What follows belongs to an exercise in optimizing a design on an open flow for a short achievable clock period and few clock cycles; a production flow would make more cautious choices.
In this exercise RTL edits were held to simulation tests only and were not proved equivalent to the original.
The series may have gaps, and a smaller design here may also do less where the tests do not look.
Power figures rest on the tool's default switching activity, not on a simulated workload.

<file path="flow/design.v">
/*verilator lint_off MULTITOP*/
module compare_1bit (
    input   logic   a_i,
    input   logic   b_i,
    output  logic   equal_o,
    output  logic   alarger_o,
    output  logic   blarger_o
);
    assign equal_o    = a_i~^b_i;
    assign alarger_o  = a_i&(~b_i);
    assign blarger_o  = (~a_i)&b_i;
endmodule
module compare_4bit (
    input logic [3:0] a_i,
    input logic [3:0] b_i,
    output logic equal_o,
    output logic alarger_o,
    output logic blarger_o
);
    logic [3:0] eq_t;
    logic [3:0] al_t;
    logic unused_01,unused_02,unused_03,unused_04;
    assign equal_o    = &eq_t;
    assign alarger_o  = al_t[3]|(al_t[2]&eq_t[3])|(al_t[1]&eq_t[3]&eq_t[2])|(al_t[0]&eq_t[3]&eq_t[2]&eq_t[1]);
    assign blarger_o  = ~(equal_o|alarger_o);                
    compare_1bit compare10(.a_i(a_i[0]),.b_i(b_i[0]),.equal_o(eq_t[0]),.alarger_o(al_t[0]),.blarger_o(unused_01));
    compare_1bit compare11(.a_i(a_i[1]),.b_i(b_i[1]),.equal_o(eq_t[1]),.alarger_o(al_t[1]),.blarger_o(unused_02));
    compare_1bit compare12(.a_i(a_i[2]),.b_i(b_i[2]),.equal_o(eq_t[2]),.alarger_o(al_t[2]),.blarger_o(unused_03));
    compare_1bit compare13(.a_i(a_i[3]),.b_i(b_i[3]),.equal_o(eq_t[3]),.alarger_o(al_t[3]),.blarger_o(unused_04));                                                                                                          
endmodule
/*verilator lint_off MULTITOP*/
module compare_8bit (
    input logic [7:0] a_i,
    input logic [7:0] b_i,
    output logic equal_o,
    output logic alarger_o,
    output logic blarger_o
);
    logic [1:0] eq_t;
    logic [1:0] al_t;
    logic unused_01,unused_02;
    assign equal_o   = &eq_t;
    assign alarger_o = al_t[1]|(al_t[0]&eq_t[1]);
    assign blarger_o = ~(equal_o|alarger_o);                
    compare_4bit compare40(.a_i(a_i[3:0]),.b_i(b_i[3:0]),.equal_o(eq_t[0]),.alarger_o(al_t[0]),.blarger_o(unused_01));
    compare_4bit compare41(.a_i(a_i[7:4]),.b_i(b_i[7:4]),.equal_o(eq_t[1]),.alarger_o(al_t[1]),.blarger_o(unused_02));
endmodule
/*verilator lint_off MULTITOP*/
module compare_16bit (
    input   logic   [15:0]  a_i,
    input   logic   [15:0]  b_i,
    output  logic           equal_o,
    output  logic           alarger_o,
    output  logic           blarger_o
);
    logic [3:0] eq_t;
    logic [3:0] al_t;
    logic unused_01,unused_02,unused_03,unused_04;
    assign equal_o   = &eq_t;
    assign alarger_o = al_t[3]|(al_t[2]&eq_t[3])|(al_t[1]&eq_t[3]&eq_t[2])|(al_t[0]&eq_t[3]&eq_t[2]&eq_t[1]);
    assign blarger_o = ~(equal_o|alarger_o);                
    compare_4bit compare10(.a_i(a_i[  3:0]),.b_i(b_i[  3:0]),.equal_o(eq_t[0]),.alarger_o(al_t[0]),.blarger_o(unused_01));
    compare_4bit compare11(.a_i(a_i[  7:4]),.b_i(b_i[  7:4]),.equal_o(eq_t[1]),.alarger_o(al_t[1]),.blarger_o(unused_02));
    compare_4bit compare12(.a_i(a_i[ 11:8]),.b_i(b_i[ 11:8]),.equal_o(eq_t[2]),.alarger_o(al_t[2]),.blarger_o(unused_03));
    compare_4bit compare13(.a_i(a_i[15:12]),.b_i(b_i[15:12]),.equal_o(eq_t[3]),.alarger_o(al_t[3]),.blarger_o(unused_04));                                                                                                                       
endmodule
module compare_32bit_u (
    input logic [31:0] a_i,
    input logic [31:0] b_i,
    output logic equal_o,
    output logic alarger_o,
    output logic blarger_o
);
    logic [1:0] el_t;
    logic [1:0] al_t;
    logic unused_01,unused_02;
    assign equal_o    = &el_t;
    assign alarger_o  = al_t[1]|(al_t[0]&el_t[1]);
    assign blarger_o  = ~(equal_o|alarger_o);            
    compare_16bit compare160(.a_i(a_i[15:0]),.b_i(b_i[15:0]),.equal_o(el_t[0]),.alarger_o(al_t[0]),.blarger_o(unused_01));
    compare_16bit compare161(.a_i(a_i[31:16]),.b_i(b_i[31:16]),.equal_o(el_t[1]),.alarger_o(al_t[1]),.blarger_o(unused_02));
endmodule
/*verilator lint_off MULTITOP*/
module compare_32bit_s (
    input logic [31:0] a_i,
    input logic [31:0] b_i,
    output logic equal_o,
    output logic alarger_o,
    output logic blarger_o
);
    logic [1:0] eq_t;
    logic [1:0] al_t;
    logic [1:0] bl_t;
    logic [31:0] a_t;
    logic [31:0] b_t;
    logic unused_01,unused_02,unused_03,unused_04;
    assign a_t = ~(a_i)+1;
    assign b_t = ~(b_i)+1;
    compare_32bit_u compare32u_0(.a_i(a_i[31:0]),.b_i(b_i[31:0]),.equal_o(eq_t[0]),.alarger_o(al_t[0]),.blarger_o(bl_t[0]));
    compare_32bit_u compare32u_1(.a_i(a_t[31:0]),.b_i(b_t[31:0]),.equal_o(eq_t[1]),.alarger_o(al_t[1]),.blarger_o(bl_t[1]));
    always_comb begin 
        case({a_i[31],b_i[31]})
        2'b00:  begin 
            equal_o     =   eq_t[0];
            alarger_o   =   al_t[0];
            blarger_o   =   bl_t[0];
        end
        2'b01:  begin 
            equal_o     =   1'b0;
            alarger_o   =   1'b1;
            blarger_o   =   1'b0;
        end
        2'b10:  begin 
            equal_o     =   1'b0;
            alarger_o   =   1'b0;
            blarger_o   =   1'b1;
        end
        2'b11:  begin 
            equal_o     =   eq_t[1];
            alarger_o   =   ~al_t[1] & ~eq_t[1];
            blarger_o   =   ~bl_t[1] & ~eq_t[1];
        end
        default: begin 
        end 
        endcase
    end
endmodule
/*verilator lint_off UNUSED*/
module logic_shift_left_32bit(
    input logic [31:0] data_i,
    input logic [4:0] shamt_i,  
    output logic [31:0] data_o
);
    logic [31:0] temp_data;
    always_comb begin
        temp_data = data_i;
        if (shamt_i[0]) temp_data = {temp_data[30:0], 1'b0};
        if (shamt_i[1]) temp_data = {temp_data[29:0], 2'b0};
        if (shamt_i[2]) temp_data = {temp_data[27:0], 4'b0};
        if (shamt_i[3]) temp_data = {temp_data[23:0], 8'b0};
        if (shamt_i[4]) temp_data = {temp_data[15:0], 16'b0};
    end
    assign data_o = temp_data;
endmodule
/*verilator lint_off UNUSED*/
module logic_shift_right_32bit(
    input logic [31:0] data_i, 
    input logic [4:0] shamt_i,  
    output logic [31:0] data_o
);
    logic [31:0] temp_data;
    always_comb begin
        temp_data = data_i;
        if (shamt_i[0]) temp_data = {1'b0, temp_data[31:1]};
        if (shamt_i[1]) temp_data = {2'b0, temp_data[31:2]};
        if (shamt_i[2]) temp_data = {4'b0, temp_data[31:4]};
        if (shamt_i[3]) temp_data = {8'b0, temp_data[31:8]};
        if (shamt_i[4]) temp_data = {16'b0, temp_data[31:16]};
    end
    assign data_o = temp_data;
endmodule
module arithmetic_shift_right_32bit(
    input logic [31:0] data_i,
    input logic [4:0] shamt_i,  
    output logic [31:0] data_o
);
    logic [31:0] temp_data;
    logic sign_bit;
    assign sign_bit = data_i[31];
    always_comb begin
        temp_data = data_i;
        if (shamt_i[0]) temp_data = {sign_bit, temp_data[31:1]};
        if (shamt_i[1]) temp_data = { {2{sign_bit}}, temp_data[31:2]};
        if (shamt_i[2]) temp_data = { {4{sign_bit}}, temp_data[31:4]};
        if (shamt_i[3]) temp_data = { {8{sign_bit}}, temp_data[31:8]};
        if (shamt_i[4]) temp_data = { {16{sign_bit}}, temp_data[31:16]};
    end
    assign data_o = temp_data;
endmodule
/*verilator lint_off UNUSED*/
module ALU(
    input signed [31:0] operand_a_i,
    input signed [31:0] operand_b_i,
    input logic [3:0] alu_op_i,
    output logic [31:0] alu_data
);
    logic [31:0] tmp_sub_data;
    logic [31:0] tmp_sll_data;
    logic [31:0] tmp_srl_data;
    logic [31:0] tmp_sra_data;
    logic [31:0] tmp_op_b_sub;
    logic_shift_left_32bit SLL(
        .data_i   (operand_a_i),
        .shamt_i  (operand_b_i[4:0]),
        .data_o   (tmp_sll_data)
    );
    logic_shift_right_32bit SRL(
        .data_i   (operand_a_i),
        .shamt_i  (operand_b_i[4:0]),
        .data_o   (tmp_srl_data)
    );
    arithmetic_shift_right_32bit SRA(
        .data_i   (operand_a_i),
        .shamt_i  (operand_b_i[4:0]),
        .data_o   (tmp_sra_data)
    );
    assign tmp_sub_data = operand_a_i + (~(operand_b_i) + 32'd1);
    always_comb begin
        case(alu_op_i)
            4'b0000: alu_data = operand_a_i + operand_b_i;
            4'b1000: alu_data = tmp_sub_data;
            4'b0010: begin
                if (operand_a_i[31] ^ operand_b_i[31]) begin
                    alu_data = (operand_a_i[31])?(32'd1):(32'd0);
                end
                else begin
                    alu_data = (tmp_sub_data[31])?(32'd1):(32'd0);
                end
            end
            4'b0011: begin 
                if (operand_a_i[31] ^ operand_b_i[31]) begin
                    alu_data = {31'b0,operand_b_i[31]};
                end
                else begin
                    alu_data  = (tmp_sub_data[31])?(32'd1):(32'd0);
                end
            end
            4'b0100: alu_data = operand_a_i ^ operand_b_i;
            4'b0110:  alu_data = operand_a_i | operand_b_i;
            4'b0111: alu_data = operand_a_i & operand_b_i;
            4'b0001: alu_data = tmp_sll_data;
            4'b0101: alu_data = tmp_srl_data;
            4'b1101: alu_data = tmp_sra_data;
				4'b1001 : alu_data = operand_b_i;
            default:  alu_data = 32'd0;
        endcase
    end
endmodule
/*verilator lint_off UNUSED*/
module brcomp(
    input   logic [31:0]  instr_i,
    input   logic [31:0]  operand_a_i,
    input   logic [31:0]  operand_b_i,
    input   logic         br_unsigned_i,
    output  logic         br_sel_o
);
    logic unused_01,unused_02;
    logic br_less_u;
    logic br_less_s;
    logic br_equal_u;
    logic br_equal_s;
    logic br_less;
    logic br_equal;
    compare_32bit_u compare32_u(
        .a_i(operand_a_i),
        .b_i(operand_b_i),
        .equal_o(br_equal_u),
        .alarger_o(unused_01),    
        .blarger_o(br_less_u)
    );
    compare_32bit_s compare32_s(
        .a_i(operand_a_i),
        .b_i(operand_b_i),
        .equal_o(br_equal_s),
        .alarger_o(unused_02),    
        .blarger_o(br_less_s)
    );
    always_comb
      if(instr_i[6:2] == 5'b11000)  
        case(instr_i [14:12])  
          3'b000:  
            br_sel_o = br_equal;
          3'b001:  
            br_sel_o = !br_equal;           
          3'b100:  
            br_sel_o = br_less;
          3'b101:  
            br_sel_o = (br_equal | !br_less);          
          3'b110:  
            br_sel_o = br_less;                 
          3'b111:  
            br_sel_o = (br_equal | !br_less);                       
          default:  
            br_sel_o = 1'b0;                
        endcase
      else if(instr_i[6:2] == 5'b11011 || instr_i[6:2] == 5'b11001) 
             br_sel_o = 1'b1;
      else br_sel_o = 1'b0;
assign br_less  = (br_unsigned_i)? br_less_u :br_less_s;
assign br_equal = (br_unsigned_i)? br_equal_u:br_equal_s;
endmodule
/*verilator lint_off UNUSED*/
module immgen(
    input logic [31:0] instr_i,
    output logic [31:0] imm_o
);
    always_comb begin
        case(instr_i[6:2])
            5'b01101,5'b00101: begin
                imm_o = {instr_i[31:12],12'b0};
            end
            5'b11011: begin
                if (instr_i[31]) imm_o = {11'h7FF,instr_i[31],instr_i[19:12],instr_i[20],instr_i[30:21],1'b0};
                else imm_o = {11'h0,instr_i[31],instr_i[19:12],instr_i[20],instr_i[30:21],1'b0};
            end
            5'b11001,5'b00000: begin
                if (instr_i[31]) imm_o = {20'hFFFFF,instr_i[31:20]};
                else imm_o = {20'h0,instr_i[31:20]};
            end
            5'b11000: begin
                if (instr_i[31]) imm_o = {19'h7FFFF,instr_i[31],instr_i[7],instr_i[30:25],instr_i[11:8],1'b0};
                else imm_o = {19'h0,instr_i[31],instr_i[7],instr_i[30:25],instr_i[11:8],1'b0};
            end
            5'b01000: begin
            if (instr_i[31]) imm_o = {20'hFFFFF,instr_i[31:25],instr_i[11:7]};
            else imm_o = {20'h0,instr_i[31:25],instr_i[11:7]};
            end
            5'b00100: begin
                if (instr_i[14:12] == 3'b001 | instr_i[14:12] == 3'b101) begin
                    imm_o = {27'h0,instr_i[24:20]};
                end 
                else begin
                    if (instr_i[31]) imm_o = {20'hFFFFF,instr_i[31:20]};
                    else imm_o = {20'h0,instr_i[31:20]};
                end
            end
            default: imm_o = 32'h0;
        endcase
    end
endmodule
/*verilator lint_off UNUSED*/
module ctrl_unit(
    input logic [31:0] instr_i,
    output logic is_load_o,
    output logic is_rs2_o,
    output logic br_unsigned_o, 
    output logic rd_wren_o,
    output logic op_a_sel_o,
    output logic op_b_sel_o,
    output logic mem_wren_o,
    output logic [3:0] alu_op_o,
    output logic [2:0] mem_op_o,
    output logic [1:0] wb_sel_o,
    output logic o_insn_vld   
);
    localparam CLEAR = 1'b0;
    localparam SET = 1'b1;
    always_comb begin
        is_load_o     = CLEAR;
        is_rs2_o      = CLEAR;
        br_unsigned_o = CLEAR;
        rd_wren_o     = CLEAR;
        op_a_sel_o    = 1'b0;
        op_b_sel_o    = 1'b0;
        mem_wren_o    = CLEAR;
        alu_op_o      = 4'b0000;
        mem_op_o      = 3'b010;
        wb_sel_o      = 2'b00;
        o_insn_vld    = SET; 
        case(instr_i[6:2])
            5'b01101: begin
                rd_wren_o     = SET;
                op_b_sel_o    = 1'b1;
                alu_op_o      = 4'b1001;
                o_insn_vld    = CLEAR;
            end
            5'b00101: begin
                rd_wren_o     = SET;
                op_a_sel_o    = 1'b1;
                op_b_sel_o    = 1'b1;
                o_insn_vld    = CLEAR;
            end
            5'b11011: begin
                rd_wren_o     = SET;
                wb_sel_o      = 2'b10;
                op_a_sel_o    = 1'b1;
                op_b_sel_o    = 1'b1;
                o_insn_vld    = CLEAR;
            end
            5'b11001: begin
                rd_wren_o     = SET;
                wb_sel_o      = 2'b10;
                op_b_sel_o    = 1'b1;
                o_insn_vld    = CLEAR;
            end
            5'b11000: begin
                br_unsigned_o = ((instr_i[14:12] == 3'b110) || (instr_i[14:12] == 3'b111));
                op_a_sel_o    = 1'b1;
                op_b_sel_o    = 1'b1;
                is_rs2_o      = SET;
                o_insn_vld    = CLEAR;
            end
            5'b00000: begin
                rd_wren_o     = SET;
                op_b_sel_o    = 1'b1;
                mem_op_o      = instr_i[14:12];
                wb_sel_o      = 2'b01;
                is_load_o     = SET;
                o_insn_vld    = CLEAR;
            end
            5'b01000: begin
                mem_wren_o    = SET;
                mem_op_o      = instr_i[14:12];
                op_b_sel_o    = 1'b1;
                is_rs2_o      = SET;
                o_insn_vld    = CLEAR;
            end
            5'b00100: begin
                rd_wren_o     = SET;
                alu_op_o      = {((instr_i[14:12] == 3'b001)||(instr_i[14:12] == 3'b101)) ? instr_i[30] : 1'b0, instr_i[14:12]};
                op_b_sel_o    = 1'b1;
                o_insn_vld    = CLEAR;
            end
            5'b01100: begin
                rd_wren_o     = SET;
                alu_op_o      = {instr_i[30], instr_i[14:12]};
                is_rs2_o      = SET;
                o_insn_vld    = CLEAR;
            end
            default: begin
                o_insn_vld    = CLEAR; 
            end
        endcase
    end
endmodule
/*verilator lint_off UNUSED*/
module reg_file(
    input logic clk_i,
    input logic rst_ni,
    input logic rd_wren_i,
    input logic [4:0] rs1_addr_i,
    input logic [4:0] rs2_addr_i,
    input logic [4:0] rd_addr_i,
    input logic [31:0] rd_data_i,
    output logic [31:0] rs1_data_o,
    output logic [31:0] rs2_data_o
    );
logic [31:0] memory [0:31];
logic Write;
logic CheckRd;
assign rs1_data_o = memory[rs1_addr_i];
assign rs2_data_o = memory[rs2_addr_i];
assign CheckRd = (|rd_addr_i);  
assign Write = rd_wren_i & CheckRd;
always @(posedge clk_i)
    begin
       if (Write) begin 
           memory[0] <= 32'd0;
           memory[rd_addr_i] <= rd_data_i;
       end
       else 
           memory[0] <= 32'd0;
    end
endmodule 
module IF_ID(
    input logic clk_i,
    input logic rst_ni,
    input logic enable_i,
    input logic [31:0] pc_i,
    input logic [31:0] instr_i,
    output logic [31:0] pc_o,
    output logic [31:0] instr_o
);
    always_ff @(posedge clk_i) begin
        if (!rst_ni) begin           
            pc_o    <= 32'h0;
            instr_o <= 32'h00000013;
        end                          
        else if (enable_i) begin
            pc_o    <= pc_i;
            instr_o <= instr_i;
        end
    end
endmodule
module ID_EX(
    input logic clk_i,
    input logic rst_ni,
    input logic enable_i,
    input logic is_rs2_i,
    input logic rd_wren_i,
    input logic is_load_i,
    input logic mem_wren_i,
    input logic op_sel_a_i,
    input logic op_sel_b_i,
    input logic br_unsigned_i,
    input logic [1:0] wb_sel_i,
    input logic [2:0] mem_op_i,
    input logic [3:0] alu_op_i,
    input logic [31:0] pc_i,
    input logic [31:0] instr_i,
    input logic [31:0] rs1_data_i,
    input logic [31:0] rs2_data_i,
    output logic is_rs2_o,
    output logic rd_wren_o,
    output logic is_load_o,
    output logic mem_wren_o,
    output logic op_sel_a_o,
    output logic op_sel_b_o,
    output logic br_unsigned_o,
    output logic [1:0] wb_sel_o,
    output logic [2:0] mem_op_o,
    output logic [3:0] alu_op_o,
    output logic [31:0] pc_o,
    output logic [31:0] instr_o,
    output logic [31:0] rs1_data_o,
    output logic [31:0] rs2_data_o
);
    always_ff @(posedge clk_i) begin
        if (!rst_ni) begin               
            is_rs2_o      <= 1'b0;
            rd_wren_o     <= 1'b0;
            is_load_o     <= 1'b0;
            mem_wren_o    <= 1'b0;
            op_sel_a_o    <= 1'b0;
            op_sel_b_o    <= 1'b0;
            br_unsigned_o <= 1'b0;
            wb_sel_o      <= 2'h0;
            mem_op_o      <= 3'h0;
            alu_op_o      <= 4'h0;
            pc_o          <= 32'h0;
            instr_o       <= 32'h00000013;
            rs1_data_o    <= 32'h0;
            rs2_data_o    <= 32'h0;
        end
        else if (enable_i) begin         
            is_rs2_o      <= is_rs2_i;
            rd_wren_o     <= rd_wren_i;
            is_load_o     <= is_load_i;
            mem_wren_o    <= mem_wren_i;
            op_sel_a_o    <= op_sel_a_i;
            op_sel_b_o    <= op_sel_b_i;
            br_unsigned_o <= br_unsigned_i;
            wb_sel_o      <= wb_sel_i;
            mem_op_o      <= mem_op_i;
            alu_op_o      <= alu_op_i;
            pc_o          <= pc_i;
            instr_o       <= instr_i;
            rs1_data_o    <= rs1_data_i;
            rs2_data_o    <= rs2_data_i;
        end
    end
endmodule
module EX_ME(
    input logic clk_i,
    input logic rst_ni,
    input logic enable_i,
    input logic rd_wren_i,
    input logic is_load_i,
    input logic mem_wren_i,
    input logic [1:0] wb_sel_i,
    input logic [2:0] mem_op_i,
    input logic [31:0] pc_i,
    input logic [31:0] instr_i,
    input logic [31:0] rs2_data_i,
    input logic [31:0] alu_data_i,
    output logic rd_wren_o,
    output logic is_load_o,
    output logic mem_wren_o,
    output logic [1:0] wb_sel_o,
    output logic [2:0] mem_op_o,
    output logic [31:0] pc_o,
    output logic [31:0] instr_o,
    output logic [31:0] rs2_data_o,
    output logic [31:0] alu_data_o
);
    always_ff @(posedge clk_i) begin
        if (!rst_ni) begin           
            rd_wren_o   <= 1'b0;
            is_load_o   <= 1'b0;
            mem_wren_o  <= 1'b0;
            wb_sel_o    <= 2'h0;
            mem_op_o    <= 3'h0;
            pc_o        <= 32'h0;
            instr_o     <= 32'h00000013;
            rs2_data_o  <= 32'h0;
            alu_data_o  <= 32'h0;
        end
        else if (enable_i) begin     
            rd_wren_o   <= rd_wren_i;
            is_load_o   <= is_load_i;
            mem_wren_o  <= mem_wren_i;
            wb_sel_o    <= wb_sel_i;
            mem_op_o    <= mem_op_i;
            pc_o        <= pc_i;
            instr_o     <= instr_i;
            rs2_data_o  <= rs2_data_i;
            alu_data_o  <= alu_data_i;
        end
    end
endmodule
module ME_WB(
    input logic clk_i,
    input logic rst_ni,
    input logic enable_i,
    input logic rd_wren_i,
    input logic is_load_i,
    input logic mem_wren_i,
    input logic [1:0] wb_sel_i,
    input logic [31:0] pc_i,
    input logic [31:0] instr_i,
    input logic [31:0] alu_data_i,
    input logic [31:0] ld_data_i,
    output logic rd_wren_o,
    output logic is_load_o,
    output logic mem_wren_o,
    output logic [1:0] wb_sel_o,
    output logic [31:0] pc_o,
    output logic [31:0] instr_o,
    output logic [31:0] alu_data_o,
    output logic [31:0] ld_data_o
);
    always_ff @(posedge clk_i) begin
        if (!rst_ni) begin
            rd_wren_o   <= 1'h0;
            is_load_o   <= 1'h0;
            mem_wren_o  <= 1'h0;
            wb_sel_o    <= 2'h0;
            pc_o        <= 32'h0;
            instr_o     <= 32'h00000013;
            alu_data_o  <= 32'h0;
            ld_data_o   <= 32'h0;
        end
        else if (enable_i) begin
            rd_wren_o   <= rd_wren_i;
            is_load_o   <= is_load_i;
            mem_wren_o  <= mem_wren_i;
            wb_sel_o    <= wb_sel_i;
            pc_o        <= pc_i;
            instr_o     <= instr_i;
            alu_data_o  <= alu_data_i;
            ld_data_o   <= ld_data_i;
        end
    end  
endmodule
module LSU (
  input logic clk_i, rst_ni, st_en_i,
  input logic [31:0] addr_i,
  input logic [31:0] st_data_i,
  input logic [31:0] io_sw_i,
  output logic        dmem_we_o,
  output logic [31:0] dmem_addr_o,
  output logic [31:0] dmem_wdata_o,
  input  logic [31:0] dmem_rdata_i,
  output logic [31:0] ld_data_o,
  output logic [31:0] io_ledr_o,
  output logic [31:0] io_ledg_o,
  output logic [ 6:0] io_hex0_o, io_hex1_o, io_hex2_o, io_hex3_o, io_hex4_o, io_hex5_o, io_hex6_o, io_hex7_o,
  output logic [31:0] io_lcd_o);
logic ouput_wren;
logic [1:0] sel_addr;  
localparam sel_IM = 2'b00;
localparam sel_DM = 2'b01;
localparam sel_IO = 2'b11;
localparam sel_NO = 2'b10;
logic [31:0] output_memory [0:15];         
logic [31:0] data_input, data_output;
always_comb case (addr_i[15:13])
                3'b000: sel_addr = sel_IM;  
                3'b001: sel_addr = sel_DM;  
                3'b011: sel_addr = sel_IO;  
                default: begin
                sel_addr = sel_NO;
                end
            endcase
always_comb begin
          if (!st_en_i) begin
            case (sel_addr)
            sel_IM: ld_data_o = dmem_rdata_i;
            sel_DM: ld_data_o = dmem_rdata_i;
            sel_IO: if (addr_i[11]) ld_data_o = data_input;  
                  else ld_data_o = data_output;
            default: begin
                        ld_data_o = 0;
                  end
            endcase
          end
          else ld_data_o = 0;
          end
assign dmem_addr_o  = addr_i;
assign dmem_wdata_o = st_data_i;
assign dmem_we_o    = ((sel_addr==sel_IM)|(sel_addr==sel_DM))&st_en_i;
assign data_input = io_sw_i;
assign data_output = output_memory[addr_i[5:2]];
assign io_ledr_o = output_memory[0];
assign io_ledg_o = output_memory[4];
assign io_hex0_o = output_memory[8][6:0];
assign io_hex1_o = output_memory[8][14:8];
assign io_hex2_o = output_memory[8][22:16];
assign io_hex3_o = output_memory[8][30:24];
assign io_hex4_o = output_memory[9][6:0];
assign io_hex5_o = output_memory[9][14:8];
assign io_hex6_o = output_memory[9][22:16];
assign io_hex7_o = output_memory[9][30:24];
assign io_lcd_o  = output_memory[12];
assign ouput_wren = (sel_addr==sel_IO)&st_en_i&(!addr_i[11]);
always_ff @(posedge clk_i)
      begin
        if (!rst_ni) begin
          for (int i = 0; i < 16; i++) output_memory[i] <= 32'h0;
          end
        else if (ouput_wren) begin
          output_memory[addr_i[5:2]] <= st_data_i;
          end
      end
endmodule
/*verilator lint_off UNUSED*/
module hazard_detect(
    input logic br_sel_i,
    input logic id_is_rs2_i,
    input logic ex_is_rs2_i,
    input logic ex_is_load_i,
    input logic mem_is_load_i,
    input logic wb_is_load_i,
    input logic ex_rd_wren_i,
    input logic mem_rd_wren_i,
    input logic wb_rd_wren_i,
    input logic [4:0] ex_rs1_addr_i,
    input logic [4:0] ex_rs2_addr_i,
    input logic [4:0] ex_rd_addr_i,
    input logic [4:0] mem_rd_addr_i,
    input logic [4:0] wb_rd_addr_i,
    input logic [4:0] id_rs1_addr_i,
    input logic [4:0] id_rs2_addr_i,
    output logic id_enable_o,
    output logic ex_enable_o,
    output logic mem_enable_o,
    output logic wb_enable_o,
    output logic pc_enable_o,
    output logic id_reset_no,
    output logic ex_reset_no,
    output logic mem_reset_no,
    output logic wb_reset_no
);
    logic hazard_1,hazard_2,hazard_3;
    assign hazard_1 = (wb_rd_wren_i)  && (wb_rd_addr_i != 5'h0)  && ((wb_rd_addr_i == id_rs1_addr_i)  || ((wb_rd_addr_i == id_rs2_addr_i)  && (id_is_rs2_i)));
    assign hazard_2 = (ex_rd_wren_i)  && (ex_rd_addr_i != 5'h0)  && (ex_is_load_i)          
                      && ((ex_rd_addr_i == id_rs1_addr_i)  || ((ex_rd_addr_i == id_rs2_addr_i)  && (id_is_rs2_i)));
    assign hazard_3 = (ex_is_load_i) && (mem_is_load_i) && (ex_rd_wren_i) && (mem_rd_wren_i) && (ex_rd_addr_i != 5'h0) && (mem_rd_addr_i != 5'h0)
                      && ((ex_rd_addr_i == id_rs1_addr_i)  || ((ex_rd_addr_i == id_rs2_addr_i)  && (id_is_rs2_i)))
                      && ((mem_rd_addr_i == id_rs1_addr_i) || ((mem_rd_addr_i == id_rs2_addr_i) && (id_is_rs2_i)));
    always_comb begin
        id_enable_o  = 1'b1;
        ex_enable_o  = 1'b1;
        mem_enable_o = 1'b1;
        wb_enable_o  = 1'b1;
        pc_enable_o  = 1'b1;
        id_reset_no  = 1'b1;
        ex_reset_no  = 1'b1;
        mem_reset_no = 1'b1;
        wb_reset_no  = 1'b1;
        if (hazard_1 || hazard_2 || hazard_3) begin
            ex_reset_no = 1'b0;
            id_enable_o = 1'b0;
            pc_enable_o = br_sel_i;
        end
        if (br_sel_i) begin
            id_reset_no = 1'b0;
            ex_reset_no = 1'b0;
        end
    end
endmodule
module forwarding_unit(
    input logic mem_rd_wren_i,
    input logic wb_rd_wren_i,
    input logic [4:0] mem_rd_addr_i,
    input logic [4:0] wb_rd_addr_i,
    input logic [4:0] ex_rs1_addr_i,
    input logic [4:0] ex_rs2_addr_i,
    output logic [1:0] forward_a_o,
    output logic [1:0] forward_b_o
);
    always_comb begin
        forward_a_o = 2'b00;
        forward_b_o = 2'b00;
        if ((mem_rd_wren_i) && (mem_rd_addr_i != 5'h0) && (mem_rd_addr_i == ex_rs1_addr_i)) begin
            forward_a_o = 2'b10;
        end
        else if ((wb_rd_wren_i) && (wb_rd_addr_i != 5'h0) && (wb_rd_addr_i == ex_rs1_addr_i)) begin
            forward_a_o = 2'b11;
        end
        if ((mem_rd_wren_i) && (mem_rd_addr_i != 5'h0) && (mem_rd_addr_i == ex_rs2_addr_i)) begin
            forward_b_o = 2'b10;
        end
        else if ((wb_rd_wren_i) && (wb_rd_addr_i != 5'h0) && (wb_rd_addr_i == ex_rs2_addr_i)) begin
            forward_b_o = 2'b11;
        end
    end
endmodule
/*verilator lint_off UNUSED*/
module singlecycle(
    input logic clk_i,
    input logic rst_ni,
    input logic [31:0] io_sw_i,
    output logic [31:0] imem_addr_o,
    input logic [31:0] imem_rdata_i,
    output logic        dmem_we_o,
    output logic [31:0] dmem_addr_o,
    output logic [31:0] dmem_wdata_o,
    input logic [31:0] dmem_rdata_i,
    output logic [31:0] io_lcd_o,
    output logic [31:0] io_ledg_o,
    output logic [31:0] io_ledr_o,
    output logic [ 6:0] io_hex0_o,
    output logic [ 6:0] io_hex1_o,
    output logic [ 6:0] io_hex2_o,
    output logic [ 6:0] io_hex3_o,
    output logic [ 6:0] io_hex4_o,
    output logic [ 6:0] io_hex5_o,
    output logic [ 6:0] io_hex6_o,
    output logic [ 6:0] io_hex7_o
);
    logic id_rst_ni,ex_rst_ni,mem_rst_ni,wb_rst_ni;
    logic enable_ID,enable_EX,enable_ME,enable_WB;
    logic is_rs2_ID,is_rs2_EX;
    logic rd_wren_ID,rd_wren_EX,rd_wren_ME,rd_wren_WB;
    logic is_load_ID,is_load_EX,is_load_ME,is_load_WB;
    logic mem_wren_ID,mem_wren_EX,mem_wren_ME,mem_wren_WB;
    logic op_a_sel_ID,op_a_sel_EX;
    logic op_b_sel_ID,op_b_sel_EX;
    logic br_unsigned_ID,br_unsigned_EX;
    logic pc_enable;
    logic br_sel;
    logic [1:0] forward_a,forward_b;
    logic [1:0] wb_sel_ID,wb_sel_EX,wb_sel_ME,wb_sel_WB;
    logic [2:0] mem_op_ID,mem_op_EX,mem_op_ME;
    logic [3:0] alu_op_ID,alu_op_EX;
    logic [31:0] rs1_data_ID,rs1_data_EX,rs1_data_WB;
    logic [31:0] rs2_data_ID,rs2_data_EX,rs2_data_ME,rs2_data_WB;
    logic [31:0] alu_data_EX,alu_data_ME,alu_data_WB;
    logic [31:0] ld_data_ME,ld_data_WB;
    logic [31:0] next_pc;
    logic [31:0] operand_a,operand_b;
    logic [31:0] wb_data_WB;
    logic [31:0] pc_IF,pc_ID,pc_EX,pc_ME,pc_WB,pc_four_IF,pc_four_WB;
    logic [31:0] imm_EX;
    logic [31:0] instr_IF,instr_ID,instr_EX,instr_ME,instr_WB;
    logic id_hd_rst_ni,ex_hd_rst_ni,mem_hd_rst_ni,wb_hd_rst_ni;
    assign imem_addr_o = pc_IF;
    assign instr_IF    = imem_rdata_i;
    assign id_rst_ni  = rst_ni & id_hd_rst_ni;
    assign ex_rst_ni  = rst_ni & ex_hd_rst_ni;
    assign mem_rst_ni = rst_ni & mem_hd_rst_ni;
    assign wb_rst_ni  = rst_ni & wb_hd_rst_ni;
    IF_ID reg01(
        .clk_i    (clk_i),
        .rst_ni   (id_rst_ni),
        .enable_i (enable_ID),
        .pc_i     (pc_IF),
        .instr_i  (instr_IF),
        .pc_o     (pc_ID),
        .instr_o  (instr_ID)
    );
    reg_file RF(
        .clk_i      (clk_i),
        .rst_ni     (rst_ni),
        .rs1_addr_i (instr_ID[19:15]), 
        .rs2_addr_i (instr_ID[24:20]), 
        .rd_addr_i  (instr_WB[11:7]),
        .rd_data_i  (wb_data_WB),
        .rd_wren_i  (rd_wren_WB),
        .rs1_data_o (rs1_data_ID),
        .rs2_data_o (rs2_data_ID)
    );
    ctrl_unit CU(
        .instr_i        (instr_ID),
        .is_load_o      (is_load_ID),
        .is_rs2_o       (is_rs2_ID),
        .br_unsigned_o  (br_unsigned_ID), 
        .rd_wren_o      (rd_wren_ID),
        .op_a_sel_o     (op_a_sel_ID),
        .op_b_sel_o     (op_b_sel_ID),
        .mem_wren_o     (mem_wren_ID),
        .alu_op_o       (alu_op_ID),
        .mem_op_o       (mem_op_ID),
        .wb_sel_o       (wb_sel_ID),
        .o_insn_vld     ()
    );
    ID_EX reg02(
        .clk_i          (clk_i),
        .rst_ni         (ex_rst_ni),
        .enable_i       (enable_EX),
        .is_rs2_i       (is_rs2_ID),
        .rd_wren_i      (rd_wren_ID),
        .is_load_i      (is_load_ID),
        .mem_wren_i     (mem_wren_ID),
        .op_sel_a_i     (op_a_sel_ID),
        .op_sel_b_i     (op_b_sel_ID),
        .br_unsigned_i  (br_unsigned_ID),
        .wb_sel_i       (wb_sel_ID),
        .mem_op_i       (mem_op_ID),
        .alu_op_i       (alu_op_ID),
        .pc_i           (pc_ID),
        .instr_i        (instr_ID),
        .rs1_data_i     (rs1_data_ID),
        .rs2_data_i     (rs2_data_ID),
        .is_rs2_o       (is_rs2_EX),
        .rd_wren_o      (rd_wren_EX),
        .is_load_o      (is_load_EX),
        .mem_wren_o     (mem_wren_EX),
        .op_sel_a_o     (op_a_sel_EX),
        .op_sel_b_o     (op_b_sel_EX),
        .br_unsigned_o  (br_unsigned_EX),
        .wb_sel_o       (wb_sel_EX),
        .mem_op_o       (mem_op_EX),
        .alu_op_o       (alu_op_EX),
        .pc_o           (pc_EX),
        .instr_o        (instr_EX),
        .rs1_data_o     (rs1_data_EX),
        .rs2_data_o     (rs2_data_EX)
    );
    immgen IG(
        .instr_i (instr_EX),
        .imm_o   (imm_EX)
    );
    ALU alu(
        .operand_a_i (operand_a),
        .operand_b_i (operand_b),
        .alu_op_i    (alu_op_EX),
        .alu_data  (alu_data_EX)
    );
    brcomp BC(
        .instr_i        (instr_EX),
        .operand_a_i     (rs1_data_WB),
        .operand_b_i     (rs2_data_WB),
        .br_unsigned_i  (br_unsigned_EX),
        .br_sel_o       (br_sel)
    );
    EX_ME reg03(
        .clk_i      (clk_i),
        .rst_ni     (mem_rst_ni),
        .enable_i   (enable_ME),
        .rd_wren_i  (rd_wren_EX),
        .is_load_i  (is_load_EX),
        .mem_wren_i (mem_wren_EX),
        .wb_sel_i   (wb_sel_EX),
        .mem_op_i   (mem_op_EX),
        .pc_i       (pc_EX),
        .instr_i    (instr_EX),
        .rs2_data_i (rs2_data_WB),
        .alu_data_i (alu_data_EX),
        .rd_wren_o  (rd_wren_ME),
        .is_load_o  (is_load_ME),
        .mem_wren_o (mem_wren_ME),
        .wb_sel_o   (wb_sel_ME),
        .mem_op_o   (mem_op_ME),
        .pc_o       (pc_ME),
        .instr_o    (instr_ME),
        .rs2_data_o (rs2_data_ME),
        .alu_data_o (alu_data_ME)
    );
    LSU lsu(
        .clk_i      (clk_i),
        .rst_ni     (rst_ni),
        .st_en_i    (mem_wren_ME),
        .addr_i     (alu_data_ME),
        .st_data_i  (rs2_data_ME),
        .io_sw_i    (io_sw_i),
        .dmem_we_o    (dmem_we_o),
        .dmem_addr_o  (dmem_addr_o),
        .dmem_wdata_o (dmem_wdata_o),
        .dmem_rdata_i (dmem_rdata_i),
        .ld_data_o  (ld_data_ME),
        .io_lcd_o   (io_lcd_o),
        .io_ledg_o  (io_ledg_o),
        .io_ledr_o  (io_ledr_o),
        .io_hex0_o  (io_hex0_o),
        .io_hex1_o  (io_hex1_o),
        .io_hex2_o  (io_hex2_o),
        .io_hex3_o  (io_hex3_o),
        .io_hex4_o  (io_hex4_o),
        .io_hex5_o  (io_hex5_o),
        .io_hex6_o  (io_hex6_o),
        .io_hex7_o  (io_hex7_o)
    );
    ME_WB reg04(
        .clk_i       (clk_i),
        .rst_ni      (wb_rst_ni),
        .enable_i    (enable_WB),
        .rd_wren_i   (rd_wren_ME),
        .is_load_i   (is_load_ME),
        .mem_wren_i  (mem_wren_ME),
        .wb_sel_i    (wb_sel_ME),
        .pc_i        (pc_ME),
        .instr_i     (instr_ME),
        .alu_data_i  (alu_data_ME),
        .ld_data_i   (ld_data_ME),
        .rd_wren_o   (rd_wren_WB),
        .is_load_o   (is_load_WB),
        .mem_wren_o  (mem_wren_WB),
        .wb_sel_o    (wb_sel_WB),
        .pc_o        (pc_WB),
        .instr_o     (instr_WB),
        .alu_data_o  (alu_data_WB),
        .ld_data_o   (ld_data_WB)
    );
    hazard_detect HD(
        .br_sel_i       (br_sel),
        .id_is_rs2_i    (is_rs2_ID),
        .ex_is_rs2_i    (is_rs2_EX),
        .ex_is_load_i   (is_load_EX),
        .mem_is_load_i  (is_load_ME),
        .wb_is_load_i   (is_load_WB),
        .ex_rd_wren_i   (rd_wren_EX),
        .mem_rd_wren_i  (rd_wren_ME),
        .wb_rd_wren_i   (rd_wren_WB),
        .ex_rs1_addr_i  (instr_EX[19:15]),
        .ex_rs2_addr_i  (instr_EX[24:20]),
        .ex_rd_addr_i   (instr_EX[11:7]),
        .mem_rd_addr_i  (instr_ME[11:7]),
        .wb_rd_addr_i   (instr_WB[11:7]),
        .id_rs1_addr_i  (instr_ID[19:15]),
        .id_rs2_addr_i  (instr_ID[24:20]),
        .id_enable_o    (enable_ID),
        .ex_enable_o    (enable_EX),
        .mem_enable_o   (enable_ME),
        .wb_enable_o    (enable_WB),
        .pc_enable_o    (pc_enable),
        .id_reset_no    (id_hd_rst_ni),
        .ex_reset_no    (ex_hd_rst_ni),
        .mem_reset_no   (mem_hd_rst_ni),
        .wb_reset_no    (wb_hd_rst_ni)
    );
    forwarding_unit FU(
        .mem_rd_wren_i  (rd_wren_ME),
        .wb_rd_wren_i   (rd_wren_WB),
        .mem_rd_addr_i  (instr_ME[11:7]),
        .wb_rd_addr_i   (instr_WB[11:7]),
        .ex_rs1_addr_i  (instr_EX[19:15]),
        .ex_rs2_addr_i  (instr_EX[24:20]),
        .forward_a_o    (forward_a),
        .forward_b_o    (forward_b)
    );
    assign pc_four_WB = pc_WB + 32'h4;
    always_comb begin
        case (wb_sel_WB)
            2'b00:  wb_data_WB = alu_data_WB;
            2'b01: wb_data_WB = ld_data_WB;
            2'b10:  wb_data_WB = pc_four_WB;
            default: wb_data_WB = 32'h0;
        endcase
    end
    assign pc_four_IF = pc_IF + 32'h4;
    assign next_pc = (br_sel)?(alu_data_EX):(pc_four_IF);
    assign operand_a = (op_a_sel_EX)?(pc_EX):(rs1_data_WB);
    assign operand_b = (op_b_sel_EX)?(imm_EX):(rs2_data_WB);
    always_ff @(posedge clk_i) begin
        if (!rst_ni) pc_IF <= 32'h0;
        else pc_IF <= (pc_enable)?(next_pc):(pc_IF);
    end
    always_comb begin
        case(forward_a)
            2'b00:        rs1_data_WB = rs1_data_EX;
            2'b10:    rs1_data_WB = alu_data_ME;
            2'b11: rs1_data_WB = wb_data_WB;
            default:               rs1_data_WB = 32'h0;
        endcase
    end
    always_comb begin
        case(forward_b)
            2'b00:        rs2_data_WB = rs2_data_EX;
            2'b10:    rs2_data_WB = alu_data_ME;
            2'b11: rs2_data_WB = wb_data_WB;
            default:               rs2_data_WB = 32'h0;
        endcase
    end
endmodule
</file>
<file path="flow/run.sh">
#!/bin/bash
# synth_recipe.tcl (not shown) runs the flow's synth.tcl, then flattens the netlist and writes it again
# the make line also repeats each setting of config.mk as NAME=value (left out here)
make -C /OpenROAD-flow-scripts/flow DESIGN_CONFIG=/design/flow/config.mk WORK_HOME=/design/flow/orfs CLKGATE_MAP_FILE= SYNTH_SCRIPT=/design/flow/synth_recipe.tcl finish
</file>
<file path="flow/config.mk">
export PLATFORM = sky130hd
export DESIGN_NAME = singlecycle
export DESIGN_NICKNAME = singlecycle
export VERILOG_FILES = /design/flow/design.v
export SDC_FILE = /design/flow/constraint.sdc
export NUM_CORES = 4
export LEC_CHECK = 0
export CAP_MARGIN = 20
export CORE_MARGIN = 2
export CORE_UTILIZATION = 40
export SLEW_MARGIN = 20
</file>
<file path="flow/constraint.sdc">
create_clock -name core_clock -period 10.0 [get_ports {clk_i}]
set_input_delay 2.0000 -clock core_clock [delete_from_list [all_inputs] [get_ports {clk_i}]]
set_output_delay 2.0000 -clock core_clock [all_outputs]
set_load 0.01 [all_outputs]
</file>
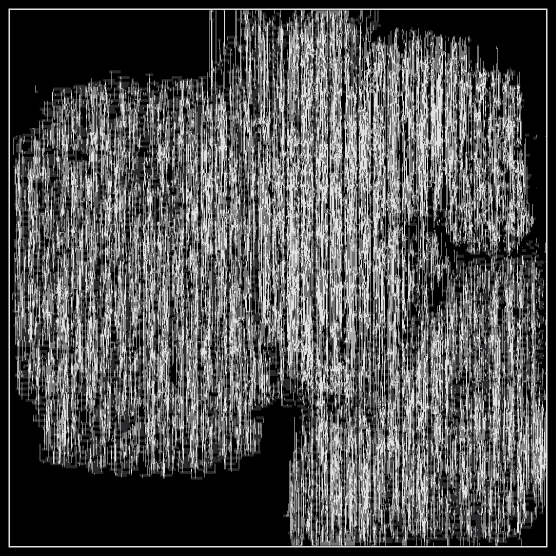
Run 1: M2 wires
nets with wire on the layer: 6736
share of all routed wire: 46%
longest straight run: 180 um
main direction: vertical
wire length on this layer: 179 mm

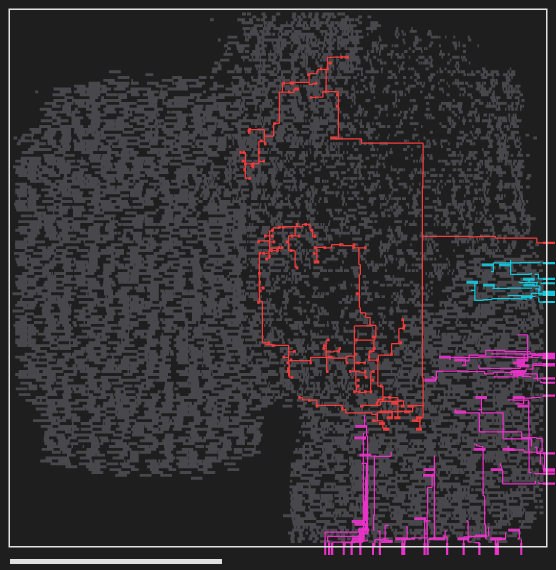
Run 1: port wiring
The bar under the picture is 200 um long.
| color | port | direction | end cells | buffers | wire |
|---|---|---|---|---|---|
| cyan | `io_hex3_o` | output | 7 | 7 | 343 um |
| magenta | `io_ledr_o` | output | 32 | 32 | 2380 um |
| red | `rst_ni` | input | 138 | 3 | 2170 um |

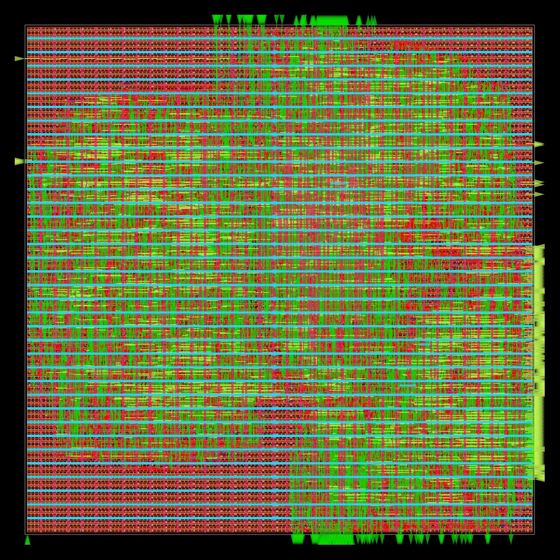
Run 1: the whole layout, all layers
Die Wd: 505.7 um
# IOs: 347
DRT Wirelength: 385500 um
Die ar.: 255700 um2
Layout Cells excl Fill: 11110

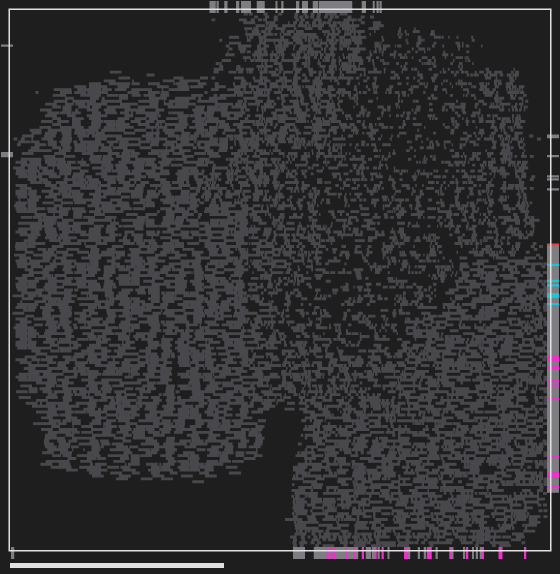
Run 1: ports around the boundary
The bar under the picture is 200 um long. Pins as bars across the die edge, other pins in gray.
| color | port | pins | direction | edge |
|---|---|---|---|---|
| cyan | `io_hex3_o` | 7 | output | east |
| red | `rst_ni` | 1 | input | east |
| magenta | `io_ledr_o` | 32 | output | 18 south, 14 east |

==> flow_summary.toml, run 1 <==
[yosys]
post-synth-top-count-cell = "edfxtp_1"
yosys.area_share.simple = 0.1090
ys_top_cells_by_count = "1504 x edfxtp_1, 812 x mux4_2, 700 x and2_1"
synth-compound-area-share = 0.06626
async_flop_share = 0
synth_seq_area_share = 0.5427
synth_warnings = 17
synth_fa_ha_area_frac = 0.02130
avgSynthCellArea_um2 = 13.75
synth_cell_types = 120
synth_edf_count = 1504
yosysTopAreaCellShare = 0.4487
synth_cells = 7323
synth_xor_xnor_area_share = 0.01416
synth_top_family_by_area = "multiplexers"
yosysTopAreaCell = "edfxtp_1"

[floorplan]
row_count = 184
core_um2 = 250700
initial_core_util = 0.4015

[global_routing]
busiest_layer = "met2"
gr-usage-met2 = 0.4667
met3_usage = 0.05383
grt_pass1_wl_um = 534300
grt_pass1_vias = 68070
use_met1 = 0.3968
grt_remaining_overflow = 0
antenna_found_initial = 29
grt_max_degree = 129

[placed_design]
place_congestion = 1.032
io_buffers = 344
dp_cells = 10710
dpl_cell_area_um2 = 108500
dpl_worst_slack_ns = 1.325

[routing]
viasPerCell = 6.240
ant_nets = 0
num_vias = 69330
drt_first_pass_iters = 9
drc = 0
met3WireLength_um = 34790

[clock_tree]
max-clock-path-buffers = 3
post_cts_resized = 0
clock_tree.root_cell = "clkbuf_16"
cts.sinks = 1977
cts_tree = "built"
clkTransAtPathRegs_ns = 0.06
hold_buffers = 0

[min_path]
hold_depth = 1
min_from = "reg01.instr_o[26]"
holdCritPathClass = "reg -> reg"

[timing]
finalWorstSetupSlack_ns = 0.9793
fin_crit_ns = 9.021
rsz0062_at_grt = "false"
hold_viol = 0
fmax_mhz = 110.9
maxSlewHeadroom = 0.1393

[worst_setup_path]
cp_slowest_cell = "dfxtp_2"
cp.arrival_ns = 9.76
crit_top_cell = "nand2_1"
cp.depth = 26
worstPathRequired_ns = 10.74
critPathTopFamily = "simple AND/OR/NAND/NOR gates"
endpoint = "reg02.mem_wren_o"
reg2reg_depth = 26
worst-path-max-fanout = 33
startpoint = "reg04.wb_sel_o[0]"
end_kind = "flip-flop"
r2r-start = "reg04.wb_sel_o[0]"
slowest_delay_ns = 0.76
worstSetupStartpointType = "flip-flop"

[layout]
area_delta_synth_final_pct = 14.93
final_core_util = 0.4615
fillers = 22000
register_area_um2 = 54690
multi_input_area_um2 = 43520
final_net_count = 7838
final_area_um2 = 115700
largest_reg_flops = 1024

[pwr]
vdd_drop_max_mv = 0.1643
power_density_nw_per_um2 = 183.4

[run]
max_cap_viol_count = 0

[outcome]
status = "complete, no violations"
Testbench counts for the RTL of run 1, summed over its fixed seeds: cycles 207,589.
[run 1: area by class of cell]
class,instances,area share
diodes,10,0.0002163
clock buffers,280,0.05063
clock inverters,115,0.01080
inverters,161,0.005267
multi-input cells,4606,0.3761
flip-flops and latches,1977,0.4727
well taps,3348,0.03621
repair buffers,615,0.04804
[run 1: power by group]
group / internal, uW / switching [uW]
sequential: 9100 / 318
combinational: 1400 / 2480
clock: 4520 / 3410
[run 1: placed cells by master, fill, tap and decap left out, drive strengths merged, types with 18 or more instances in the layout]
cell	Yosys	routed
mux2	21	21
xor2	46	46
buf	219	272
a21oi	229	229
nor4	38	38
o221ai	26	26
nor2b	23	23
nand4	49	49
a211oi	81	81
a221oi	20	20
a31oi	30	30
and3	34	34
ha	165	165
nor3	113	113
o221a	18	18
a22oi	21	21
dfxtp	473	473
clkbuf	391	280
nor2	592	592
inv	158	167
o31ai	37	37
xnor2	115	115
o22ai	47	47
nand2	355	355
edfxtp	1504	1504
nand2b	34	34
conb	1	32
mux4	812	812
a21o	36	36
clkinv	3	86
o21ai	199	199
mux2i	299	299
nand3	105	105
clkdlybuf4s50	0	343
and2	701	701
or4	18	18
o211ai	43	43
Run 1, the routed nets:
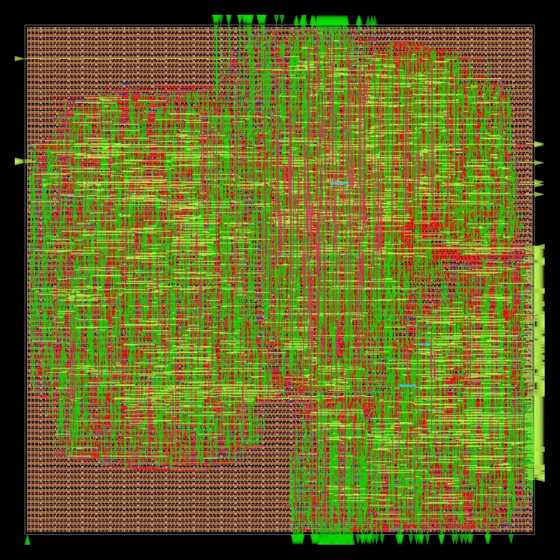

--- run 2 (changed files replaced; the others as in run 1) ---
==> flow/design.v <==
module singlecycle(
    input  logic        clk_i,
    input  logic        rst_ni,
    input  logic [31:0] io_sw_i,
    output logic [31:0] imem_addr_o,
    input  logic [31:0] imem_rdata_i,
    output logic        dmem_we_o,
    output logic [31:0] dmem_addr_o,
    output logic [31:0] dmem_wdata_o,
    input  logic [31:0] dmem_rdata_i,
    output logic [31:0] io_lcd_o,
    output logic [31:0] io_ledg_o,
    output logic [31:0] io_ledr_o,
    output logic [ 6:0] io_hex0_o,
    output logic [ 6:0] io_hex1_o,
    output logic [ 6:0] io_hex2_o,
    output logic [ 6:0] io_hex3_o,
    output logic [ 6:0] io_hex4_o,
    output logic [ 6:0] io_hex5_o,
    output logic [ 6:0] io_hex6_o,
    output logic [ 6:0] io_hex7_o
);
    logic [31:0] pc_q;
    logic        id_v_q;
    logic [31:0] id_pc_q, id_pc4_q, id_ins_q;
    logic        ex_rd_we_q, ex_ld_q, ex_st_q;
    logic [4:0]  ex_rd_q;
    logic        ex_c_al_q, ex_c_eq_q, ex_c_ne_q, ex_c_lt_q, ex_c_ge_q, ex_c_ltu_q, ex_c_geu_q;
    logic        ex_jalr_q;
    logic        ex_s_add_q, ex_s_slt_q, ex_s_sltu_q, ex_s_xor_q, ex_s_or_q, ex_s_and_q;
    logic        ex_s_sll_q, ex_s_srl_q, ex_s_sra_q, ex_s_k_q, ex_sub_q;
    logic        ex_fa_q, ex_fb_q, ex_fs_q;
    logic [31:0] ex_a_q, ex_b_q, ex_s_q, ex_k_q, ex_alt_q;
    logic        me_rd_we_q, me_ld_q, me_we_q, me_iowe_q, me_ldm_q, me_ldio_q, me_ldsw_q;
    logic [4:0]  me_rd_q;
    logic [31:0] me_res_q, me_addr_q, me_wd_q;
    logic [31:0] rf [1:31];
    logic [31:0] iom [0:15];
    logic [31:0] me_ld_data, me_result;
    assign dmem_addr_o  = me_addr_q;
    assign dmem_wdata_o = me_wd_q;
    assign dmem_we_o    = me_we_q;
    assign me_ld_data = ({32{me_ldm_q}}  & dmem_rdata_i)
                      | ({32{me_ldio_q}} & iom[me_addr_q[5:2]])
                      | ({32{me_ldsw_q}} & io_sw_i);
    assign me_result  = me_ld_q ? me_ld_data : me_res_q;
    always_ff @(posedge clk_i) begin
        if (!rst_ni) begin
            for (int i = 0; i < 16; i++) iom[i] <= 32'h0;
        end else if (me_iowe_q) begin
            iom[me_addr_q[5:2]] <= me_wd_q;
        end
    end
    always_ff @(posedge clk_i) begin
        if (me_rd_we_q) rf[me_rd_q] <= me_result;
    end
    assign io_ledr_o = iom[0];
    assign io_ledg_o = iom[4];
    assign io_hex0_o = iom[8][6:0];
    assign io_hex1_o = iom[8][14:8];
    assign io_hex2_o = iom[8][22:16];
    assign io_hex3_o = iom[8][30:24];
    assign io_hex4_o = iom[9][6:0];
    assign io_hex5_o = iom[9][14:8];
    assign io_hex6_o = iom[9][22:16];
    assign io_hex7_o = iom[9][30:24];
    assign io_lcd_o  = iom[12];
    logic [31:0] a, b, sdat, sum, bx, res;
    logic        eq, lt, ltu, ex_redirect;
    logic [31:0] ex_target;
    assign a    = ex_fa_q ? me_res_q : ex_a_q;
    assign b    = ex_fb_q ? me_res_q : ex_b_q;
    assign sdat = ex_fs_q ? me_res_q : ex_s_q;
    assign bx   = b ^ {32{ex_sub_q}};
    assign sum  = a + bx + {31'b0, ex_sub_q};
    assign eq   = (a == b);
    assign ltu  = (a < b);
    assign lt   = (a[31] ^ b[31]) ? a[31] : ltu;
    assign res  = ({32{ex_s_add_q}}  & sum)
                | ({32{ex_s_slt_q}}  & {31'b0, lt})
                | ({32{ex_s_sltu_q}} & {31'b0, ltu})
                | ({32{ex_s_xor_q}}  & (a ^ b))
                | ({32{ex_s_or_q}}   & (a | b))
                | ({32{ex_s_and_q}}  & (a & b))
                | ({32{ex_s_sll_q}}  & (a << b[4:0]))
                | ({32{ex_s_srl_q}}  & (a >> b[4:0]))
                | ({32{ex_s_sra_q}}  & ((a >> b[4:0]) | ({32{a[31]}} & ~(32'hFFFFFFFF >> b[4:0]))))
                | ({32{ex_s_k_q}}    & ex_k_q);
    assign ex_redirect = ex_c_al_q | (ex_c_eq_q & eq) | (ex_c_ne_q & ~eq)
                       | (ex_c_lt_q & lt) | (ex_c_ge_q & ~lt)
                       | (ex_c_ltu_q & ltu) | (ex_c_geu_q & ~ltu);
    assign ex_target = ex_jalr_q ? sum : ex_alt_q;
    always_ff @(posedge clk_i) begin
        if (!rst_ni) begin
            me_rd_we_q <= 1'b0; me_ld_q <= 1'b0; me_we_q <= 1'b0; me_iowe_q <= 1'b0;
            me_ldm_q <= 1'b0; me_ldio_q <= 1'b0; me_ldsw_q <= 1'b0;
        end else begin
            me_rd_we_q <= ex_rd_we_q;
            me_ld_q    <= ex_ld_q;
            me_we_q    <= ex_st_q & (sum[15:14] == 2'b00);
            me_iowe_q  <= ex_st_q & (sum[15:13] == 3'b011) & ~sum[11];
            me_ldm_q   <= ex_ld_q & (sum[15:14] == 2'b00);
            me_ldio_q  <= ex_ld_q & (sum[15:13] == 3'b011) & ~sum[11];
            me_ldsw_q  <= ex_ld_q & (sum[15:13] == 3'b011) &  sum[11];
        end
        me_rd_q   <= ex_rd_q;
        me_res_q  <= res;
        me_addr_q <= sum;
        me_wd_q   <= sdat;
    end
    logic [31:0] ins;
    logic [4:0]  opc, rs1, rs2, rd;
    logic [2:0]  f3;
    logic is_lui, is_auipc, is_jal, is_jalr, is_br, is_ld, is_st, is_opi, is_op;
    logic use1, use2, wr, b_imm, stall, id_go, id_redirect, pred;
    logic [31:0] immI, immS, immB, immJ, immU, imm_pc, id_sum, rs1v, rs2v;
    assign ins = id_ins_q;
    assign opc = ins[6:2];
    assign rs1 = ins[19:15];
    assign rs2 = ins[24:20];
    assign rd  = ins[11:7];
    assign f3  = ins[14:12];
    assign is_lui   = (opc == 5'b01101);
    assign is_auipc = (opc == 5'b00101);
    assign is_jal   = (opc == 5'b11011);
    assign is_jalr  = (opc == 5'b11001);
    assign is_br    = (opc == 5'b11000);
    assign is_ld    = (opc == 5'b00000);
    assign is_st    = (opc == 5'b01000);
    assign is_opi   = (opc == 5'b00100);
    assign is_op    = (opc == 5'b01100);
    assign use1 = is_jalr | is_br | is_ld | is_st | is_opi | is_op;
    assign use2 = is_br | is_st | is_op;
    assign wr   = (is_lui | is_auipc | is_jal | is_jalr | is_ld | is_opi | is_op) & (rd != 5'd0);
    assign b_imm = is_jalr | is_ld | is_st | is_opi;
    assign immI = {{20{ins[31]}}, ins[31:20]};
    assign immS = {{20{ins[31]}}, ins[31:25], ins[11:7]};
    assign immB = {{19{ins[31]}}, ins[31], ins[7], ins[30:25], ins[11:8], 1'b0};
    assign immJ = {{11{ins[31]}}, ins[31], ins[19:12], ins[20], ins[30:21], 1'b0};
    assign immU = {ins[31:12], 12'b0};
    assign imm_pc = is_br ? immB : (is_jal ? immJ : immU);
    assign id_sum = id_pc_q + imm_pc;
    assign rs1v = (rs1 == 5'd0) ? 32'h0 : ((me_rd_we_q && me_rd_q == rs1) ? me_result : rf[rs1]);
    assign rs2v = (rs2 == 5'd0) ? 32'h0 : ((me_rd_we_q && me_rd_q == rs2) ? me_result : rf[rs2]);
    assign stall = id_v_q & ex_ld_q & ex_rd_we_q &
                   ((use1 & (ex_rd_q == rs1)) | (use2 & (ex_rd_q == rs2)));
    assign id_go = id_v_q & ~stall & ~ex_redirect;
    assign pred  = is_jal | (is_br & ins[31]);
    assign id_redirect = id_v_q & ~stall & pred;
    always_ff @(posedge clk_i) begin
        if (!rst_ni || !id_go) begin
            ex_rd_we_q <= 1'b0; ex_ld_q <= 1'b0; ex_st_q <= 1'b0;
            ex_c_al_q <= 1'b0; ex_c_eq_q <= 1'b0; ex_c_ne_q <= 1'b0; ex_c_lt_q <= 1'b0;
            ex_c_ge_q <= 1'b0; ex_c_ltu_q <= 1'b0; ex_c_geu_q <= 1'b0;
        end else begin
            ex_rd_we_q <= wr;
            ex_ld_q    <= is_ld;
            ex_st_q    <= is_st;
            ex_c_al_q  <= is_jalr;
            ex_c_eq_q  <= is_br & (pred ? (f3 == 3'b001) : (f3 == 3'b000));
            ex_c_ne_q  <= is_br & (pred ? (f3 == 3'b000) : (f3 == 3'b001));
            ex_c_lt_q  <= is_br & (pred ? (f3 == 3'b101) : (f3 == 3'b100));
            ex_c_ge_q  <= is_br & (pred ? (f3 == 3'b100) : (f3 == 3'b101));
            ex_c_ltu_q <= is_br & (pred ? (f3 == 3'b111) : (f3 == 3'b110));
            ex_c_geu_q <= is_br & (pred ? (f3 == 3'b110) : (f3 == 3'b111));
        end
        ex_jalr_q  <= is_jalr;
        ex_rd_q    <= rd;
        ex_sub_q   <= is_op & ins[30] & (f3 == 3'b000);
        ex_s_add_q <= ((is_op | is_opi) & (f3 == 3'b000)) | is_ld | is_st;
        ex_s_slt_q <= (is_op | is_opi) & (f3 == 3'b010);
        ex_s_sltu_q<= (is_op | is_opi) & (f3 == 3'b011);
        ex_s_xor_q <= (is_op | is_opi) & (f3 == 3'b100);
        ex_s_or_q  <= (is_op | is_opi) & (f3 == 3'b110);
        ex_s_and_q <= (is_op | is_opi) & (f3 == 3'b111);
        ex_s_sll_q <= (is_op | is_opi) & (f3 == 3'b001);
        ex_s_srl_q <= (is_op | is_opi) & (f3 == 3'b101) & ~ins[30];
        ex_s_sra_q <= (is_op | is_opi) & (f3 == 3'b101) &  ins[30];
        ex_s_k_q   <= is_lui | is_auipc | is_jal | is_jalr;
        ex_k_q     <= is_lui ? immU : (is_auipc ? id_sum : id_pc4_q);
        ex_alt_q   <= pred ? id_pc4_q : id_sum;
        ex_fa_q    <= ex_rd_we_q & (ex_rd_q == rs1);
        ex_fb_q    <= ~b_imm & ex_rd_we_q & (ex_rd_q == rs2);
        ex_fs_q    <= ex_rd_we_q & (ex_rd_q == rs2);
        ex_a_q     <= rs1v;
        ex_b_q     <= b_imm ? (is_st ? immS : immI) : rs2v;
        ex_s_q     <= rs2v;
    end
    logic [31:0] pc4, pc_next;
    assign pc4 = pc_q + 32'd4;
    assign imem_addr_o = pc_q;
    always_comb begin
        if (ex_redirect)      pc_next = ex_target;
        else if (stall)       pc_next = pc_q;
        else if (id_redirect) pc_next = id_sum;
        else                  pc_next = pc4;
    end
    always_ff @(posedge clk_i) begin
        if (!rst_ni) begin
            pc_q   <= 32'h0;
            id_v_q <= 1'b0;
        end else begin
            pc_q <= pc_next;
            if (ex_redirect || (id_redirect && !stall)) id_v_q <= 1'b0;
            else if (!stall)                            id_v_q <= 1'b1;
        end
        if (!stall) begin
            id_pc_q  <= pc_q;
            id_pc4_q <= pc4;
            id_ins_q <= imem_rdata_i;
        end
    end
endmodule
==> flow/config.mk <==
export PLATFORM = sky130hd
export DESIGN_NAME = singlecycle
export DESIGN_NICKNAME = singlecycle
export VERILOG_FILES = /design/flow/design.v
export SDC_FILE = /design/flow/constraint.sdc
export NUM_CORES = 4
export LEC_CHECK = 0
export ABC_CLOCK_PERIOD_IN_PS = 3000
export CAP_MARGIN = 20
export CORE_MARGIN = 2
export CORE_UTILIZATION = 40
export SETUP_SLACK_MARGIN = 5
export SLEW_MARGIN = 20
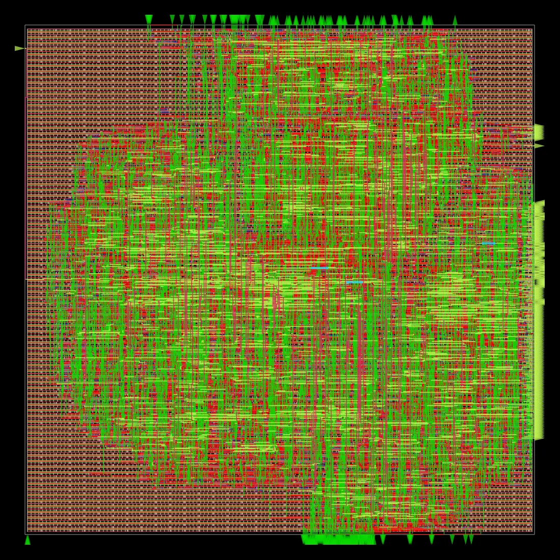
Run 2: the routed nets
Metal-1 WL: 133700 um
Routed met3 length: 33860 um
Total GRT Usage: 0.2775
DRT Wirelength: 342100 um

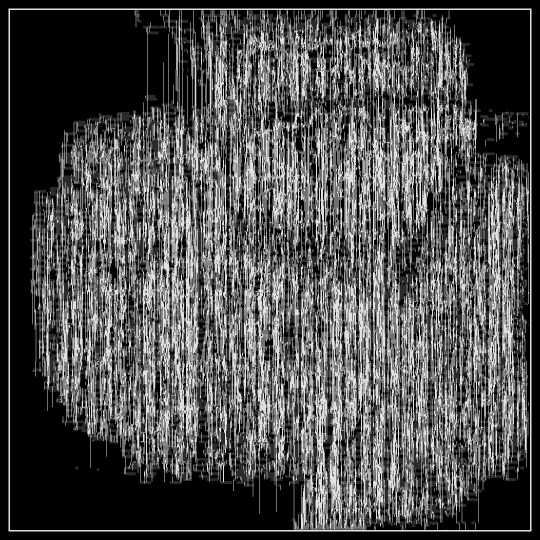
Run 2: M2 wires
longest straight run: 165 um
nets with wire on the layer: 6070

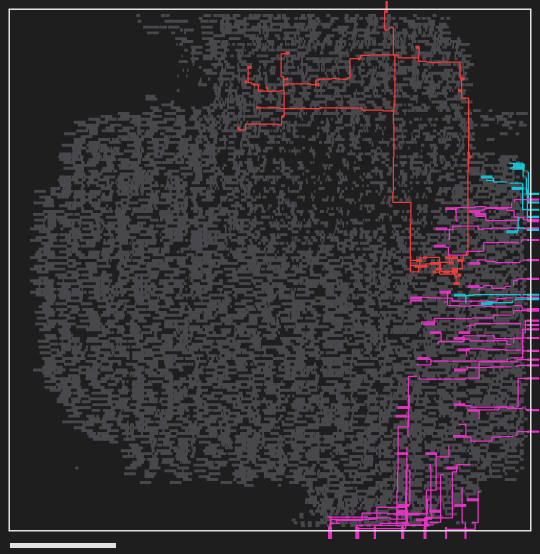
Run 2: port wiring
The bar under the picture is 100 um long.
| color | port | direction | end cells | buffers | wire |
|---|---|---|---|---|---|
| magenta | `io_ledr_o` | output | 32 | 32 | 3120 um |
| red | `rst_ni` | input | 34 | 3 | 1240 um |
| cyan | `io_hex3_o` | output | 7 | 7 | 332 um |

==> flow_summary.toml, run 2 <==
[outcome]
status = "complete, no violations"

[clock_tree]
clkTransAtPathRegs_ns = 0.06
max-clock-path-buffers = 3
clock_tree.root_cell = "clkbuf_16"
cts.sinks = 1932
cts_made_buffers = 207
hold_buffers = 0
cts_tree = "built"

[yosys]
synth_mux_area_frac = 0.2006
synth_seq_area_share = 0.5767
yosysTopAreaCellShare = 0.5057
async_flop_share = 0
yosysTopAreaCell = "edfxtp_1"
synth_warnings = 1
ys_top_cells_by_count = "1596 x edfxtp_1, 656 x mux4_2, 523 x and2_1"
synth_xor_xnor_area_share = 0.01201
synth_top_family_by_area = "multiplexers"
avgSynthCellArea_um2 = 14.39
yosys.area_share.simple = 0.08065
post-synth-top-count-cell = "edfxtp_1"
synth_fa_ha_area_frac = 0.02128
synth_edf_count = 1596
synth_cells = 6585
synth_cell_types = 77
synth_ff_type = "edfxtp_1"
synth-compound-area-share = 0.07812

[global_routing]
grt_remaining_overflow = 0
use_met1 = 0.3704
met3_usage = 0.06320
gr-usage-met2 = 0.4382
grt_pass1_wl_um = 476100
grt_max_degree = 110
grt_pass1_vias = 61100
busiest_layer = "met2"
antenna_found_initial = 20

[layout]
final_core_util = 0.4641
final_cell_mix = "1596 x edfxtp_1, 656 x mux4_2, 523 x and2_1"
layout.cells.non_filler = 10120
final_area_um2 = 109300
area_delta_synth_final_pct = 15.28
final_net_count = 7044
largest_reg_flops = 992
final_common_cell = "edfxtp_1"

[worst_setup_path]
slowest_delay_ns = 0.61
r2r-start = "ex_fa_q"
crit_top_cell = "o21ai_0"
end_kind = "flip-flop"
cp_slowest_cell = "mux2i_1"
worstSetupStartpointType = "flip-flop"
cp.depth = 13
endpoint = "pc_q[22]"
cp.arrival_ns = 5.80
worst-path-max-fanout = 34
critPathTopFamily = "compound AO/OA/AOI/OAI gates"
reg2reg_depth = 13
worstPathRequired_ns = 10.76
startpoint = "ex_fa_q"

[timing]
setup_viol = 0
maxSlewHeadroom = 0.1625
fin_crit_ns = 5.044
fmax_mhz = 198.3
fin_crit_sh = 0.5044
finalWorstSetupSlack_ns = 4.956
hold_viol = 0
rsz0062_at_grt = "true"

[floorplan]
die_width_um = 490.8
dieArea_um2 = 240800
row_count = 178
initial_core_util = 0.4026
ioPinCount = 347
core_um2 = 235400

[pwr]
vdd_drop_max_mv = 0.1515
p_switching_uw = 6179
pwr-share-comb = 0.193
powerSeq_uw = 9360
p_clk_uw = 7720
p_sw_frac = 0.2921
power.internal_uw = 14970
power_density_nw_per_um2 = 193.6
p_seq_frac = 0.442
pwr.group.combinational_uw = 4080
finalPower_uw = 21150
clkPwrFrac = 0.365
p_leak_uw = 0.03817
power_leader = "sequential cells"

[run]
max_cap_viol_count = 0

[routing]
first_iter_violations = 8173
viasPerCell = 6.206
drc = 0
num_vias = 62830
drt_first_pass_iters = 6
routed.top_layer = "met5"
wl_per_cell_um = 33.79
ant_nets = 0

[placed_design]
place_congestion = 0.9906
dpl_cell_area_um2 = 102000
dp_cells = 9710
io_buffers = 344
dpl_worst_slack_ns = 3.867

[min_path]
holdCritPathClass = "reg -> reg"
min_to = "me_rd_q[0]"
hold_depth = 0
min_from = "ex_rd_q[0]"
Testbench counts for the RTL of run 2, summed over its fixed seeds: cycles 193,791.
## run 2: changes by cell type after synthesis, sizes merged, moves of 55 or more
cell / delta
and2: -178
dfxtp: -137
edfxtp: +92
mux2: +81
mux4: -156
nand3: -59
nor2: -271
nor3: -55
o21ai: +55
## run 2: worst reg2reg max path, stage by stage (launching register included)
cell	delay (ns)
dfxtp_2	0.32
clkbuf_8	0.40
mux2i_1	0.63
inv_1	0.35
ha_1	0.45
a2111o_1	0.45
o211ai_1	0.26
a311oi_1	0.14
buf_4	0.20
o21ai_0	0.61
o21ai_0	0.20
xnor2_1	0.52
nand2_1	0.12
a221oi_1	0.29
## run 2: repair_timing
item | in CTS | in global routing
resized for setup | 23 | 24
pin swaps | 1 | 1
cloned | 1 | 1
setup buffers | 9 | 2
setup endpoints to repair | 179 | 149
## run 2: final cells by class
type                    instances  area [um2]
well taps                    3150        3941
clock buffers                 294        5833
repair inverters                2       12.51
flip-flops and latches       1932       54700
diodes                          9       22.52
repair buffers                560        5235
clock inverters                94        1022
multi-input cells            3959       38010
inverters                     124       475.5
fillers                     20480      126200
Run 2, wiring heat map:
The bar under the picture is 100 um long. 25 x 25 tiles, from black (low) to pale yellow (high), scaled to the fullest tile. Values are wire area over tile area, all layers added.
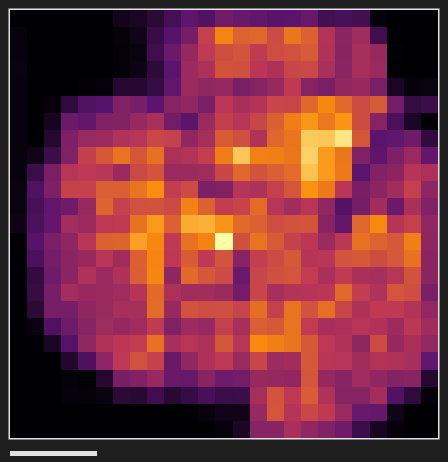

--- run 3 (changed files replaced; the others as in run 2) ---
==> flow/design.v <==
module singlecycle(
    input  logic        clk_i,
    input  logic        rst_ni,
    input  logic [31:0] io_sw_i,
    output logic [31:0] imem_addr_o,
    input  logic [31:0] imem_rdata_i,
    output logic        dmem_we_o,
    output logic [31:0] dmem_addr_o,
    output logic [31:0] dmem_wdata_o,
    input  logic [31:0] dmem_rdata_i,
    output logic [31:0] io_lcd_o,
    output logic [31:0] io_ledg_o,
    output logic [31:0] io_ledr_o,
    output logic [ 6:0] io_hex0_o,
    output logic [ 6:0] io_hex1_o,
    output logic [ 6:0] io_hex2_o,
    output logic [ 6:0] io_hex3_o,
    output logic [ 6:0] io_hex4_o,
    output logic [ 6:0] io_hex5_o,
    output logic [ 6:0] io_hex6_o,
    output logic [ 6:0] io_hex7_o
);
    logic [31:0] pc_q;
    logic        id_v_q;
    logic [31:0] id_pc_q, id_pc4_q, id_ins_q;
    logic        ex_kill_q;
    logic        ex_rd_we_q, ex_ld_q, ex_st_q;
    logic [4:0]  ex_rd_q;
    logic        ex_c_al_q, ex_c_eq_q, ex_c_ne_q, ex_c_lt_q, ex_c_ge_q, ex_c_ltu_q, ex_c_geu_q;
    logic        ex_jalr_q;
    logic        ex_s_add_q, ex_s_slt_q, ex_s_sltu_q, ex_s_xor_q, ex_s_or_q, ex_s_and_q;
    logic        ex_s_sll_q, ex_s_srl_q, ex_s_sra_q, ex_s_k_q, ex_sub_q;
    logic        ex_fa_q, ex_fb_q, ex_fs_q;
    logic [31:0] ex_a_q, ex_b_q, ex_s_q, ex_k_q, ex_alt_q;
    logic        me_rd_we_q, me_ld_q, me_we_q, me_iowe_q, me_ldm_q, me_ldio_q, me_ldsw_q;
    logic [4:0]  me_rd_q;
    logic [31:0] me_res_q, me_addr_q, me_wd_q;
    logic [31:0] rf [1:31];
    logic [31:0] iom [0:15];
    logic [31:0] me_ld_data, me_result;
    assign dmem_addr_o  = me_addr_q;
    assign dmem_wdata_o = me_wd_q;
    assign dmem_we_o    = me_we_q;
    assign me_ld_data = ({32{me_ldm_q}}  & dmem_rdata_i)
                      | ({32{me_ldio_q}} & iom[me_addr_q[5:2]])
                      | ({32{me_ldsw_q}} & io_sw_i);
    assign me_result  = me_ld_q ? me_ld_data : me_res_q;
    always_ff @(posedge clk_i) begin
        if (!rst_ni) begin
            for (int i = 0; i < 16; i++) iom[i] <= 32'h0;
        end else if (me_iowe_q) begin
            iom[me_addr_q[5:2]] <= me_wd_q;
        end
    end
    always_ff @(posedge clk_i) begin
        if (me_rd_we_q) rf[me_rd_q] <= me_result;
    end
    assign io_ledr_o = iom[0];
    assign io_ledg_o = iom[4];
    assign io_hex0_o = iom[8][6:0];
    assign io_hex1_o = iom[8][14:8];
    assign io_hex2_o = iom[8][22:16];
    assign io_hex3_o = iom[8][30:24];
    assign io_hex4_o = iom[9][6:0];
    assign io_hex5_o = iom[9][14:8];
    assign io_hex6_o = iom[9][22:16];
    assign io_hex7_o = iom[9][30:24];
    assign io_lcd_o  = iom[12];
    logic [31:0] m, a, b, sdat, bx0, mx, res;
    logic [31:0] sum00, sum10, sum01, sum11, sum;
    logic        eq00, eq10, eq01, ltu00, ltu10, ltu01, lt00, lt10, lt01;
    logic        eq, lt, ltu, ex_redirect;
    logic [31:0] ex_target;
    assign m    = me_res_q;
    assign a    = ex_fa_q ? m : ex_a_q;
    assign b    = ex_fb_q ? m : ex_b_q;
    assign sdat = ex_fs_q ? m : ex_s_q;
    assign bx0   = ex_b_q ^ {32{ex_sub_q}};
    assign mx    = m ^ {32{ex_sub_q}};
    assign sum00 = ex_a_q + bx0 + {31'b0, ex_sub_q};
    assign sum10 = m      + bx0 + {31'b0, ex_sub_q};
    assign sum01 = ex_a_q + mx  + {31'b0, ex_sub_q};
    assign sum11 = m      + mx  + {31'b0, ex_sub_q};
    assign sum   = ex_fa_q ? (ex_fb_q ? sum11 : sum10) : (ex_fb_q ? sum01 : sum00);
    assign eq00  = (ex_a_q == ex_b_q);
    assign eq10  = (m == ex_b_q);
    assign eq01  = (ex_a_q == m);
    assign ltu00 = (ex_a_q < ex_b_q);
    assign ltu10 = (m < ex_b_q);
    assign ltu01 = (ex_a_q < m);
    assign lt00  = (ex_a_q[31] ^ ex_b_q[31]) ? ex_a_q[31] : ltu00;
    assign lt10  = (m[31] ^ ex_b_q[31])      ? m[31]      : ltu10;
    assign lt01  = (ex_a_q[31] ^ m[31])      ? ex_a_q[31] : ltu01;
    assign eq  = ex_fa_q ? (ex_fb_q | eq10) : (ex_fb_q ? eq01 : eq00);
    assign ltu = ex_fa_q ? (~ex_fb_q & ltu10) : (ex_fb_q ? ltu01 : ltu00);
    assign lt  = ex_fa_q ? (~ex_fb_q & lt10) : (ex_fb_q ? lt01 : lt00);
    assign res  = ({32{ex_s_add_q}}  & sum)
                | ({32{ex_s_slt_q}}  & {31'b0, lt})
                | ({32{ex_s_sltu_q}} & {31'b0, ltu})
                | ({32{ex_s_xor_q}}  & (a ^ b))
                | ({32{ex_s_or_q}}   & (a | b))
                | ({32{ex_s_and_q}}  & (a & b))
                | ({32{ex_s_sll_q}}  & (a << b[4:0]))
                | ({32{ex_s_srl_q}}  & (a >> b[4:0]))
                | ({32{ex_s_sra_q}}  & ((a >> b[4:0]) | ({32{a[31]}} & ~(32'hFFFFFFFF >> b[4:0]))))
                | ({32{ex_s_k_q}}    & ex_k_q);
    assign ex_redirect = ~ex_kill_q & (ex_c_al_q | (ex_c_eq_q & eq) | (ex_c_ne_q & ~eq)
                       | (ex_c_lt_q & lt) | (ex_c_ge_q & ~lt)
                       | (ex_c_ltu_q & ltu) | (ex_c_geu_q & ~ltu));
    assign ex_target = ex_jalr_q ? sum : ex_alt_q;
    always_ff @(posedge clk_i) begin
        if (!rst_ni || ex_kill_q) begin
            me_rd_we_q <= 1'b0; me_ld_q <= 1'b0; me_we_q <= 1'b0; me_iowe_q <= 1'b0;
            me_ldm_q <= 1'b0; me_ldio_q <= 1'b0; me_ldsw_q <= 1'b0;
        end else begin
            me_rd_we_q <= ex_rd_we_q;
            me_ld_q    <= ex_ld_q;
            me_we_q    <= ex_st_q & (sum[15:14] == 2'b00);
            me_iowe_q  <= ex_st_q & (sum[15:13] == 3'b011) & ~sum[11];
            me_ldm_q   <= ex_ld_q & (sum[15:14] == 2'b00);
            me_ldio_q  <= ex_ld_q & (sum[15:13] == 3'b011) & ~sum[11];
            me_ldsw_q  <= ex_ld_q & (sum[15:13] == 3'b011) &  sum[11];
        end
        me_rd_q   <= ex_rd_q;
        me_res_q  <= res;
        me_addr_q <= sum;
        me_wd_q   <= sdat;
    end
    logic [31:0] ins;
    logic [4:0]  opc, rs1, rs2, rd;
    logic [2:0]  f3;
    logic is_lui, is_auipc, is_jal, is_jalr, is_br, is_ld, is_st, is_opi, is_op;
    logic use1, use2, wr, b_imm, stall, id_go, pred;
    logic [31:0] immI, immS, immB, immJ, immU, imm_pc, id_sum, rs1v, rs2v;
    assign ins = id_ins_q;
    assign opc = ins[6:2];
    assign rs1 = ins[19:15];
    assign rs2 = ins[24:20];
    assign rd  = ins[11:7];
    assign f3  = ins[14:12];
    assign is_lui   = (opc == 5'b01101);
    assign is_auipc = (opc == 5'b00101);
    assign is_jal   = (opc == 5'b11011);
    assign is_jalr  = (opc == 5'b11001);
    assign is_br    = (opc == 5'b11000);
    assign is_ld    = (opc == 5'b00000);
    assign is_st    = (opc == 5'b01000);
    assign is_opi   = (opc == 5'b00100);
    assign is_op    = (opc == 5'b01100);
    assign use1 = is_jalr | is_br | is_ld | is_st | is_opi | is_op;
    assign use2 = is_br | is_st | is_op;
    assign wr   = (is_lui | is_auipc | is_jal | is_jalr | is_ld | is_opi | is_op) & (rd != 5'd0);
    assign b_imm = is_jalr | is_ld | is_st | is_opi;
    assign immI = {{20{ins[31]}}, ins[31:20]};
    assign immS = {{20{ins[31]}}, ins[31:25], ins[11:7]};
    assign immB = {{19{ins[31]}}, ins[31], ins[7], ins[30:25], ins[11:8], 1'b0};
    assign immJ = {{11{ins[31]}}, ins[31], ins[19:12], ins[20], ins[30:21], 1'b0};
    assign immU = {ins[31:12], 12'b0};
    assign imm_pc = is_br ? immB : immU;
    assign id_sum = id_pc_q + imm_pc;
    assign rs1v = (rs1 == 5'd0) ? 32'h0 : ((me_rd_we_q && me_rd_q == rs1) ? me_result : rf[rs1]);
    assign rs2v = (rs2 == 5'd0) ? 32'h0 : ((me_rd_we_q && me_rd_q == rs2) ? me_result : rf[rs2]);
    assign stall = id_v_q & ex_ld_q & ex_rd_we_q &
                   ((use1 & (ex_rd_q == rs1)) | (use2 & (ex_rd_q == rs2)));
    assign id_go = id_v_q & ~stall;
    assign pred  = is_br & ins[31];
    always_ff @(posedge clk_i) begin
        if (!rst_ni) ex_kill_q <= 1'b0;
        else         ex_kill_q <= ex_redirect;
        if (!rst_ni || !id_go) begin
            ex_rd_we_q <= 1'b0; ex_ld_q <= 1'b0; ex_st_q <= 1'b0;
            ex_c_al_q <= 1'b0; ex_c_eq_q <= 1'b0; ex_c_ne_q <= 1'b0; ex_c_lt_q <= 1'b0;
            ex_c_ge_q <= 1'b0; ex_c_ltu_q <= 1'b0; ex_c_geu_q <= 1'b0;
        end else begin
            ex_rd_we_q <= wr;
            ex_ld_q    <= is_ld;
            ex_st_q    <= is_st;
            ex_c_al_q  <= is_jalr;
            ex_c_eq_q  <= is_br & (pred ? (f3 == 3'b001) : (f3 == 3'b000));
            ex_c_ne_q  <= is_br & (pred ? (f3 == 3'b000) : (f3 == 3'b001));
            ex_c_lt_q  <= is_br & (pred ? (f3 == 3'b101) : (f3 == 3'b100));
            ex_c_ge_q  <= is_br & (pred ? (f3 == 3'b100) : (f3 == 3'b101));
            ex_c_ltu_q <= is_br & (pred ? (f3 == 3'b111) : (f3 == 3'b110));
            ex_c_geu_q <= is_br & (pred ? (f3 == 3'b110) : (f3 == 3'b111));
            if (is_br & pred & ((f3 == 3'b010) | (f3 == 3'b011))) ex_c_al_q <= 1'b1;
        end
        ex_jalr_q  <= is_jalr;
        ex_rd_q    <= rd;
        ex_sub_q   <= is_op & ins[30] & (f3 == 3'b000);
        ex_s_add_q <= ((is_op | is_opi) & (f3 == 3'b000)) | is_ld | is_st;
        ex_s_slt_q <= (is_op | is_opi) & (f3 == 3'b010);
        ex_s_sltu_q<= (is_op | is_opi) & (f3 == 3'b011);
        ex_s_xor_q <= (is_op | is_opi) & (f3 == 3'b100);
        ex_s_or_q  <= (is_op | is_opi) & (f3 == 3'b110);
        ex_s_and_q <= (is_op | is_opi) & (f3 == 3'b111);
        ex_s_sll_q <= (is_op | is_opi) & (f3 == 3'b001);
        ex_s_srl_q <= (is_op | is_opi) & (f3 == 3'b101) & ~ins[30];
        ex_s_sra_q <= (is_op | is_opi) & (f3 == 3'b101) &  ins[30];
        ex_s_k_q   <= is_lui | is_auipc | is_jal | is_jalr;
        ex_k_q     <= is_lui ? immU : (is_auipc ? id_sum : id_pc4_q);
        ex_alt_q   <= pred ? id_pc4_q : id_sum;
        ex_fa_q    <= ex_rd_we_q & ~ex_kill_q & (ex_rd_q == rs1);
        ex_fb_q    <= ~b_imm & ex_rd_we_q & ~ex_kill_q & (ex_rd_q == rs2);
        ex_fs_q    <= ex_rd_we_q & ~ex_kill_q & (ex_rd_q == rs2);
        ex_a_q     <= rs1v;
        ex_b_q     <= b_imm ? (is_st ? immS : immI) : rs2v;
        ex_s_q     <= rs2v;
    end
    logic [31:0] pc4, pc_pred, pc_next, if_ins, if_imm, if_target;
    logic        if_pred;
    assign imem_addr_o = pc_q;
    assign if_ins = imem_rdata_i;
    assign pc4 = pc_q + 32'd4;
    assign if_pred = (if_ins[6:2] == 5'b11011) | ((if_ins[6:2] == 5'b11000) & if_ins[31]);
    assign if_imm  = if_ins[3] ? {{11{if_ins[31]}}, if_ins[31], if_ins[19:12], if_ins[20], if_ins[30:21], 1'b0}
                               : {{19{if_ins[31]}}, if_ins[31], if_ins[7], if_ins[30:25], if_ins[11:8], 1'b0};
    assign if_target = pc_q + if_imm;
    assign pc_pred = if_pred ? if_target : pc4;
    always_comb begin
        if (ex_redirect) pc_next = ex_target;
        else if (stall)  pc_next = pc_q;
        else             pc_next = pc_pred;
    end
    always_ff @(posedge clk_i) begin
        if (!rst_ni) begin
            pc_q   <= 32'h0;
            id_v_q <= 1'b0;
        end else begin
            pc_q <= pc_next;
            if (ex_redirect) id_v_q <= 1'b0;
            else if (!stall) id_v_q <= 1'b1;
        end
        if (!stall) begin
            id_pc_q  <= pc_q;
            id_pc4_q <= pc4;
            id_ins_q <= imem_rdata_i;
        end
    end
endmodule
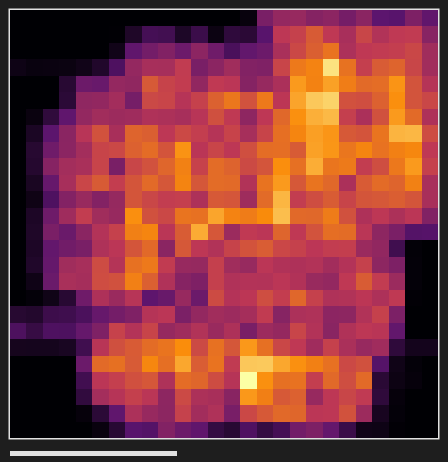
Run 3: wiring heat map
The bar under the picture is 200 um long. 26 x 26 tiles, from black (low) to pale yellow (high), scaled to the fullest tile. Values are wire area over tile area, all layers added.
tiles over half the peak: 40%
mean over tiles: 0.25
emptiest ninth of the die: north-west

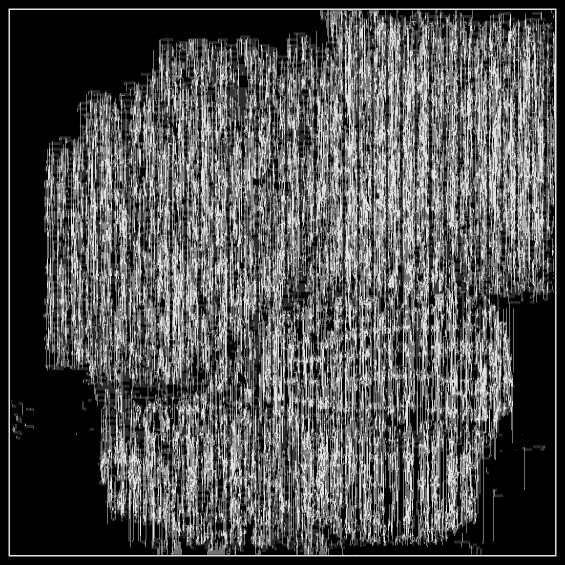
Run 3: M2 wires
wire length on this layer: 180 mm
main direction: vertical

==> flow_summary.toml, run 3 <==
[outcome]
status = "complete, no violations"

[routing]
drt_first_pass_iters = 6
met3WireLength_um = 39170
ant_nets = 0
num_vias = 73660
viasPerCell = 6.286
routed.top_layer = "met5"
drc = 0
first_iter_violations = 9857
routed_wl_um = 394000
wl_per_cell_um = 33.62
met1_length_um = 156700

[worst_setup_path]
worstSetupStartpointType = "flip-flop"
startpoint = "ex_a_q[27]"
critPathTopFamily = "simple AND/OR/NAND/NOR gates"
worst-path-max-fanout = 30
cp.arrival_ns = 5.72
end_kind = "flip-flop"
reg2reg_depth = 14
crit_top_cell = "buf_4"
cp.depth = 14
endpoint = "pc_q[30]"
worstPathCellList = "ha_1, nand3_1, nor4_1, and4_1, a221oi_1, a21o_1, mux2_1, nor4b_1, a31oi_2, buf_4, nand2_2, buf_4, nor2_1, a211o_1"
rrSetupSlack_ns = 5.04
path_buf_inv = 2
r2r-start = "ex_a_q[27]"
cp_slowest_cell = "dfxtp_1"
worstPathRequired_ns = 10.76
slowest_delay_ns = 0.75

[layout]
area_delta_synth_final_pct = 14.33
final_common_cell = "edfxtp_1"
largest_reg_flops = 992
final_cell_mix = "1596 x edfxtp_1, 698 x mux4_2, 534 x and2_1"
final_net_count = 8575
final_core_util = 0.4585
layout-drive-gt1-share = 0.1835

[yosys]
async_flop_share = 0
yosysTopAreaCell = "edfxtp_1"
synth_xor_xnor_area_share = 0.02312
synth_seq_area_share = 0.5268
synth_cell_types = 98
avgSynthCellArea_um2 = 13.07
synth-compound-area-share = 0.09621
synth_edf_count = 1596
synth_ff_type = "edfxtp_1"
post-synth-top-count-cell = "edfxtp_1"
ys_top_cells_by_count = "1596 x edfxtp_1, 698 x mux4_2, 547 x nor2_1"
synth_warnings = 1
synth_top_family_by_area = "multiplexers"
yosys.area_share.simple = 0.09417
synth_mux_area_frac = 0.1839
yosysTopAreaCellShare = 0.4618
synth_cells = 7943
synth_fa_ha_area_frac = 0.04220

[clock_tree]
clkTransAtPathRegs_ns = 0.06
cts_tree = "built"
cts.sinks = 1933
max-clock-path-buffers = 3
clock_tree.root_cell = "clkbuf_16"
hold_buffers = 0
cts_made_buffers = 201
htreeDepth = 4

[global_routing]
met3_usage = 0.06627
grt_max_degree = 159
busiest_layer = "met2"
grt_usage = 0.2919
grt_pass1_vias = 71070
antenna_found_initial = 35
use_met1 = 0.3936
grt_remaining_overflow = 0
gr-usage-met2 = 0.4578
grt_pass1_wl_um = 546900

[min_path]
min_from = "ex_rd_q[4]"
holdCritPathClass = "reg -> reg"
min_to = "me_rd_q[4]"
hold_depth = 0

[run]
max_cap_viol_count = 0

[pwr]
power_density_nw_per_um2 = 187.6
vdd_drop_max_mv = 0.1976
p_switching_uw = 7028
p_seq_frac = 0.425
p_leak_uw = 0.04310
p_sw_frac = 0.3157
pwr-share-comb = 0.236
power.internal_uw = 15230
clkPwrFrac = 0.339

[timing]
maxSlewHeadroom = 0.1660
skew_ns = 0.1661
rsz0062_at_grt = "true"
hold_viol = 0
fmax_mhz = 201.8
fin_crit_sh = 0.4956
setup_viol = 0
fin_crit_ns = 4.956
holdWs_ns = 0.3925
slew_viol_final = 0

[floorplan]
ioPinCount = 347
row_count = 187
initial_core_util = 0.4010
core_um2 = 258800
dieArea_um2 = 263500
die_width_um = 513.4

[placed_design]
io_buffers = 344
place_congestion = 0.9677
Testbench counts for the RTL of run 3, summed over its fixed seeds: cycles 184,348.
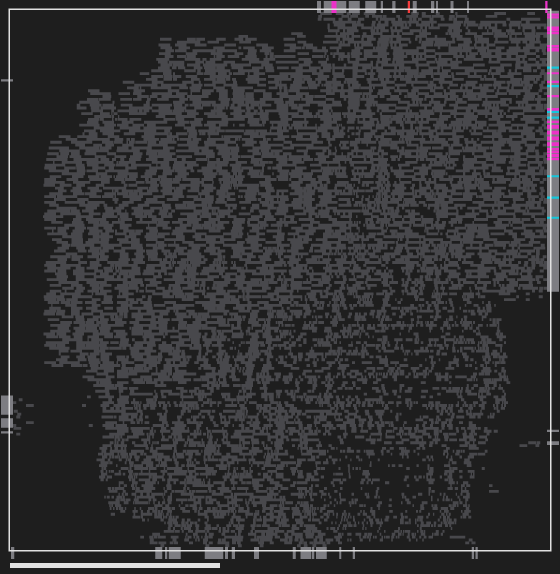
Run 3: ports around the boundary
The bar under the picture is 200 um long. Pins as bars across the die edge, other pins in gray.
| color | port | pins | direction | edge |
|---|---|---|---|---|
| red | `rst_ni` | 1 | input | north |
| cyan | `io_hex3_o` | 7 | output | east |
| magenta | `io_ledr_o` | 32 | output | 28 east, 4 north |
all pins by edge: 199 east, 71 south, 56 north, 21 west

run 3: changes by cell type after synthesis, sizes merged, moves of 52 or more:
cell,previous run,this run
nand2,337,497
nand3,46,98
nor2,321,548
xor2,45,156
inv,119,219
ha,158,342
a21oi,266,457
run 3: power groups by stage:
stage	Clock [uW]	Combinational [uW]	Sequential, uW
after global routing	7940	5480	9480
after CTS	7630	5130	9460
after global placement	0	5080	9630
after floorplan	0	3050	9370
final	7540	5250	9470
after detailed placement	0	5100	9630
run 3: repair_timing:
item | CTS | global route
gates cloned | 0 | 1
pin swaps | 2 | 5
buffers inserted | 3 | 15
resized for setup | 20 | 38
setup endpoints to repair | 32 | 76
run 3: layout make-up:
class | instances | area (um2)
antenna | 14 | 35.03
clock buffer | 267 | 5449
clock inverter | 107 | 1214
fill | 22870 | 140100
inverter | 222 | 833.3
multi-input combinational | 5168 | 46560
sequential | 1933 | 54720
tap | 3402 | 4257
timing repair buffer | 604 | 5587
run 3: per-stage QoR:
step	setup slack [ns]	cells	area, um2	total power, uW
after floorplan	4.684	7943	103800	12420
after global placement	3.724	11310	111500	14710
after detailed placement	3.776	11310	111500	14730
after CTS	4.792	11690	118300	22220
after global routing	4.912	11700	118600	22900
final	5.044	11720	118700	22260
Run 3, the whole layout, all layers:
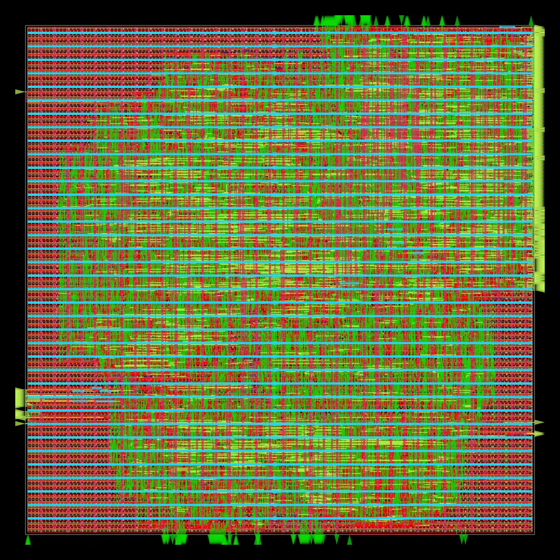

## Run 4: files that changed since run 3, shown whole
removed: flow/run.sh
==> flow/design.v <==
module singlecycle(
    input  logic        clk_i,
    input  logic        rst_ni,
    input  logic [31:0] io_sw_i,
    output logic [31:0] imem_addr_o,
    input  logic [31:0] imem_rdata_i,
    output logic        dmem_we_o,
    output logic [31:0] dmem_addr_o,
    output logic [31:0] dmem_wdata_o,
    input  logic [31:0] dmem_rdata_i,
    output logic [31:0] io_lcd_o,
    output logic [31:0] io_ledg_o,
    output logic [31:0] io_ledr_o,
    output logic [ 6:0] io_hex0_o,
    output logic [ 6:0] io_hex1_o,
    output logic [ 6:0] io_hex2_o,
    output logic [ 6:0] io_hex3_o,
    output logic [ 6:0] io_hex4_o,
    output logic [ 6:0] io_hex5_o,
    output logic [ 6:0] io_hex6_o,
    output logic [ 6:0] io_hex7_o
);
    logic [31:0] pc_q;
    logic        id_v_q;
    logic [31:0] id_pc_q, id_pc4_q, id_ins_q;
    logic        id_pred_q;
    logic        ex_kill_q;
    logic        ex_rd_we_q, ex_ld_q, ex_st_q;
    logic [4:0]  ex_rd_q;
    logic        ex_c_al_q, ex_c_eq_q, ex_c_ne_q, ex_c_lt_q, ex_c_ge_q, ex_c_ltu_q, ex_c_geu_q;
    logic        ex_jalr_q, ex_bu_q, ex_pred_q;
    logic [5:0]  ex_bidx_q;
    logic [63:0] bht_v_q, bht_t_q;
    logic        me_bu_q, me_btk_q;
    logic [5:0]  me_bidx_q;
    logic        ex_s_add_q, ex_s_slt_q, ex_s_sltu_q, ex_s_xor_q, ex_s_or_q, ex_s_and_q;
    logic        ex_s_sll_q, ex_s_srl_q, ex_s_sra_q, ex_s_k_q, ex_sub_q;
    logic        ex_fa_q, ex_fb_q, ex_fs_q;
    logic [31:0] ex_a_q, ex_b_q, ex_bn_q, ex_s_q, ex_k_q, ex_alt_q;
    logic        me_rd_we_q, me_ld_q, me_we_q, me_ldm_q, me_ldsw_q;
    logic [15:0] me_iowe_q, me_iord_q;    
    logic [4:0]  me_rd_q;
    logic [31:0] me_res_q, me_addr_q, me_wd_q;
    logic [31:0] rf [1:31];
    logic [31:0] iom [0:15];
    function automatic logic predict(input logic [31:0] w);
        logic same, z1, z2, t;
        same = (w[19:15] == w[24:20]);
        z1   = (w[19:15] == 5'd0);
        z2   = (w[24:20] == 5'd0);
        case (w[14:12])
            3'b000:  t = same;
            3'b001:  t = ~same;
            3'b100:  t = ~same & ~z2;
            3'b101:  t = same | z2;
            3'b110:  t = ~same & ~z2;
            3'b111:  t = same | z2;
            default: t = 1'b0;
        endcase
        predict = w[31] | t;
    endfunction
    logic [31:0] me_ld_data, me_result;
    assign dmem_addr_o  = me_addr_q;
    assign dmem_wdata_o = me_wd_q;
    assign dmem_we_o    = me_we_q;
    logic [31:0] me_io_data;
    always_comb begin
        me_io_data = 32'h0;
        for (int i = 0; i < 16; i++) me_io_data = me_io_data | ({32{me_iord_q[i]}} & iom[i]);
    end
    assign me_ld_data = ({32{me_ldm_q}}  & dmem_rdata_i)
                      | me_io_data
                      | ({32{me_ldsw_q}} & io_sw_i);
    assign me_result  = me_ld_q ? me_ld_data : me_res_q;
    always_ff @(posedge clk_i) begin
        if (!rst_ni) begin
            for (int i = 0; i < 16; i++) iom[i] <= 32'h0;
        end else begin
            for (int i = 0; i < 16; i++) if (me_iowe_q[i]) iom[i] <= me_wd_q;
        end
    end
    always_ff @(posedge clk_i) begin
        if (me_rd_we_q) rf[me_rd_q] <= me_result;
    end
    always_ff @(posedge clk_i) begin
        if (!rst_ni) bht_v_q <= 64'h0;
        else if (me_bu_q) bht_v_q[me_bidx_q] <= 1'b1;
        if (me_bu_q) bht_t_q[me_bidx_q] <= me_btk_q;
    end
    assign io_ledr_o = iom[0];
    assign io_ledg_o = iom[4];
    assign io_hex0_o = iom[8][6:0];
    assign io_hex1_o = iom[8][14:8];
    assign io_hex2_o = iom[8][22:16];
    assign io_hex3_o = iom[8][30:24];
    assign io_hex4_o = iom[9][6:0];
    assign io_hex5_o = iom[9][14:8];
    assign io_hex6_o = iom[9][22:16];
    assign io_hex7_o = iom[9][30:24];
    assign io_lcd_o  = iom[12];
    logic [31:0] m, a, b, sdat, res;
    logic [31:0] sum00, sum10, sum01, sum11, sum;
    logic        eq00, eq10, eq01, ltu00, ltu10, ltu01, lt00, lt10, lt01;
    logic        eq, lt, ltu, ex_redirect;
    logic [31:0] ex_target;
    assign m    = me_res_q;
    assign a    = ex_fa_q ? m : ex_a_q;
    assign b    = ex_fb_q ? m : ex_b_q;
    assign sdat = ex_fs_q ? m : ex_s_q;
    logic [31:0] sum01a, sum01s;
    logic        co00, co10, co01, unused_co;
    ks_add32 add00 (.a(ex_a_q), .b(ex_bn_q), .ci(ex_sub_q), .s(sum00), .co(unused_co));
    ks_add32 add10 (.a(m),      .b(ex_bn_q), .ci(ex_sub_q), .s(sum10), .co());
    ks_add32 add01a(.a(ex_a_q), .b(m),       .ci(1'b0),     .s(sum01a), .co());
    ks_add32 add01s(.a(ex_a_q), .b(~m),      .ci(1'b1),     .s(sum01s), .co());
    assign sum01 = ex_sub_q ? sum01s : sum01a;
    assign sum11 = ex_sub_q ? 32'h0 : {m[30:0], 1'b0};
    assign sum   = ex_fa_q ? (ex_fb_q ? sum11 : sum10) : (ex_fb_q ? sum01 : sum00);
    ks_add32 cmp00 (.a(ex_a_q), .b(~ex_b_q), .ci(1'b1), .s(), .co(co00));
    ks_add32 cmp10 (.a(m),      .b(~ex_b_q), .ci(1'b1), .s(), .co(co10));
    ks_add32 cmp01 (.a(ex_a_q), .b(~m),      .ci(1'b1), .s(), .co(co01));
    assign eq00  = (ex_a_q == ex_b_q);
    assign eq10  = (m == ex_b_q);
    assign eq01  = (ex_a_q == m);
    assign ltu00 = ~co00;
    assign ltu10 = ~co10;
    assign ltu01 = ~co01;
    assign lt00  = (ex_a_q[31] ^ ex_b_q[31]) ? ex_a_q[31] : ltu00;
    assign lt10  = (m[31] ^ ex_b_q[31])      ? m[31]      : ltu10;
    assign lt01  = (ex_a_q[31] ^ m[31])      ? ex_a_q[31] : ltu01;
    assign eq  = ex_fa_q ? (ex_fb_q | eq10) : (ex_fb_q ? eq01 : eq00);
    assign ltu = ex_fa_q ? (~ex_fb_q & ltu10) : (ex_fb_q ? ltu01 : ltu00);
    assign lt  = ex_fa_q ? (~ex_fb_q & lt10) : (ex_fb_q ? lt01 : lt00);
    logic [31:0] res_other;
    assign res  = ({32{ex_s_add_q}} & sum) | res_other;
    assign res_other = ({32{ex_s_slt_q}}  & {31'b0, lt})
                | ({32{ex_s_sltu_q}} & {31'b0, ltu})
                | ({32{ex_s_xor_q}}  & (a ^ b))
                | ({32{ex_s_or_q}}   & (a | b))
                | ({32{ex_s_and_q}}  & (a & b))
                | ({32{ex_s_sll_q}}  & (a << b[4:0]))
                | ({32{ex_s_srl_q}}  & (a >> b[4:0]))
                | ({32{ex_s_sra_q}}  & ((a >> b[4:0]) | ({32{a[31]}} & ~(32'hFFFFFFFF >> b[4:0]))))
                | ({32{ex_s_k_q}}    & ex_k_q);
    assign ex_redirect = ~ex_kill_q & (ex_c_al_q | (ex_c_eq_q & eq) | (ex_c_ne_q & ~eq)
                       | (ex_c_lt_q & lt) | (ex_c_ge_q & ~lt)
                       | (ex_c_ltu_q & ltu) | (ex_c_geu_q & ~ltu));
    assign ex_target = ex_jalr_q ? sum : ex_alt_q;
    always_ff @(posedge clk_i) begin
        if (!rst_ni || ex_kill_q) begin
            me_rd_we_q <= 1'b0; me_ld_q <= 1'b0; me_we_q <= 1'b0; me_iowe_q <= 16'h0;
            me_ldm_q <= 1'b0; me_iord_q <= 16'h0; me_ldsw_q <= 1'b0;
        end else begin
            me_rd_we_q <= ex_rd_we_q;
            me_ld_q    <= ex_ld_q;
            me_we_q    <= ex_st_q & (sum[15:14] == 2'b00);
            for (int i = 0; i < 16; i++) begin
                me_iowe_q[i] <= ex_st_q & (sum[15:13] == 3'b011) & ~sum[11] & (sum[5:2] == i);
                me_iord_q[i] <= ex_ld_q & (sum[15:13] == 3'b011) & ~sum[11] & (sum[5:2] == i);
            end
            me_ldm_q   <= ex_ld_q & (sum[15:14] == 2'b00);
            me_ldsw_q  <= ex_ld_q & (sum[15:13] == 3'b011) &  sum[11];
        end
        me_rd_q   <= ex_rd_q;
        me_res_q  <= res;
        me_addr_q <= sum;
        me_wd_q   <= sdat;
        me_bu_q   <= ex_bu_q & ~ex_kill_q & ~ex_c_al_q;
        me_btk_q  <= ex_pred_q ^ ex_redirect;
        me_bidx_q <= ex_bidx_q;
    end
    logic [31:0] ins;
    logic [4:0]  opc, rs1, rs2, rd;
    logic [2:0]  f3;
    logic is_lui, is_auipc, is_jal, is_jalr, is_br, is_ld, is_st, is_opi, is_op;
    logic use1, use2, wr, b_imm, stall, id_go, pred, id_jal;
    logic [31:0] immI, immS, immB, immJ, immU, imm_pc, id_sum, rs1v, rs2v;
    assign ins = id_ins_q;
    assign opc = ins[6:2];
    assign rs1 = ins[19:15];
    assign rs2 = ins[24:20];
    assign rd  = ins[11:7];
    assign f3  = ins[14:12];
    assign is_lui   = (opc == 5'b01101);
    assign is_auipc = (opc == 5'b00101);
    assign is_jal   = (opc == 5'b11011);
    assign is_jalr  = (opc == 5'b11001);
    assign is_br    = (opc == 5'b11000);
    assign is_ld    = (opc == 5'b00000);
    assign is_st    = (opc == 5'b01000);
    assign is_opi   = (opc == 5'b00100);
    assign is_op    = (opc == 5'b01100);
    assign use1 = is_jalr | is_br | is_ld | is_st | is_opi | is_op;
    assign use2 = is_br | is_st | is_op;
    assign wr   = (is_lui | is_auipc | is_jal | is_jalr | is_ld | is_opi | is_op) & (rd != 5'd0);
    assign b_imm = is_jalr | is_ld | is_st | is_opi;
    assign immI = {{20{ins[31]}}, ins[31:20]};
    assign immS = {{20{ins[31]}}, ins[31:25], ins[11:7]};
    assign immB = {{19{ins[31]}}, ins[31], ins[7], ins[30:25], ins[11:8], 1'b0};
    assign immJ = {{11{ins[31]}}, ins[31], ins[19:12], ins[20], ins[30:21], 1'b0};
    assign immU = {ins[31:12], 12'b0};
    assign imm_pc = is_br ? immB : (is_jal ? immJ : immU);
    ks_add32 idadd(.a(id_pc_q), .b(imm_pc), .ci(1'b0), .s(id_sum), .co());
    assign rs1v = (rs1 == 5'd0) ? 32'h0 : ((me_rd_we_q && me_rd_q == rs1) ? me_result : rf[rs1]);
    assign rs2v = (rs2 == 5'd0) ? 32'h0 : ((me_rd_we_q && me_rd_q == rs2) ? me_result : rf[rs2]);
    assign stall = id_v_q & ex_ld_q & ex_rd_we_q &
                   ((use1 & (ex_rd_q == rs1)) | (use2 & (ex_rd_q == rs2)));
    assign id_go = id_v_q & ~stall;
    assign id_jal = id_v_q & is_jal;
    assign pred  = is_br & id_pred_q;
    always_ff @(posedge clk_i) begin
        if (!rst_ni) ex_kill_q <= 1'b0;
        else         ex_kill_q <= ex_redirect;
        if (!rst_ni || !id_go) begin
            ex_rd_we_q <= 1'b0; ex_ld_q <= 1'b0; ex_st_q <= 1'b0;
            ex_c_al_q <= 1'b0; ex_c_eq_q <= 1'b0; ex_c_ne_q <= 1'b0; ex_c_lt_q <= 1'b0;
            ex_c_ge_q <= 1'b0; ex_c_ltu_q <= 1'b0; ex_c_geu_q <= 1'b0;
        end else begin
            ex_rd_we_q <= wr;
            ex_ld_q    <= is_ld;
            ex_st_q    <= is_st;
            ex_c_al_q  <= is_jalr;
            ex_c_eq_q  <= is_br & (pred ? (f3 == 3'b001) : (f3 == 3'b000));
            ex_c_ne_q  <= is_br & (pred ? (f3 == 3'b000) : (f3 == 3'b001));
            ex_c_lt_q  <= is_br & (pred ? (f3 == 3'b101) : (f3 == 3'b100));
            ex_c_ge_q  <= is_br & (pred ? (f3 == 3'b100) : (f3 == 3'b101));
            ex_c_ltu_q <= is_br & (pred ? (f3 == 3'b111) : (f3 == 3'b110));
            ex_c_geu_q <= is_br & (pred ? (f3 == 3'b110) : (f3 == 3'b111));
            if (is_br & pred & ((f3 == 3'b010) | (f3 == 3'b011))) ex_c_al_q <= 1'b1;
        end
        ex_jalr_q  <= is_jalr;
        ex_bu_q    <= is_br & id_go;
        ex_pred_q  <= pred;
        ex_bidx_q  <= id_pc_q[7:2];
        ex_rd_q    <= rd;
        ex_sub_q   <= is_op & ins[30] & (f3 == 3'b000);
        ex_s_add_q <= ((is_op | is_opi) & (f3 == 3'b000)) | is_ld | is_st;
        ex_s_slt_q <= (is_op | is_opi) & (f3 == 3'b010);
        ex_s_sltu_q<= (is_op | is_opi) & (f3 == 3'b011);
        ex_s_xor_q <= (is_op | is_opi) & (f3 == 3'b100);
        ex_s_or_q  <= (is_op | is_opi) & (f3 == 3'b110);
        ex_s_and_q <= (is_op | is_opi) & (f3 == 3'b111);
        ex_s_sll_q <= (is_op | is_opi) & (f3 == 3'b001);
        ex_s_srl_q <= (is_op | is_opi) & (f3 == 3'b101) & ~ins[30];
        ex_s_sra_q <= (is_op | is_opi) & (f3 == 3'b101) &  ins[30];
        ex_s_k_q   <= is_lui | is_auipc | is_jal | is_jalr;
        ex_k_q     <= is_lui ? immU : (is_auipc ? id_sum : id_pc4_q);
        ex_alt_q   <= pred ? id_pc4_q : id_sum;
        ex_fa_q    <= ex_rd_we_q & ~ex_kill_q & (ex_rd_q == rs1);
        ex_fb_q    <= ~b_imm & ex_rd_we_q & ~ex_kill_q & (ex_rd_q == rs2);
        ex_fs_q    <= ex_rd_we_q & ~ex_kill_q & (ex_rd_q == rs2);
        ex_a_q     <= rs1v;
        ex_b_q     <= b_imm ? (is_st ? immS : immI) : rs2v;
        ex_bn_q    <= b_imm ? (is_st ? immS : immI) : ((is_op & ins[30] & (f3 == 3'b000)) ? ~rs2v : rs2v);
        ex_s_q     <= rs2v;
    end
    logic [31:0] pc4, pc_pred, pc_next, if_ins, if_target;
    logic        if_pred;
    assign imem_addr_o = pc_q;
    assign if_ins = imem_rdata_i;
    assign pc4 = pc_q + 32'd4;
    assign if_pred = (if_ins[6:2] == 5'b11000) & (bht_v_q[pc_q[7:2]] ? bht_t_q[pc_q[7:2]] : predict(if_ins));
    logic [13:0] if_lo_b;
    logic [31:0] if_tb;
    logic [18:0] pc_hb, pc_hb_p, pc_hb_m;
    assign if_lo_b = {1'b0, pc_q[12:0]} + {1'b0, if_ins[31], if_ins[7], if_ins[30:25], if_ins[11:8], 1'b0};
    assign pc_hb   = pc_q[31:13];
    assign pc_hb_p = pc_q[31:13] + 19'd1;
    assign pc_hb_m = pc_q[31:13] - 19'd1;
    assign if_tb[12:0]  = if_lo_b[12:0];
    assign if_tb[31:13] = ({19{if_lo_b[13] == if_ins[31]}}  & pc_hb)
                        | ({19{if_lo_b[13] & ~if_ins[31]}}  & pc_hb_p)
                        | ({19{~if_lo_b[13] & if_ins[31]}}  & pc_hb_m);
    assign if_target = if_tb;
    assign pc_pred = if_pred ? if_target : pc4;
    always_comb begin
        if (ex_redirect) pc_next = ex_target;
        else if (stall)  pc_next = pc_q;
        else if (id_jal) pc_next = id_sum;
        else             pc_next = pc_pred;
    end
    always_ff @(posedge clk_i) begin
        if (!rst_ni) begin
            pc_q   <= 32'h0;
            id_v_q <= 1'b0;
        end else begin
            pc_q <= pc_next;
            if (ex_redirect)      id_v_q <= 1'b0;
            else if (stall)       id_v_q <= id_v_q;
            else                  id_v_q <= ~id_jal;
        end
        if (!stall) begin
            id_pc_q  <= pc_q;
            id_pc4_q <= pc4;
            id_pred_q <= if_pred;
            id_ins_q <= imem_rdata_i;
        end
    end
endmodule
module ks_add32(
    input  logic [31:0] a,
    input  logic [31:0] b,
    input  logic        ci,
    output logic [31:0] s,
    output logic        co
);
    logic [5:0][31:0] g, p;
    always_comb begin
        g[0] = a & b;
        p[0] = a ^ b;
        g[0][0] = (a[0] & b[0]) | ((a[0] ^ b[0]) & ci);
        for (int l = 0; l < 5; l++) begin
            for (int i = 0; i < 32; i++) begin
                if (i >= (1 << l)) begin
                    g[l+1][i] = g[l][i] | (p[l][i] & g[l][i - (1 << l)]);
                    p[l+1][i] = p[l][i] & p[l][i - (1 << l)];
                end else begin
                    g[l+1][i] = g[l][i];
                    p[l+1][i] = p[l][i];
                end
            end
        end
        s  = (a ^ b) ^ {g[5][30:0], ci};
        co = g[5][31];
    end
endmodule
==> flow/flow/run.sh <==
#!/bin/bash
set -euo pipefail
bash standard.sh SETUP_SLACK_MARGIN=6.5 finish > layout.log 2>&1
==> flow/standard.sh <==
#!/bin/bash
# synth_recipe.tcl (not shown) runs the flow's synth.tcl, then flattens the netlist and writes it again
# the make line also repeats each setting of config.mk as NAME=value (left out here)
make -C /OpenROAD-flow-scripts/flow DESIGN_CONFIG=/design/flow/config.mk WORK_HOME=/design/flow/orfs CLKGATE_MAP_FILE= SYNTH_SCRIPT=/design/flow/synth_recipe.tcl "${@:-finish}"
==> flow/config.mk <==
export PLATFORM = sky130hd
export DESIGN_NAME = singlecycle
export DESIGN_NICKNAME = singlecycle
export VERILOG_FILES = /design/flow/design.v
export SDC_FILE = /design/flow/constraint.sdc
export NUM_CORES = 4
export LEC_CHECK = 0
export CAP_MARGIN = 20
export CORE_MARGIN = 2
export CORE_UTILIZATION = 40
export SLEW_MARGIN = 20
export TNS_END_PERCENT = 10
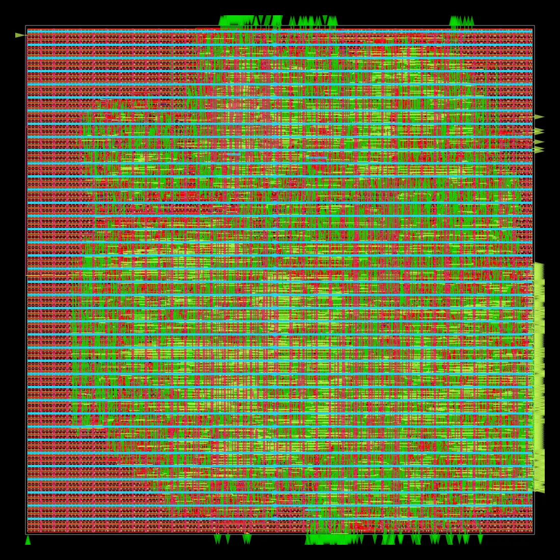
Run 4: the whole layout, all layers
row count: 191
Layout Cells excl Fill: 13570
design area: 131600 um2

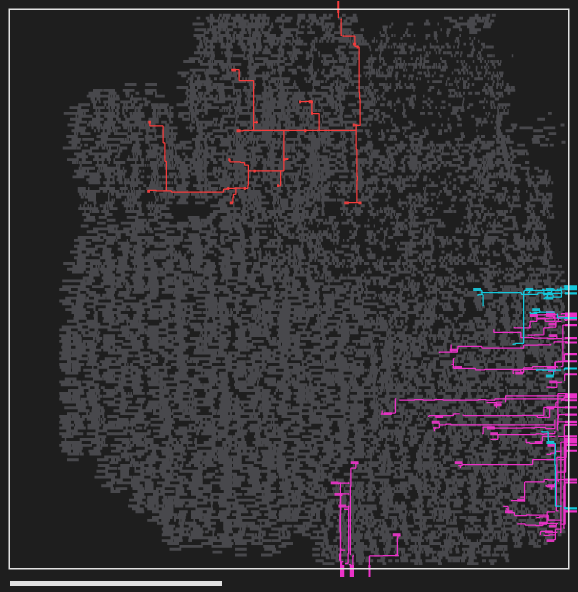
Run 4: port wiring
The bar under the picture is 200 um long.
| color | port | direction | end cells | buffers | wire |
|---|---|---|---|---|---|
| magenta | `io_ledr_o` | output | 32 | 32 | 2760 um |
| cyan | `io_hex3_o` | output | 7 | 7 | 444 um |
| red | `rst_ni` | input | 21 | 2 | 794 um |

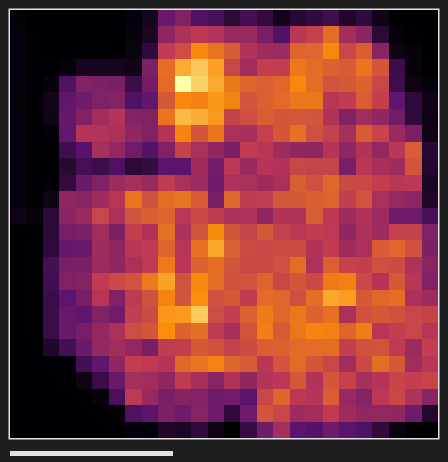
Run 4: wiring heat map
The bar under the picture is 200 um long. 26 x 26 tiles, from black (low) to pale yellow (high), scaled to the fullest tile. Values are wire area over tile area, all layers added.
fullest tile: 0.72
tiles over half the peak: 39%
mean over tiles: 0.28
emptiest ninth of the die: north-west
nearly empty tiles: 14%

==> flow_summary.toml, run 4 <==
[routing]
routed.top_layer = "met5"
wl_per_cell_um = 32.87
viasPerCell = 6.366
num_vias = 86410

[worst_setup_path]
startpoint = "imem_rdata_i[8]"
crit_top_cell = "o21ai_2"
cp.depth = 21
path_buf_inv = 3
reg2reg_depth = 17
critPathTopFamily = "compound AO/OA/AOI/OAI gates"
slowest_delay_ns = 0.36
rrSetupSlack_ns = 5.56

[global_routing]
busiest_layer = "met2"
met3_usage = 0.05388

[yosys]
synth_edf_count = 1149
synth_seq_area_share = 0.4989
synth_cell_types = 92
synth_warnings = 3
async_flop_share = 0
ys_top_cells_by_count = "1226 x nor2_1, 1149 x edfxtp_1, 991 x dfxtp_1"
post-synth-top-count-cell = "nor2_1"
synth_ff_type = "edfxtp_1"

[pwr]
pwr.group.combinational_uw = 4890
p_seq_frac = 0.422
pwr-share-comb = 0.211
p_sw_frac = 0.3028
p_switching_uw = 7028
power_leader = "sequential cells"
powerSeq_uw = 9810

[layout]
comb.multi_input.count = 6272
register_area_um2 = 54590
num-clock-buffers = 309
area_delta_synth_final_pct = 20.81
area_dominant_class = "registers"
signal_buffers = 935
final_net_count = 10210
final_core_util = 0.4860
layout-drive-gt1-share = 0.2254
fillers = 23740
seq_share = 0.4148
buffer_area_frac = 0.07469
antenna_cells = 22

[placed_design]
dpl_worst_slack_ns = 3.708
place_congestion = 0.9445
dpl_cell_area_um2 = 116100

[floorplan]
die_width_um = 525.9
initial_core_util = 0.4023
ioPinCount = 347

[timing]
fin_crit_ns = 4.522
holdWs_ns = 0.3244
rsz0062_at_grt = "true"
finalWorstSetupSlack_ns = 5.478
setup_viol = 0
slew_viol_final = 0

[clock_tree]
cts_tree = "built"
clkTransAtPathRegs_ns = 0.06
cts_made_buffers = 229
max-clock-path-buffers = 4

[outcome]
status = "complete, no violations"

[min_path]
holdCritPathClass = "reg -> reg"
min_to = "me_bidx_q[2]"

[run]
max_cap_viol_count = 0
Testbench counts for the RTL of run 4, summed over its fixed seeds: cycles 171,293.
==> run 4: cell count changes after synthesis, moves of 64 or more <==
cell / previous run / this run
a221oi_1: 28 / 104
a22o_1: 9 / 88
a22oi_1: 24 / 128
and2_1: 535 / 48
clkbuf_1: 416 / 522
dfxtp_1: 337 / 991
edfxtp_1: 1596 / 1149
mux2i_1: 269 / 835
mux4_2: 698 / 529
nand4_1: 37 / 101
nor2_1: 547 / 1226
o21ai_0: 273 / 399
xor2_1: 156 / 58
==> run 4: cell families after synthesis <==
| family | count (synthesis) | synth area share |
|---|---|---|
| muxes | 1447 | 0.1968 |
| DFF | 2140 | 0.4989 |
| buffers and inverters | 980 | 0.03735 |
| adders and majority gates | 310 | 0.03616 |
| and+or+nand+nor | 2372 | 0.09510 |
| xor gates and xnor gates | 198 | 0.01592 |
| AOI/OAI and AO/OA | 1933 | 0.1199 |
==> run 4: repair_timing <==
action,4_1_cts,5_1_grt
setup endpoints to repair,686,1023
setup buffers,124,183
hold buffers,0,0
gates resized for setup,453,720
gates cloned,9,39
pin swaps,104,200
Run 4, M2 wires:
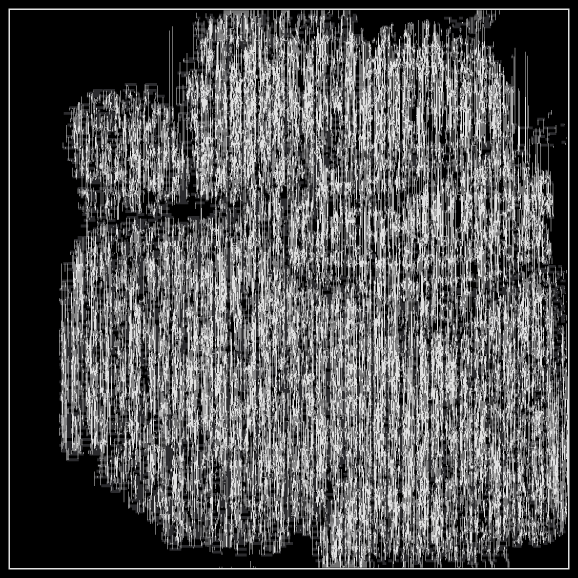

--- run 5: outline of the changes from run 4 ---
flow/design.v: 326 -> 358 lines; modules unchanged: 1
  singlecycle: edited, 299 -> 331 lines
==> flow/flow/run.sh (replaced) <==
#!/bin/bash
set -euo pipefail
bash standard.sh SETUP_SLACK_MARGIN=6.5 MATCH_CELL_FOOTPRINT=0 \
  "BUFFER_PORTS_ARGS=-buffer_cell sky130_fd_sc_hd__buf_4" finish > layout.log 2>&1
--- a/flow/config.mk
+++ b/flow/config.mk
@@ -10,3 +10,2 @@
 export CORE_UTILIZATION = 40
 export SLEW_MARGIN = 20
-export TNS_END_PERCENT = 10
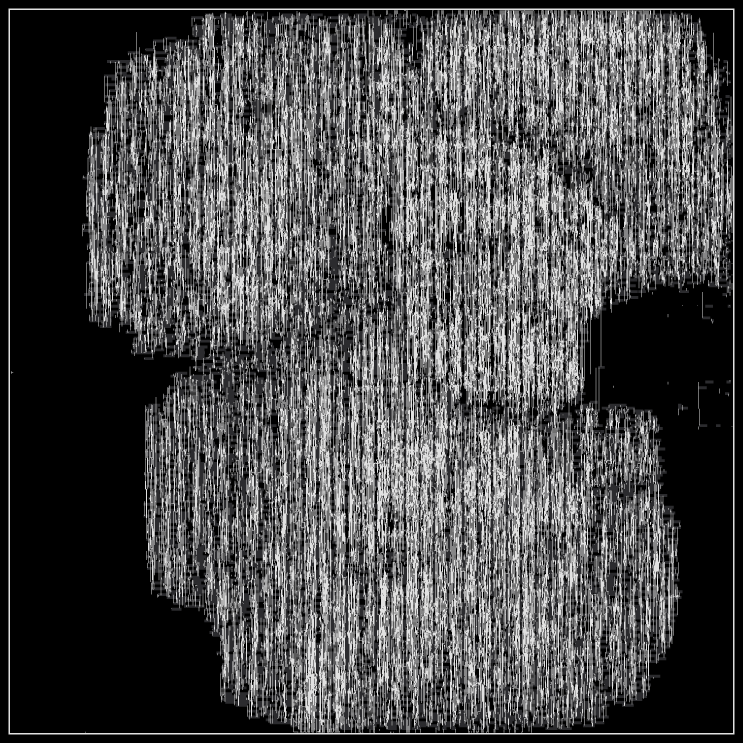
Run 5: M2 wires
wire length on this layer: 286 mm
nets with wire on the layer: 11463
main direction: vertical
longest straight run: 125 um

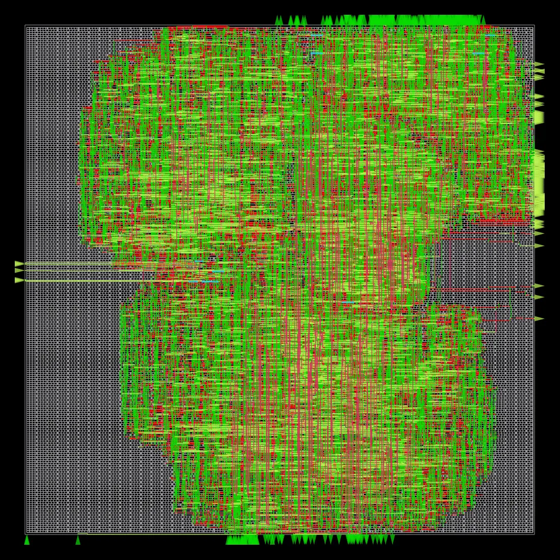
Run 5: the routed nets
Metal-1 WL: 253500 um
DR WL/cell: 33.00 um
Routed met3 length: 64530 um

==> flow_summary.toml, run 5 <==
[yosys]
synth_area_um2 = 180100
post-synth-top-count-cell = "edfxtp_1"
yosys.area_share.simple = 0.05876
synth_edf_count = 2986
synth_top_family_by_area = "multiplexers"
synth.area.top_cells = "edfxtp_1 50%, mux4_2 13%, dfxtp_1 12%"
synth_ff_type = "edfxtp_1"
ys_ff_latch = 4106
yosysTopAreaCellShare = 0.4979
synth_xor_xnor_area_share = 0.01133
synth-compound-area-share = 0.06897
ys_top_cells_by_count = "2986 x edfxtp_1, 1243 x nor2_1, 1120 x dfxtp_1"
avgSynthCellArea_um2 = 14.80
synth_fa_ha_area_frac = 0.02065
synth_cell_types = 91
yosysTopAreaCell = "edfxtp_1"
synth_warnings = 3
synth_seq_area_share = 0.6224
async_flop_share = 0
synth_cells = 12170
synth_mux_area_frac = 0.1905

[worst_setup_path]
cp_slowest_cell = "or4_4"
worstPathRequired_ns = 10.87
criticalPathCategory = "reg -> reg"
worstSetupStartpointType = "flip-flop"
worstPathCellList = "buf_16, buf_4, mux4_2, a22oi_2, nand4_1, xor2_2, or4_4, nor3_4, buf_12, nand2_8, or4_1, a31oi_1, a211oi_2"
cp.arrival_ns = 5.03
rrSetupSlack_ns = 5.84
slowest_delay_ns = 0.61
end_kind = "flip-flop"
worst-path-max-fanout = 8

[global_routing]
use_met1 = 0.3757
grt_pass1_wl_um = 880400
grt_pass1_vias = 112300
busiest_layer = "met2"
grt_remaining_overflow = 0
grt_usage = 0.2720
gr-usage-met2 = 0.4127
antenna_found_initial = 65
grt_max_degree = 173
met3_usage = 0.05295

[outcome]
status = "complete, no violations"

[routing]
wl_met2_um = 285800
routed.top_layer = "met5"
num_vias = 118300
first_iter_violations = 16400
ant_nets = 0
viasPerCell = 6.106
drt_first_pass_iters = 8
drc = 0
routed_wl_um = 639400

[clock_tree]
htreeDepth = 5
cts_made_buffers = 418
cts.sinks = 4106
clkLatencyLatePin_ns = 1.04
clkTransAtPathRegs_ns = 0.07
max-clock-path-buffers = 4
cts_tree = "built"
clock_tree.root_cell = "clkbuf_16"

[floorplan]
core_um2 = 448800
row_count = 246
dieArea_um2 = 455600
ioPinCount = 347
die_width_um = 675.0
initial_core_util = 0.4013

[pwr]
clkPwrFrac = 0.385
p_switching_uw = 11390
power.internal_uw = 30760
p_leak_uw = 0.07319
power_density_nw_per_um2 = 194.8
p_seq_frac = 0.454
finalPower_uw = 42150
vdd_drop_max_mv = 0.1597
pwr-share-comb = 0.161
p_sw_frac = 0.2703

[timing]
slew_viol_final = 0
fin_crit_sh = 0.4156
worst_slew_pin_slew_ns = 1.185
fin_crit_ns = 4.156
holdWs_ns = 0.3206
fmax_mhz = 240.6
tns_ns = 0
maxSlewHeadroom = 0.2015
skew_ns = 0.07353
finalWorstSetupSlack_ns = 5.844
setup_viol = 0
rsz0062_at_grt = "true"
hold_viol = 0

[layout]
final_net_count = 13420
final_area_um2 = 216300
layout-drive-gt1-share = 0.3059
area_delta_synth_final_pct = 20.12
final_cell_mix = "2986 x edfxtp_1, 1158 x nor2_1, 1063 x mux4_2"
final_core_util = 0.4821
final_common_cell = "edfxtp_1"
largest_reg_flops = 1024

[placed_design]
dpl.hpwl_um = 383000
place_congestion = 0.9716
io_buffers = 344
dpl_worst_slack_ns = 4.276
dpl_cell_area_um2 = 189900
dp_cells = 17920

[min_path]
min_from = "ex_pc_q[6]"
holdCritPathClass = "reg -> reg"

[run]
max_cap_viol_count = 0
Testbench counts for the RTL of run 5, summed over its fixed seeds: cycles 174,045.
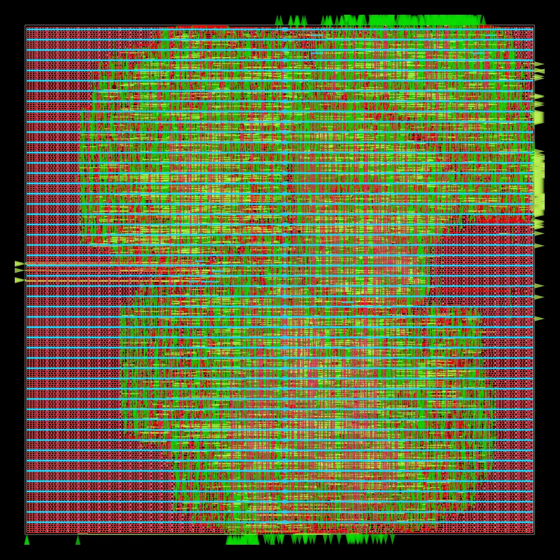
Run 5: the whole layout, all layers
die height: 675.0 um
Layout Cells excl Fill: 19380

## run 5: cell type report
class                      count  area (um2)
antenna                       32       80.08
clock buffer                 584       11870
clock inverter               203        2349
fill                       38300      232400
inverter                     298        1196
multi-input combinational   6889       67100
sequential                  4106      112800
tap                         5952        7447
timing repair buffer        1310       13530
timing repair inverter         1       11.26
## run 5: power by group through the flow
stage	combinational [uW]	sequential, uW	clock (uW)
after floorplan	3330	19200	0
after global placement	5340	19500	0
after detailed placement	5330	19600	0
after CTS	6310	19100	16400
after global routing	7050	19200	17000
final	6800	19100	16200
## run 5: worst paths after layout
check                                    to  depth (start not counted)
worst min register to register  me_bpc_q[6]                          0
worst max-delay path                pc_q[2]                         13
worst max register to register      pc_q[2]                         13
worst min-delay path            me_bpc_q[6]                          0
## run 5: what timing repair did
item	CTS	global route
hold buffers	0	0
setup buffers	433	148
setup endpoints to repair	1862	1000
endpoints found under the hold margin	0	0
cloned	41	15
resized for setup	1237	304
pin swaps	172	145
## run 5: critical path, delay by kind of cell, from the launching register on
kind | cells | cell delay, ns
simple gates | 5 | 1.62
compound gates | 3 | 0.55
buf+inv | 3 | 0.49
mux | 1 | 0.49
flops | 1 | 0.48
xor+xnor | 1 | 0.30

==> screenshots <==
Ports around the boundary.
panel A
The bar under the picture is 200 um long. Pins as bars across the die edge, other pins in gray.
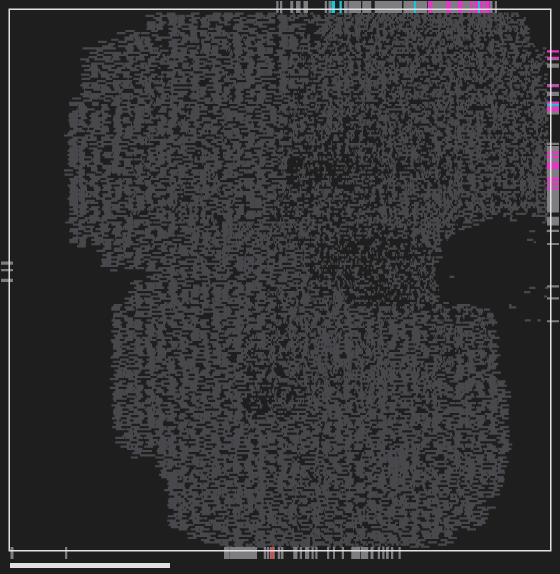
panel B
The bar under the picture is 100 um long. Pins as bars across the die edge, other pins in gray.
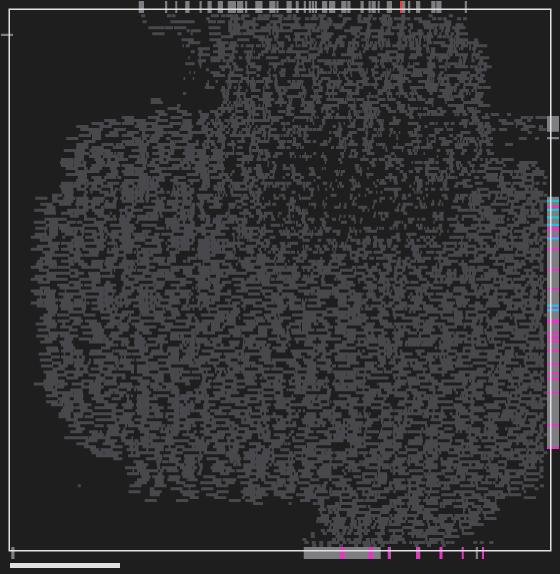
panel C
The bar under the picture is 200 um long. Pins as bars across the die edge, other pins in gray.
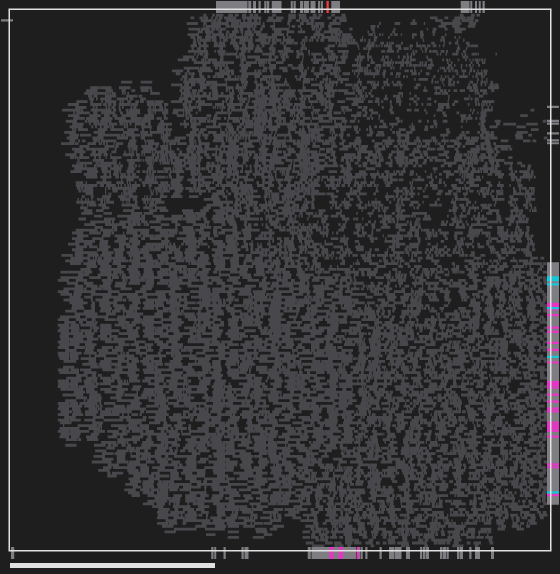
- run 5 = panel A
- run 2 = panel B
- run 4 = panel C
- largest die: panel A

Key to panel C:
| color | port | pins | direction | edge |
|---|---|---|---|---|
| cyan | `io_hex3_o` | 7 | output | east |
| red | `rst_ni` | 1 | input | north |
| magenta | `io_ledr_o` | 32 | output | 27 east, 5 south |
all pins by edge: 179 east, 90 south, 77 north, 1 west

==> afterwards: timing with drivers on the ports <==
No port has a modelled driver above. Below, the same layouts with a new extraction and two added sets of constraints. Step 1, drivers: a clkbuf_16 drives clk_i and a buf_2 each remaining input, both assumed. Step 2 also shifts input and output timing later by t, the mid clock arrival at the registers, as if the neighbouring blocks saw the same clock. a / b / c = no drivers / after step 1 / after step 2; a / b = the first two.
| run | t, ns | slack for setup (ns) | hold WS [ns] | clock arrival spread, ns |
|---|---|---|---|---|
| run 1 | 0.943 | 0.979 / 0.979 / 0.979 | 0.406 / 0.406 / 0.406 | 0.094 / 0.094 |
| run 2 | 0.953 | 4.956 / 4.956 / 4.862 | 0.394 / 0.394 / 0.394 | 0.098 / 0.098 |
| run 3 | 0.965 | 5.044 / 5.044 / 4.245 | 0.393 / 0.393 / 0.393 | 0.167 / 0.166 |
| run 4 | 0.970 | 5.478 / 5.515 / 4.545 | 0.324 / 0.324 / 0.324 | 0.113 / 0.113 |
| run 5 | 1.112 | 5.844 / 5.844 / 4.838 | 0.321 / 0.321 / 0.321 | 0.093 / 0.092 |
After both steps every run listed still meets setup and hold. For run 5, which loses most, drivers alone change the setup slack by 0.000 ns; drivers and shift together by -1.006 ns.
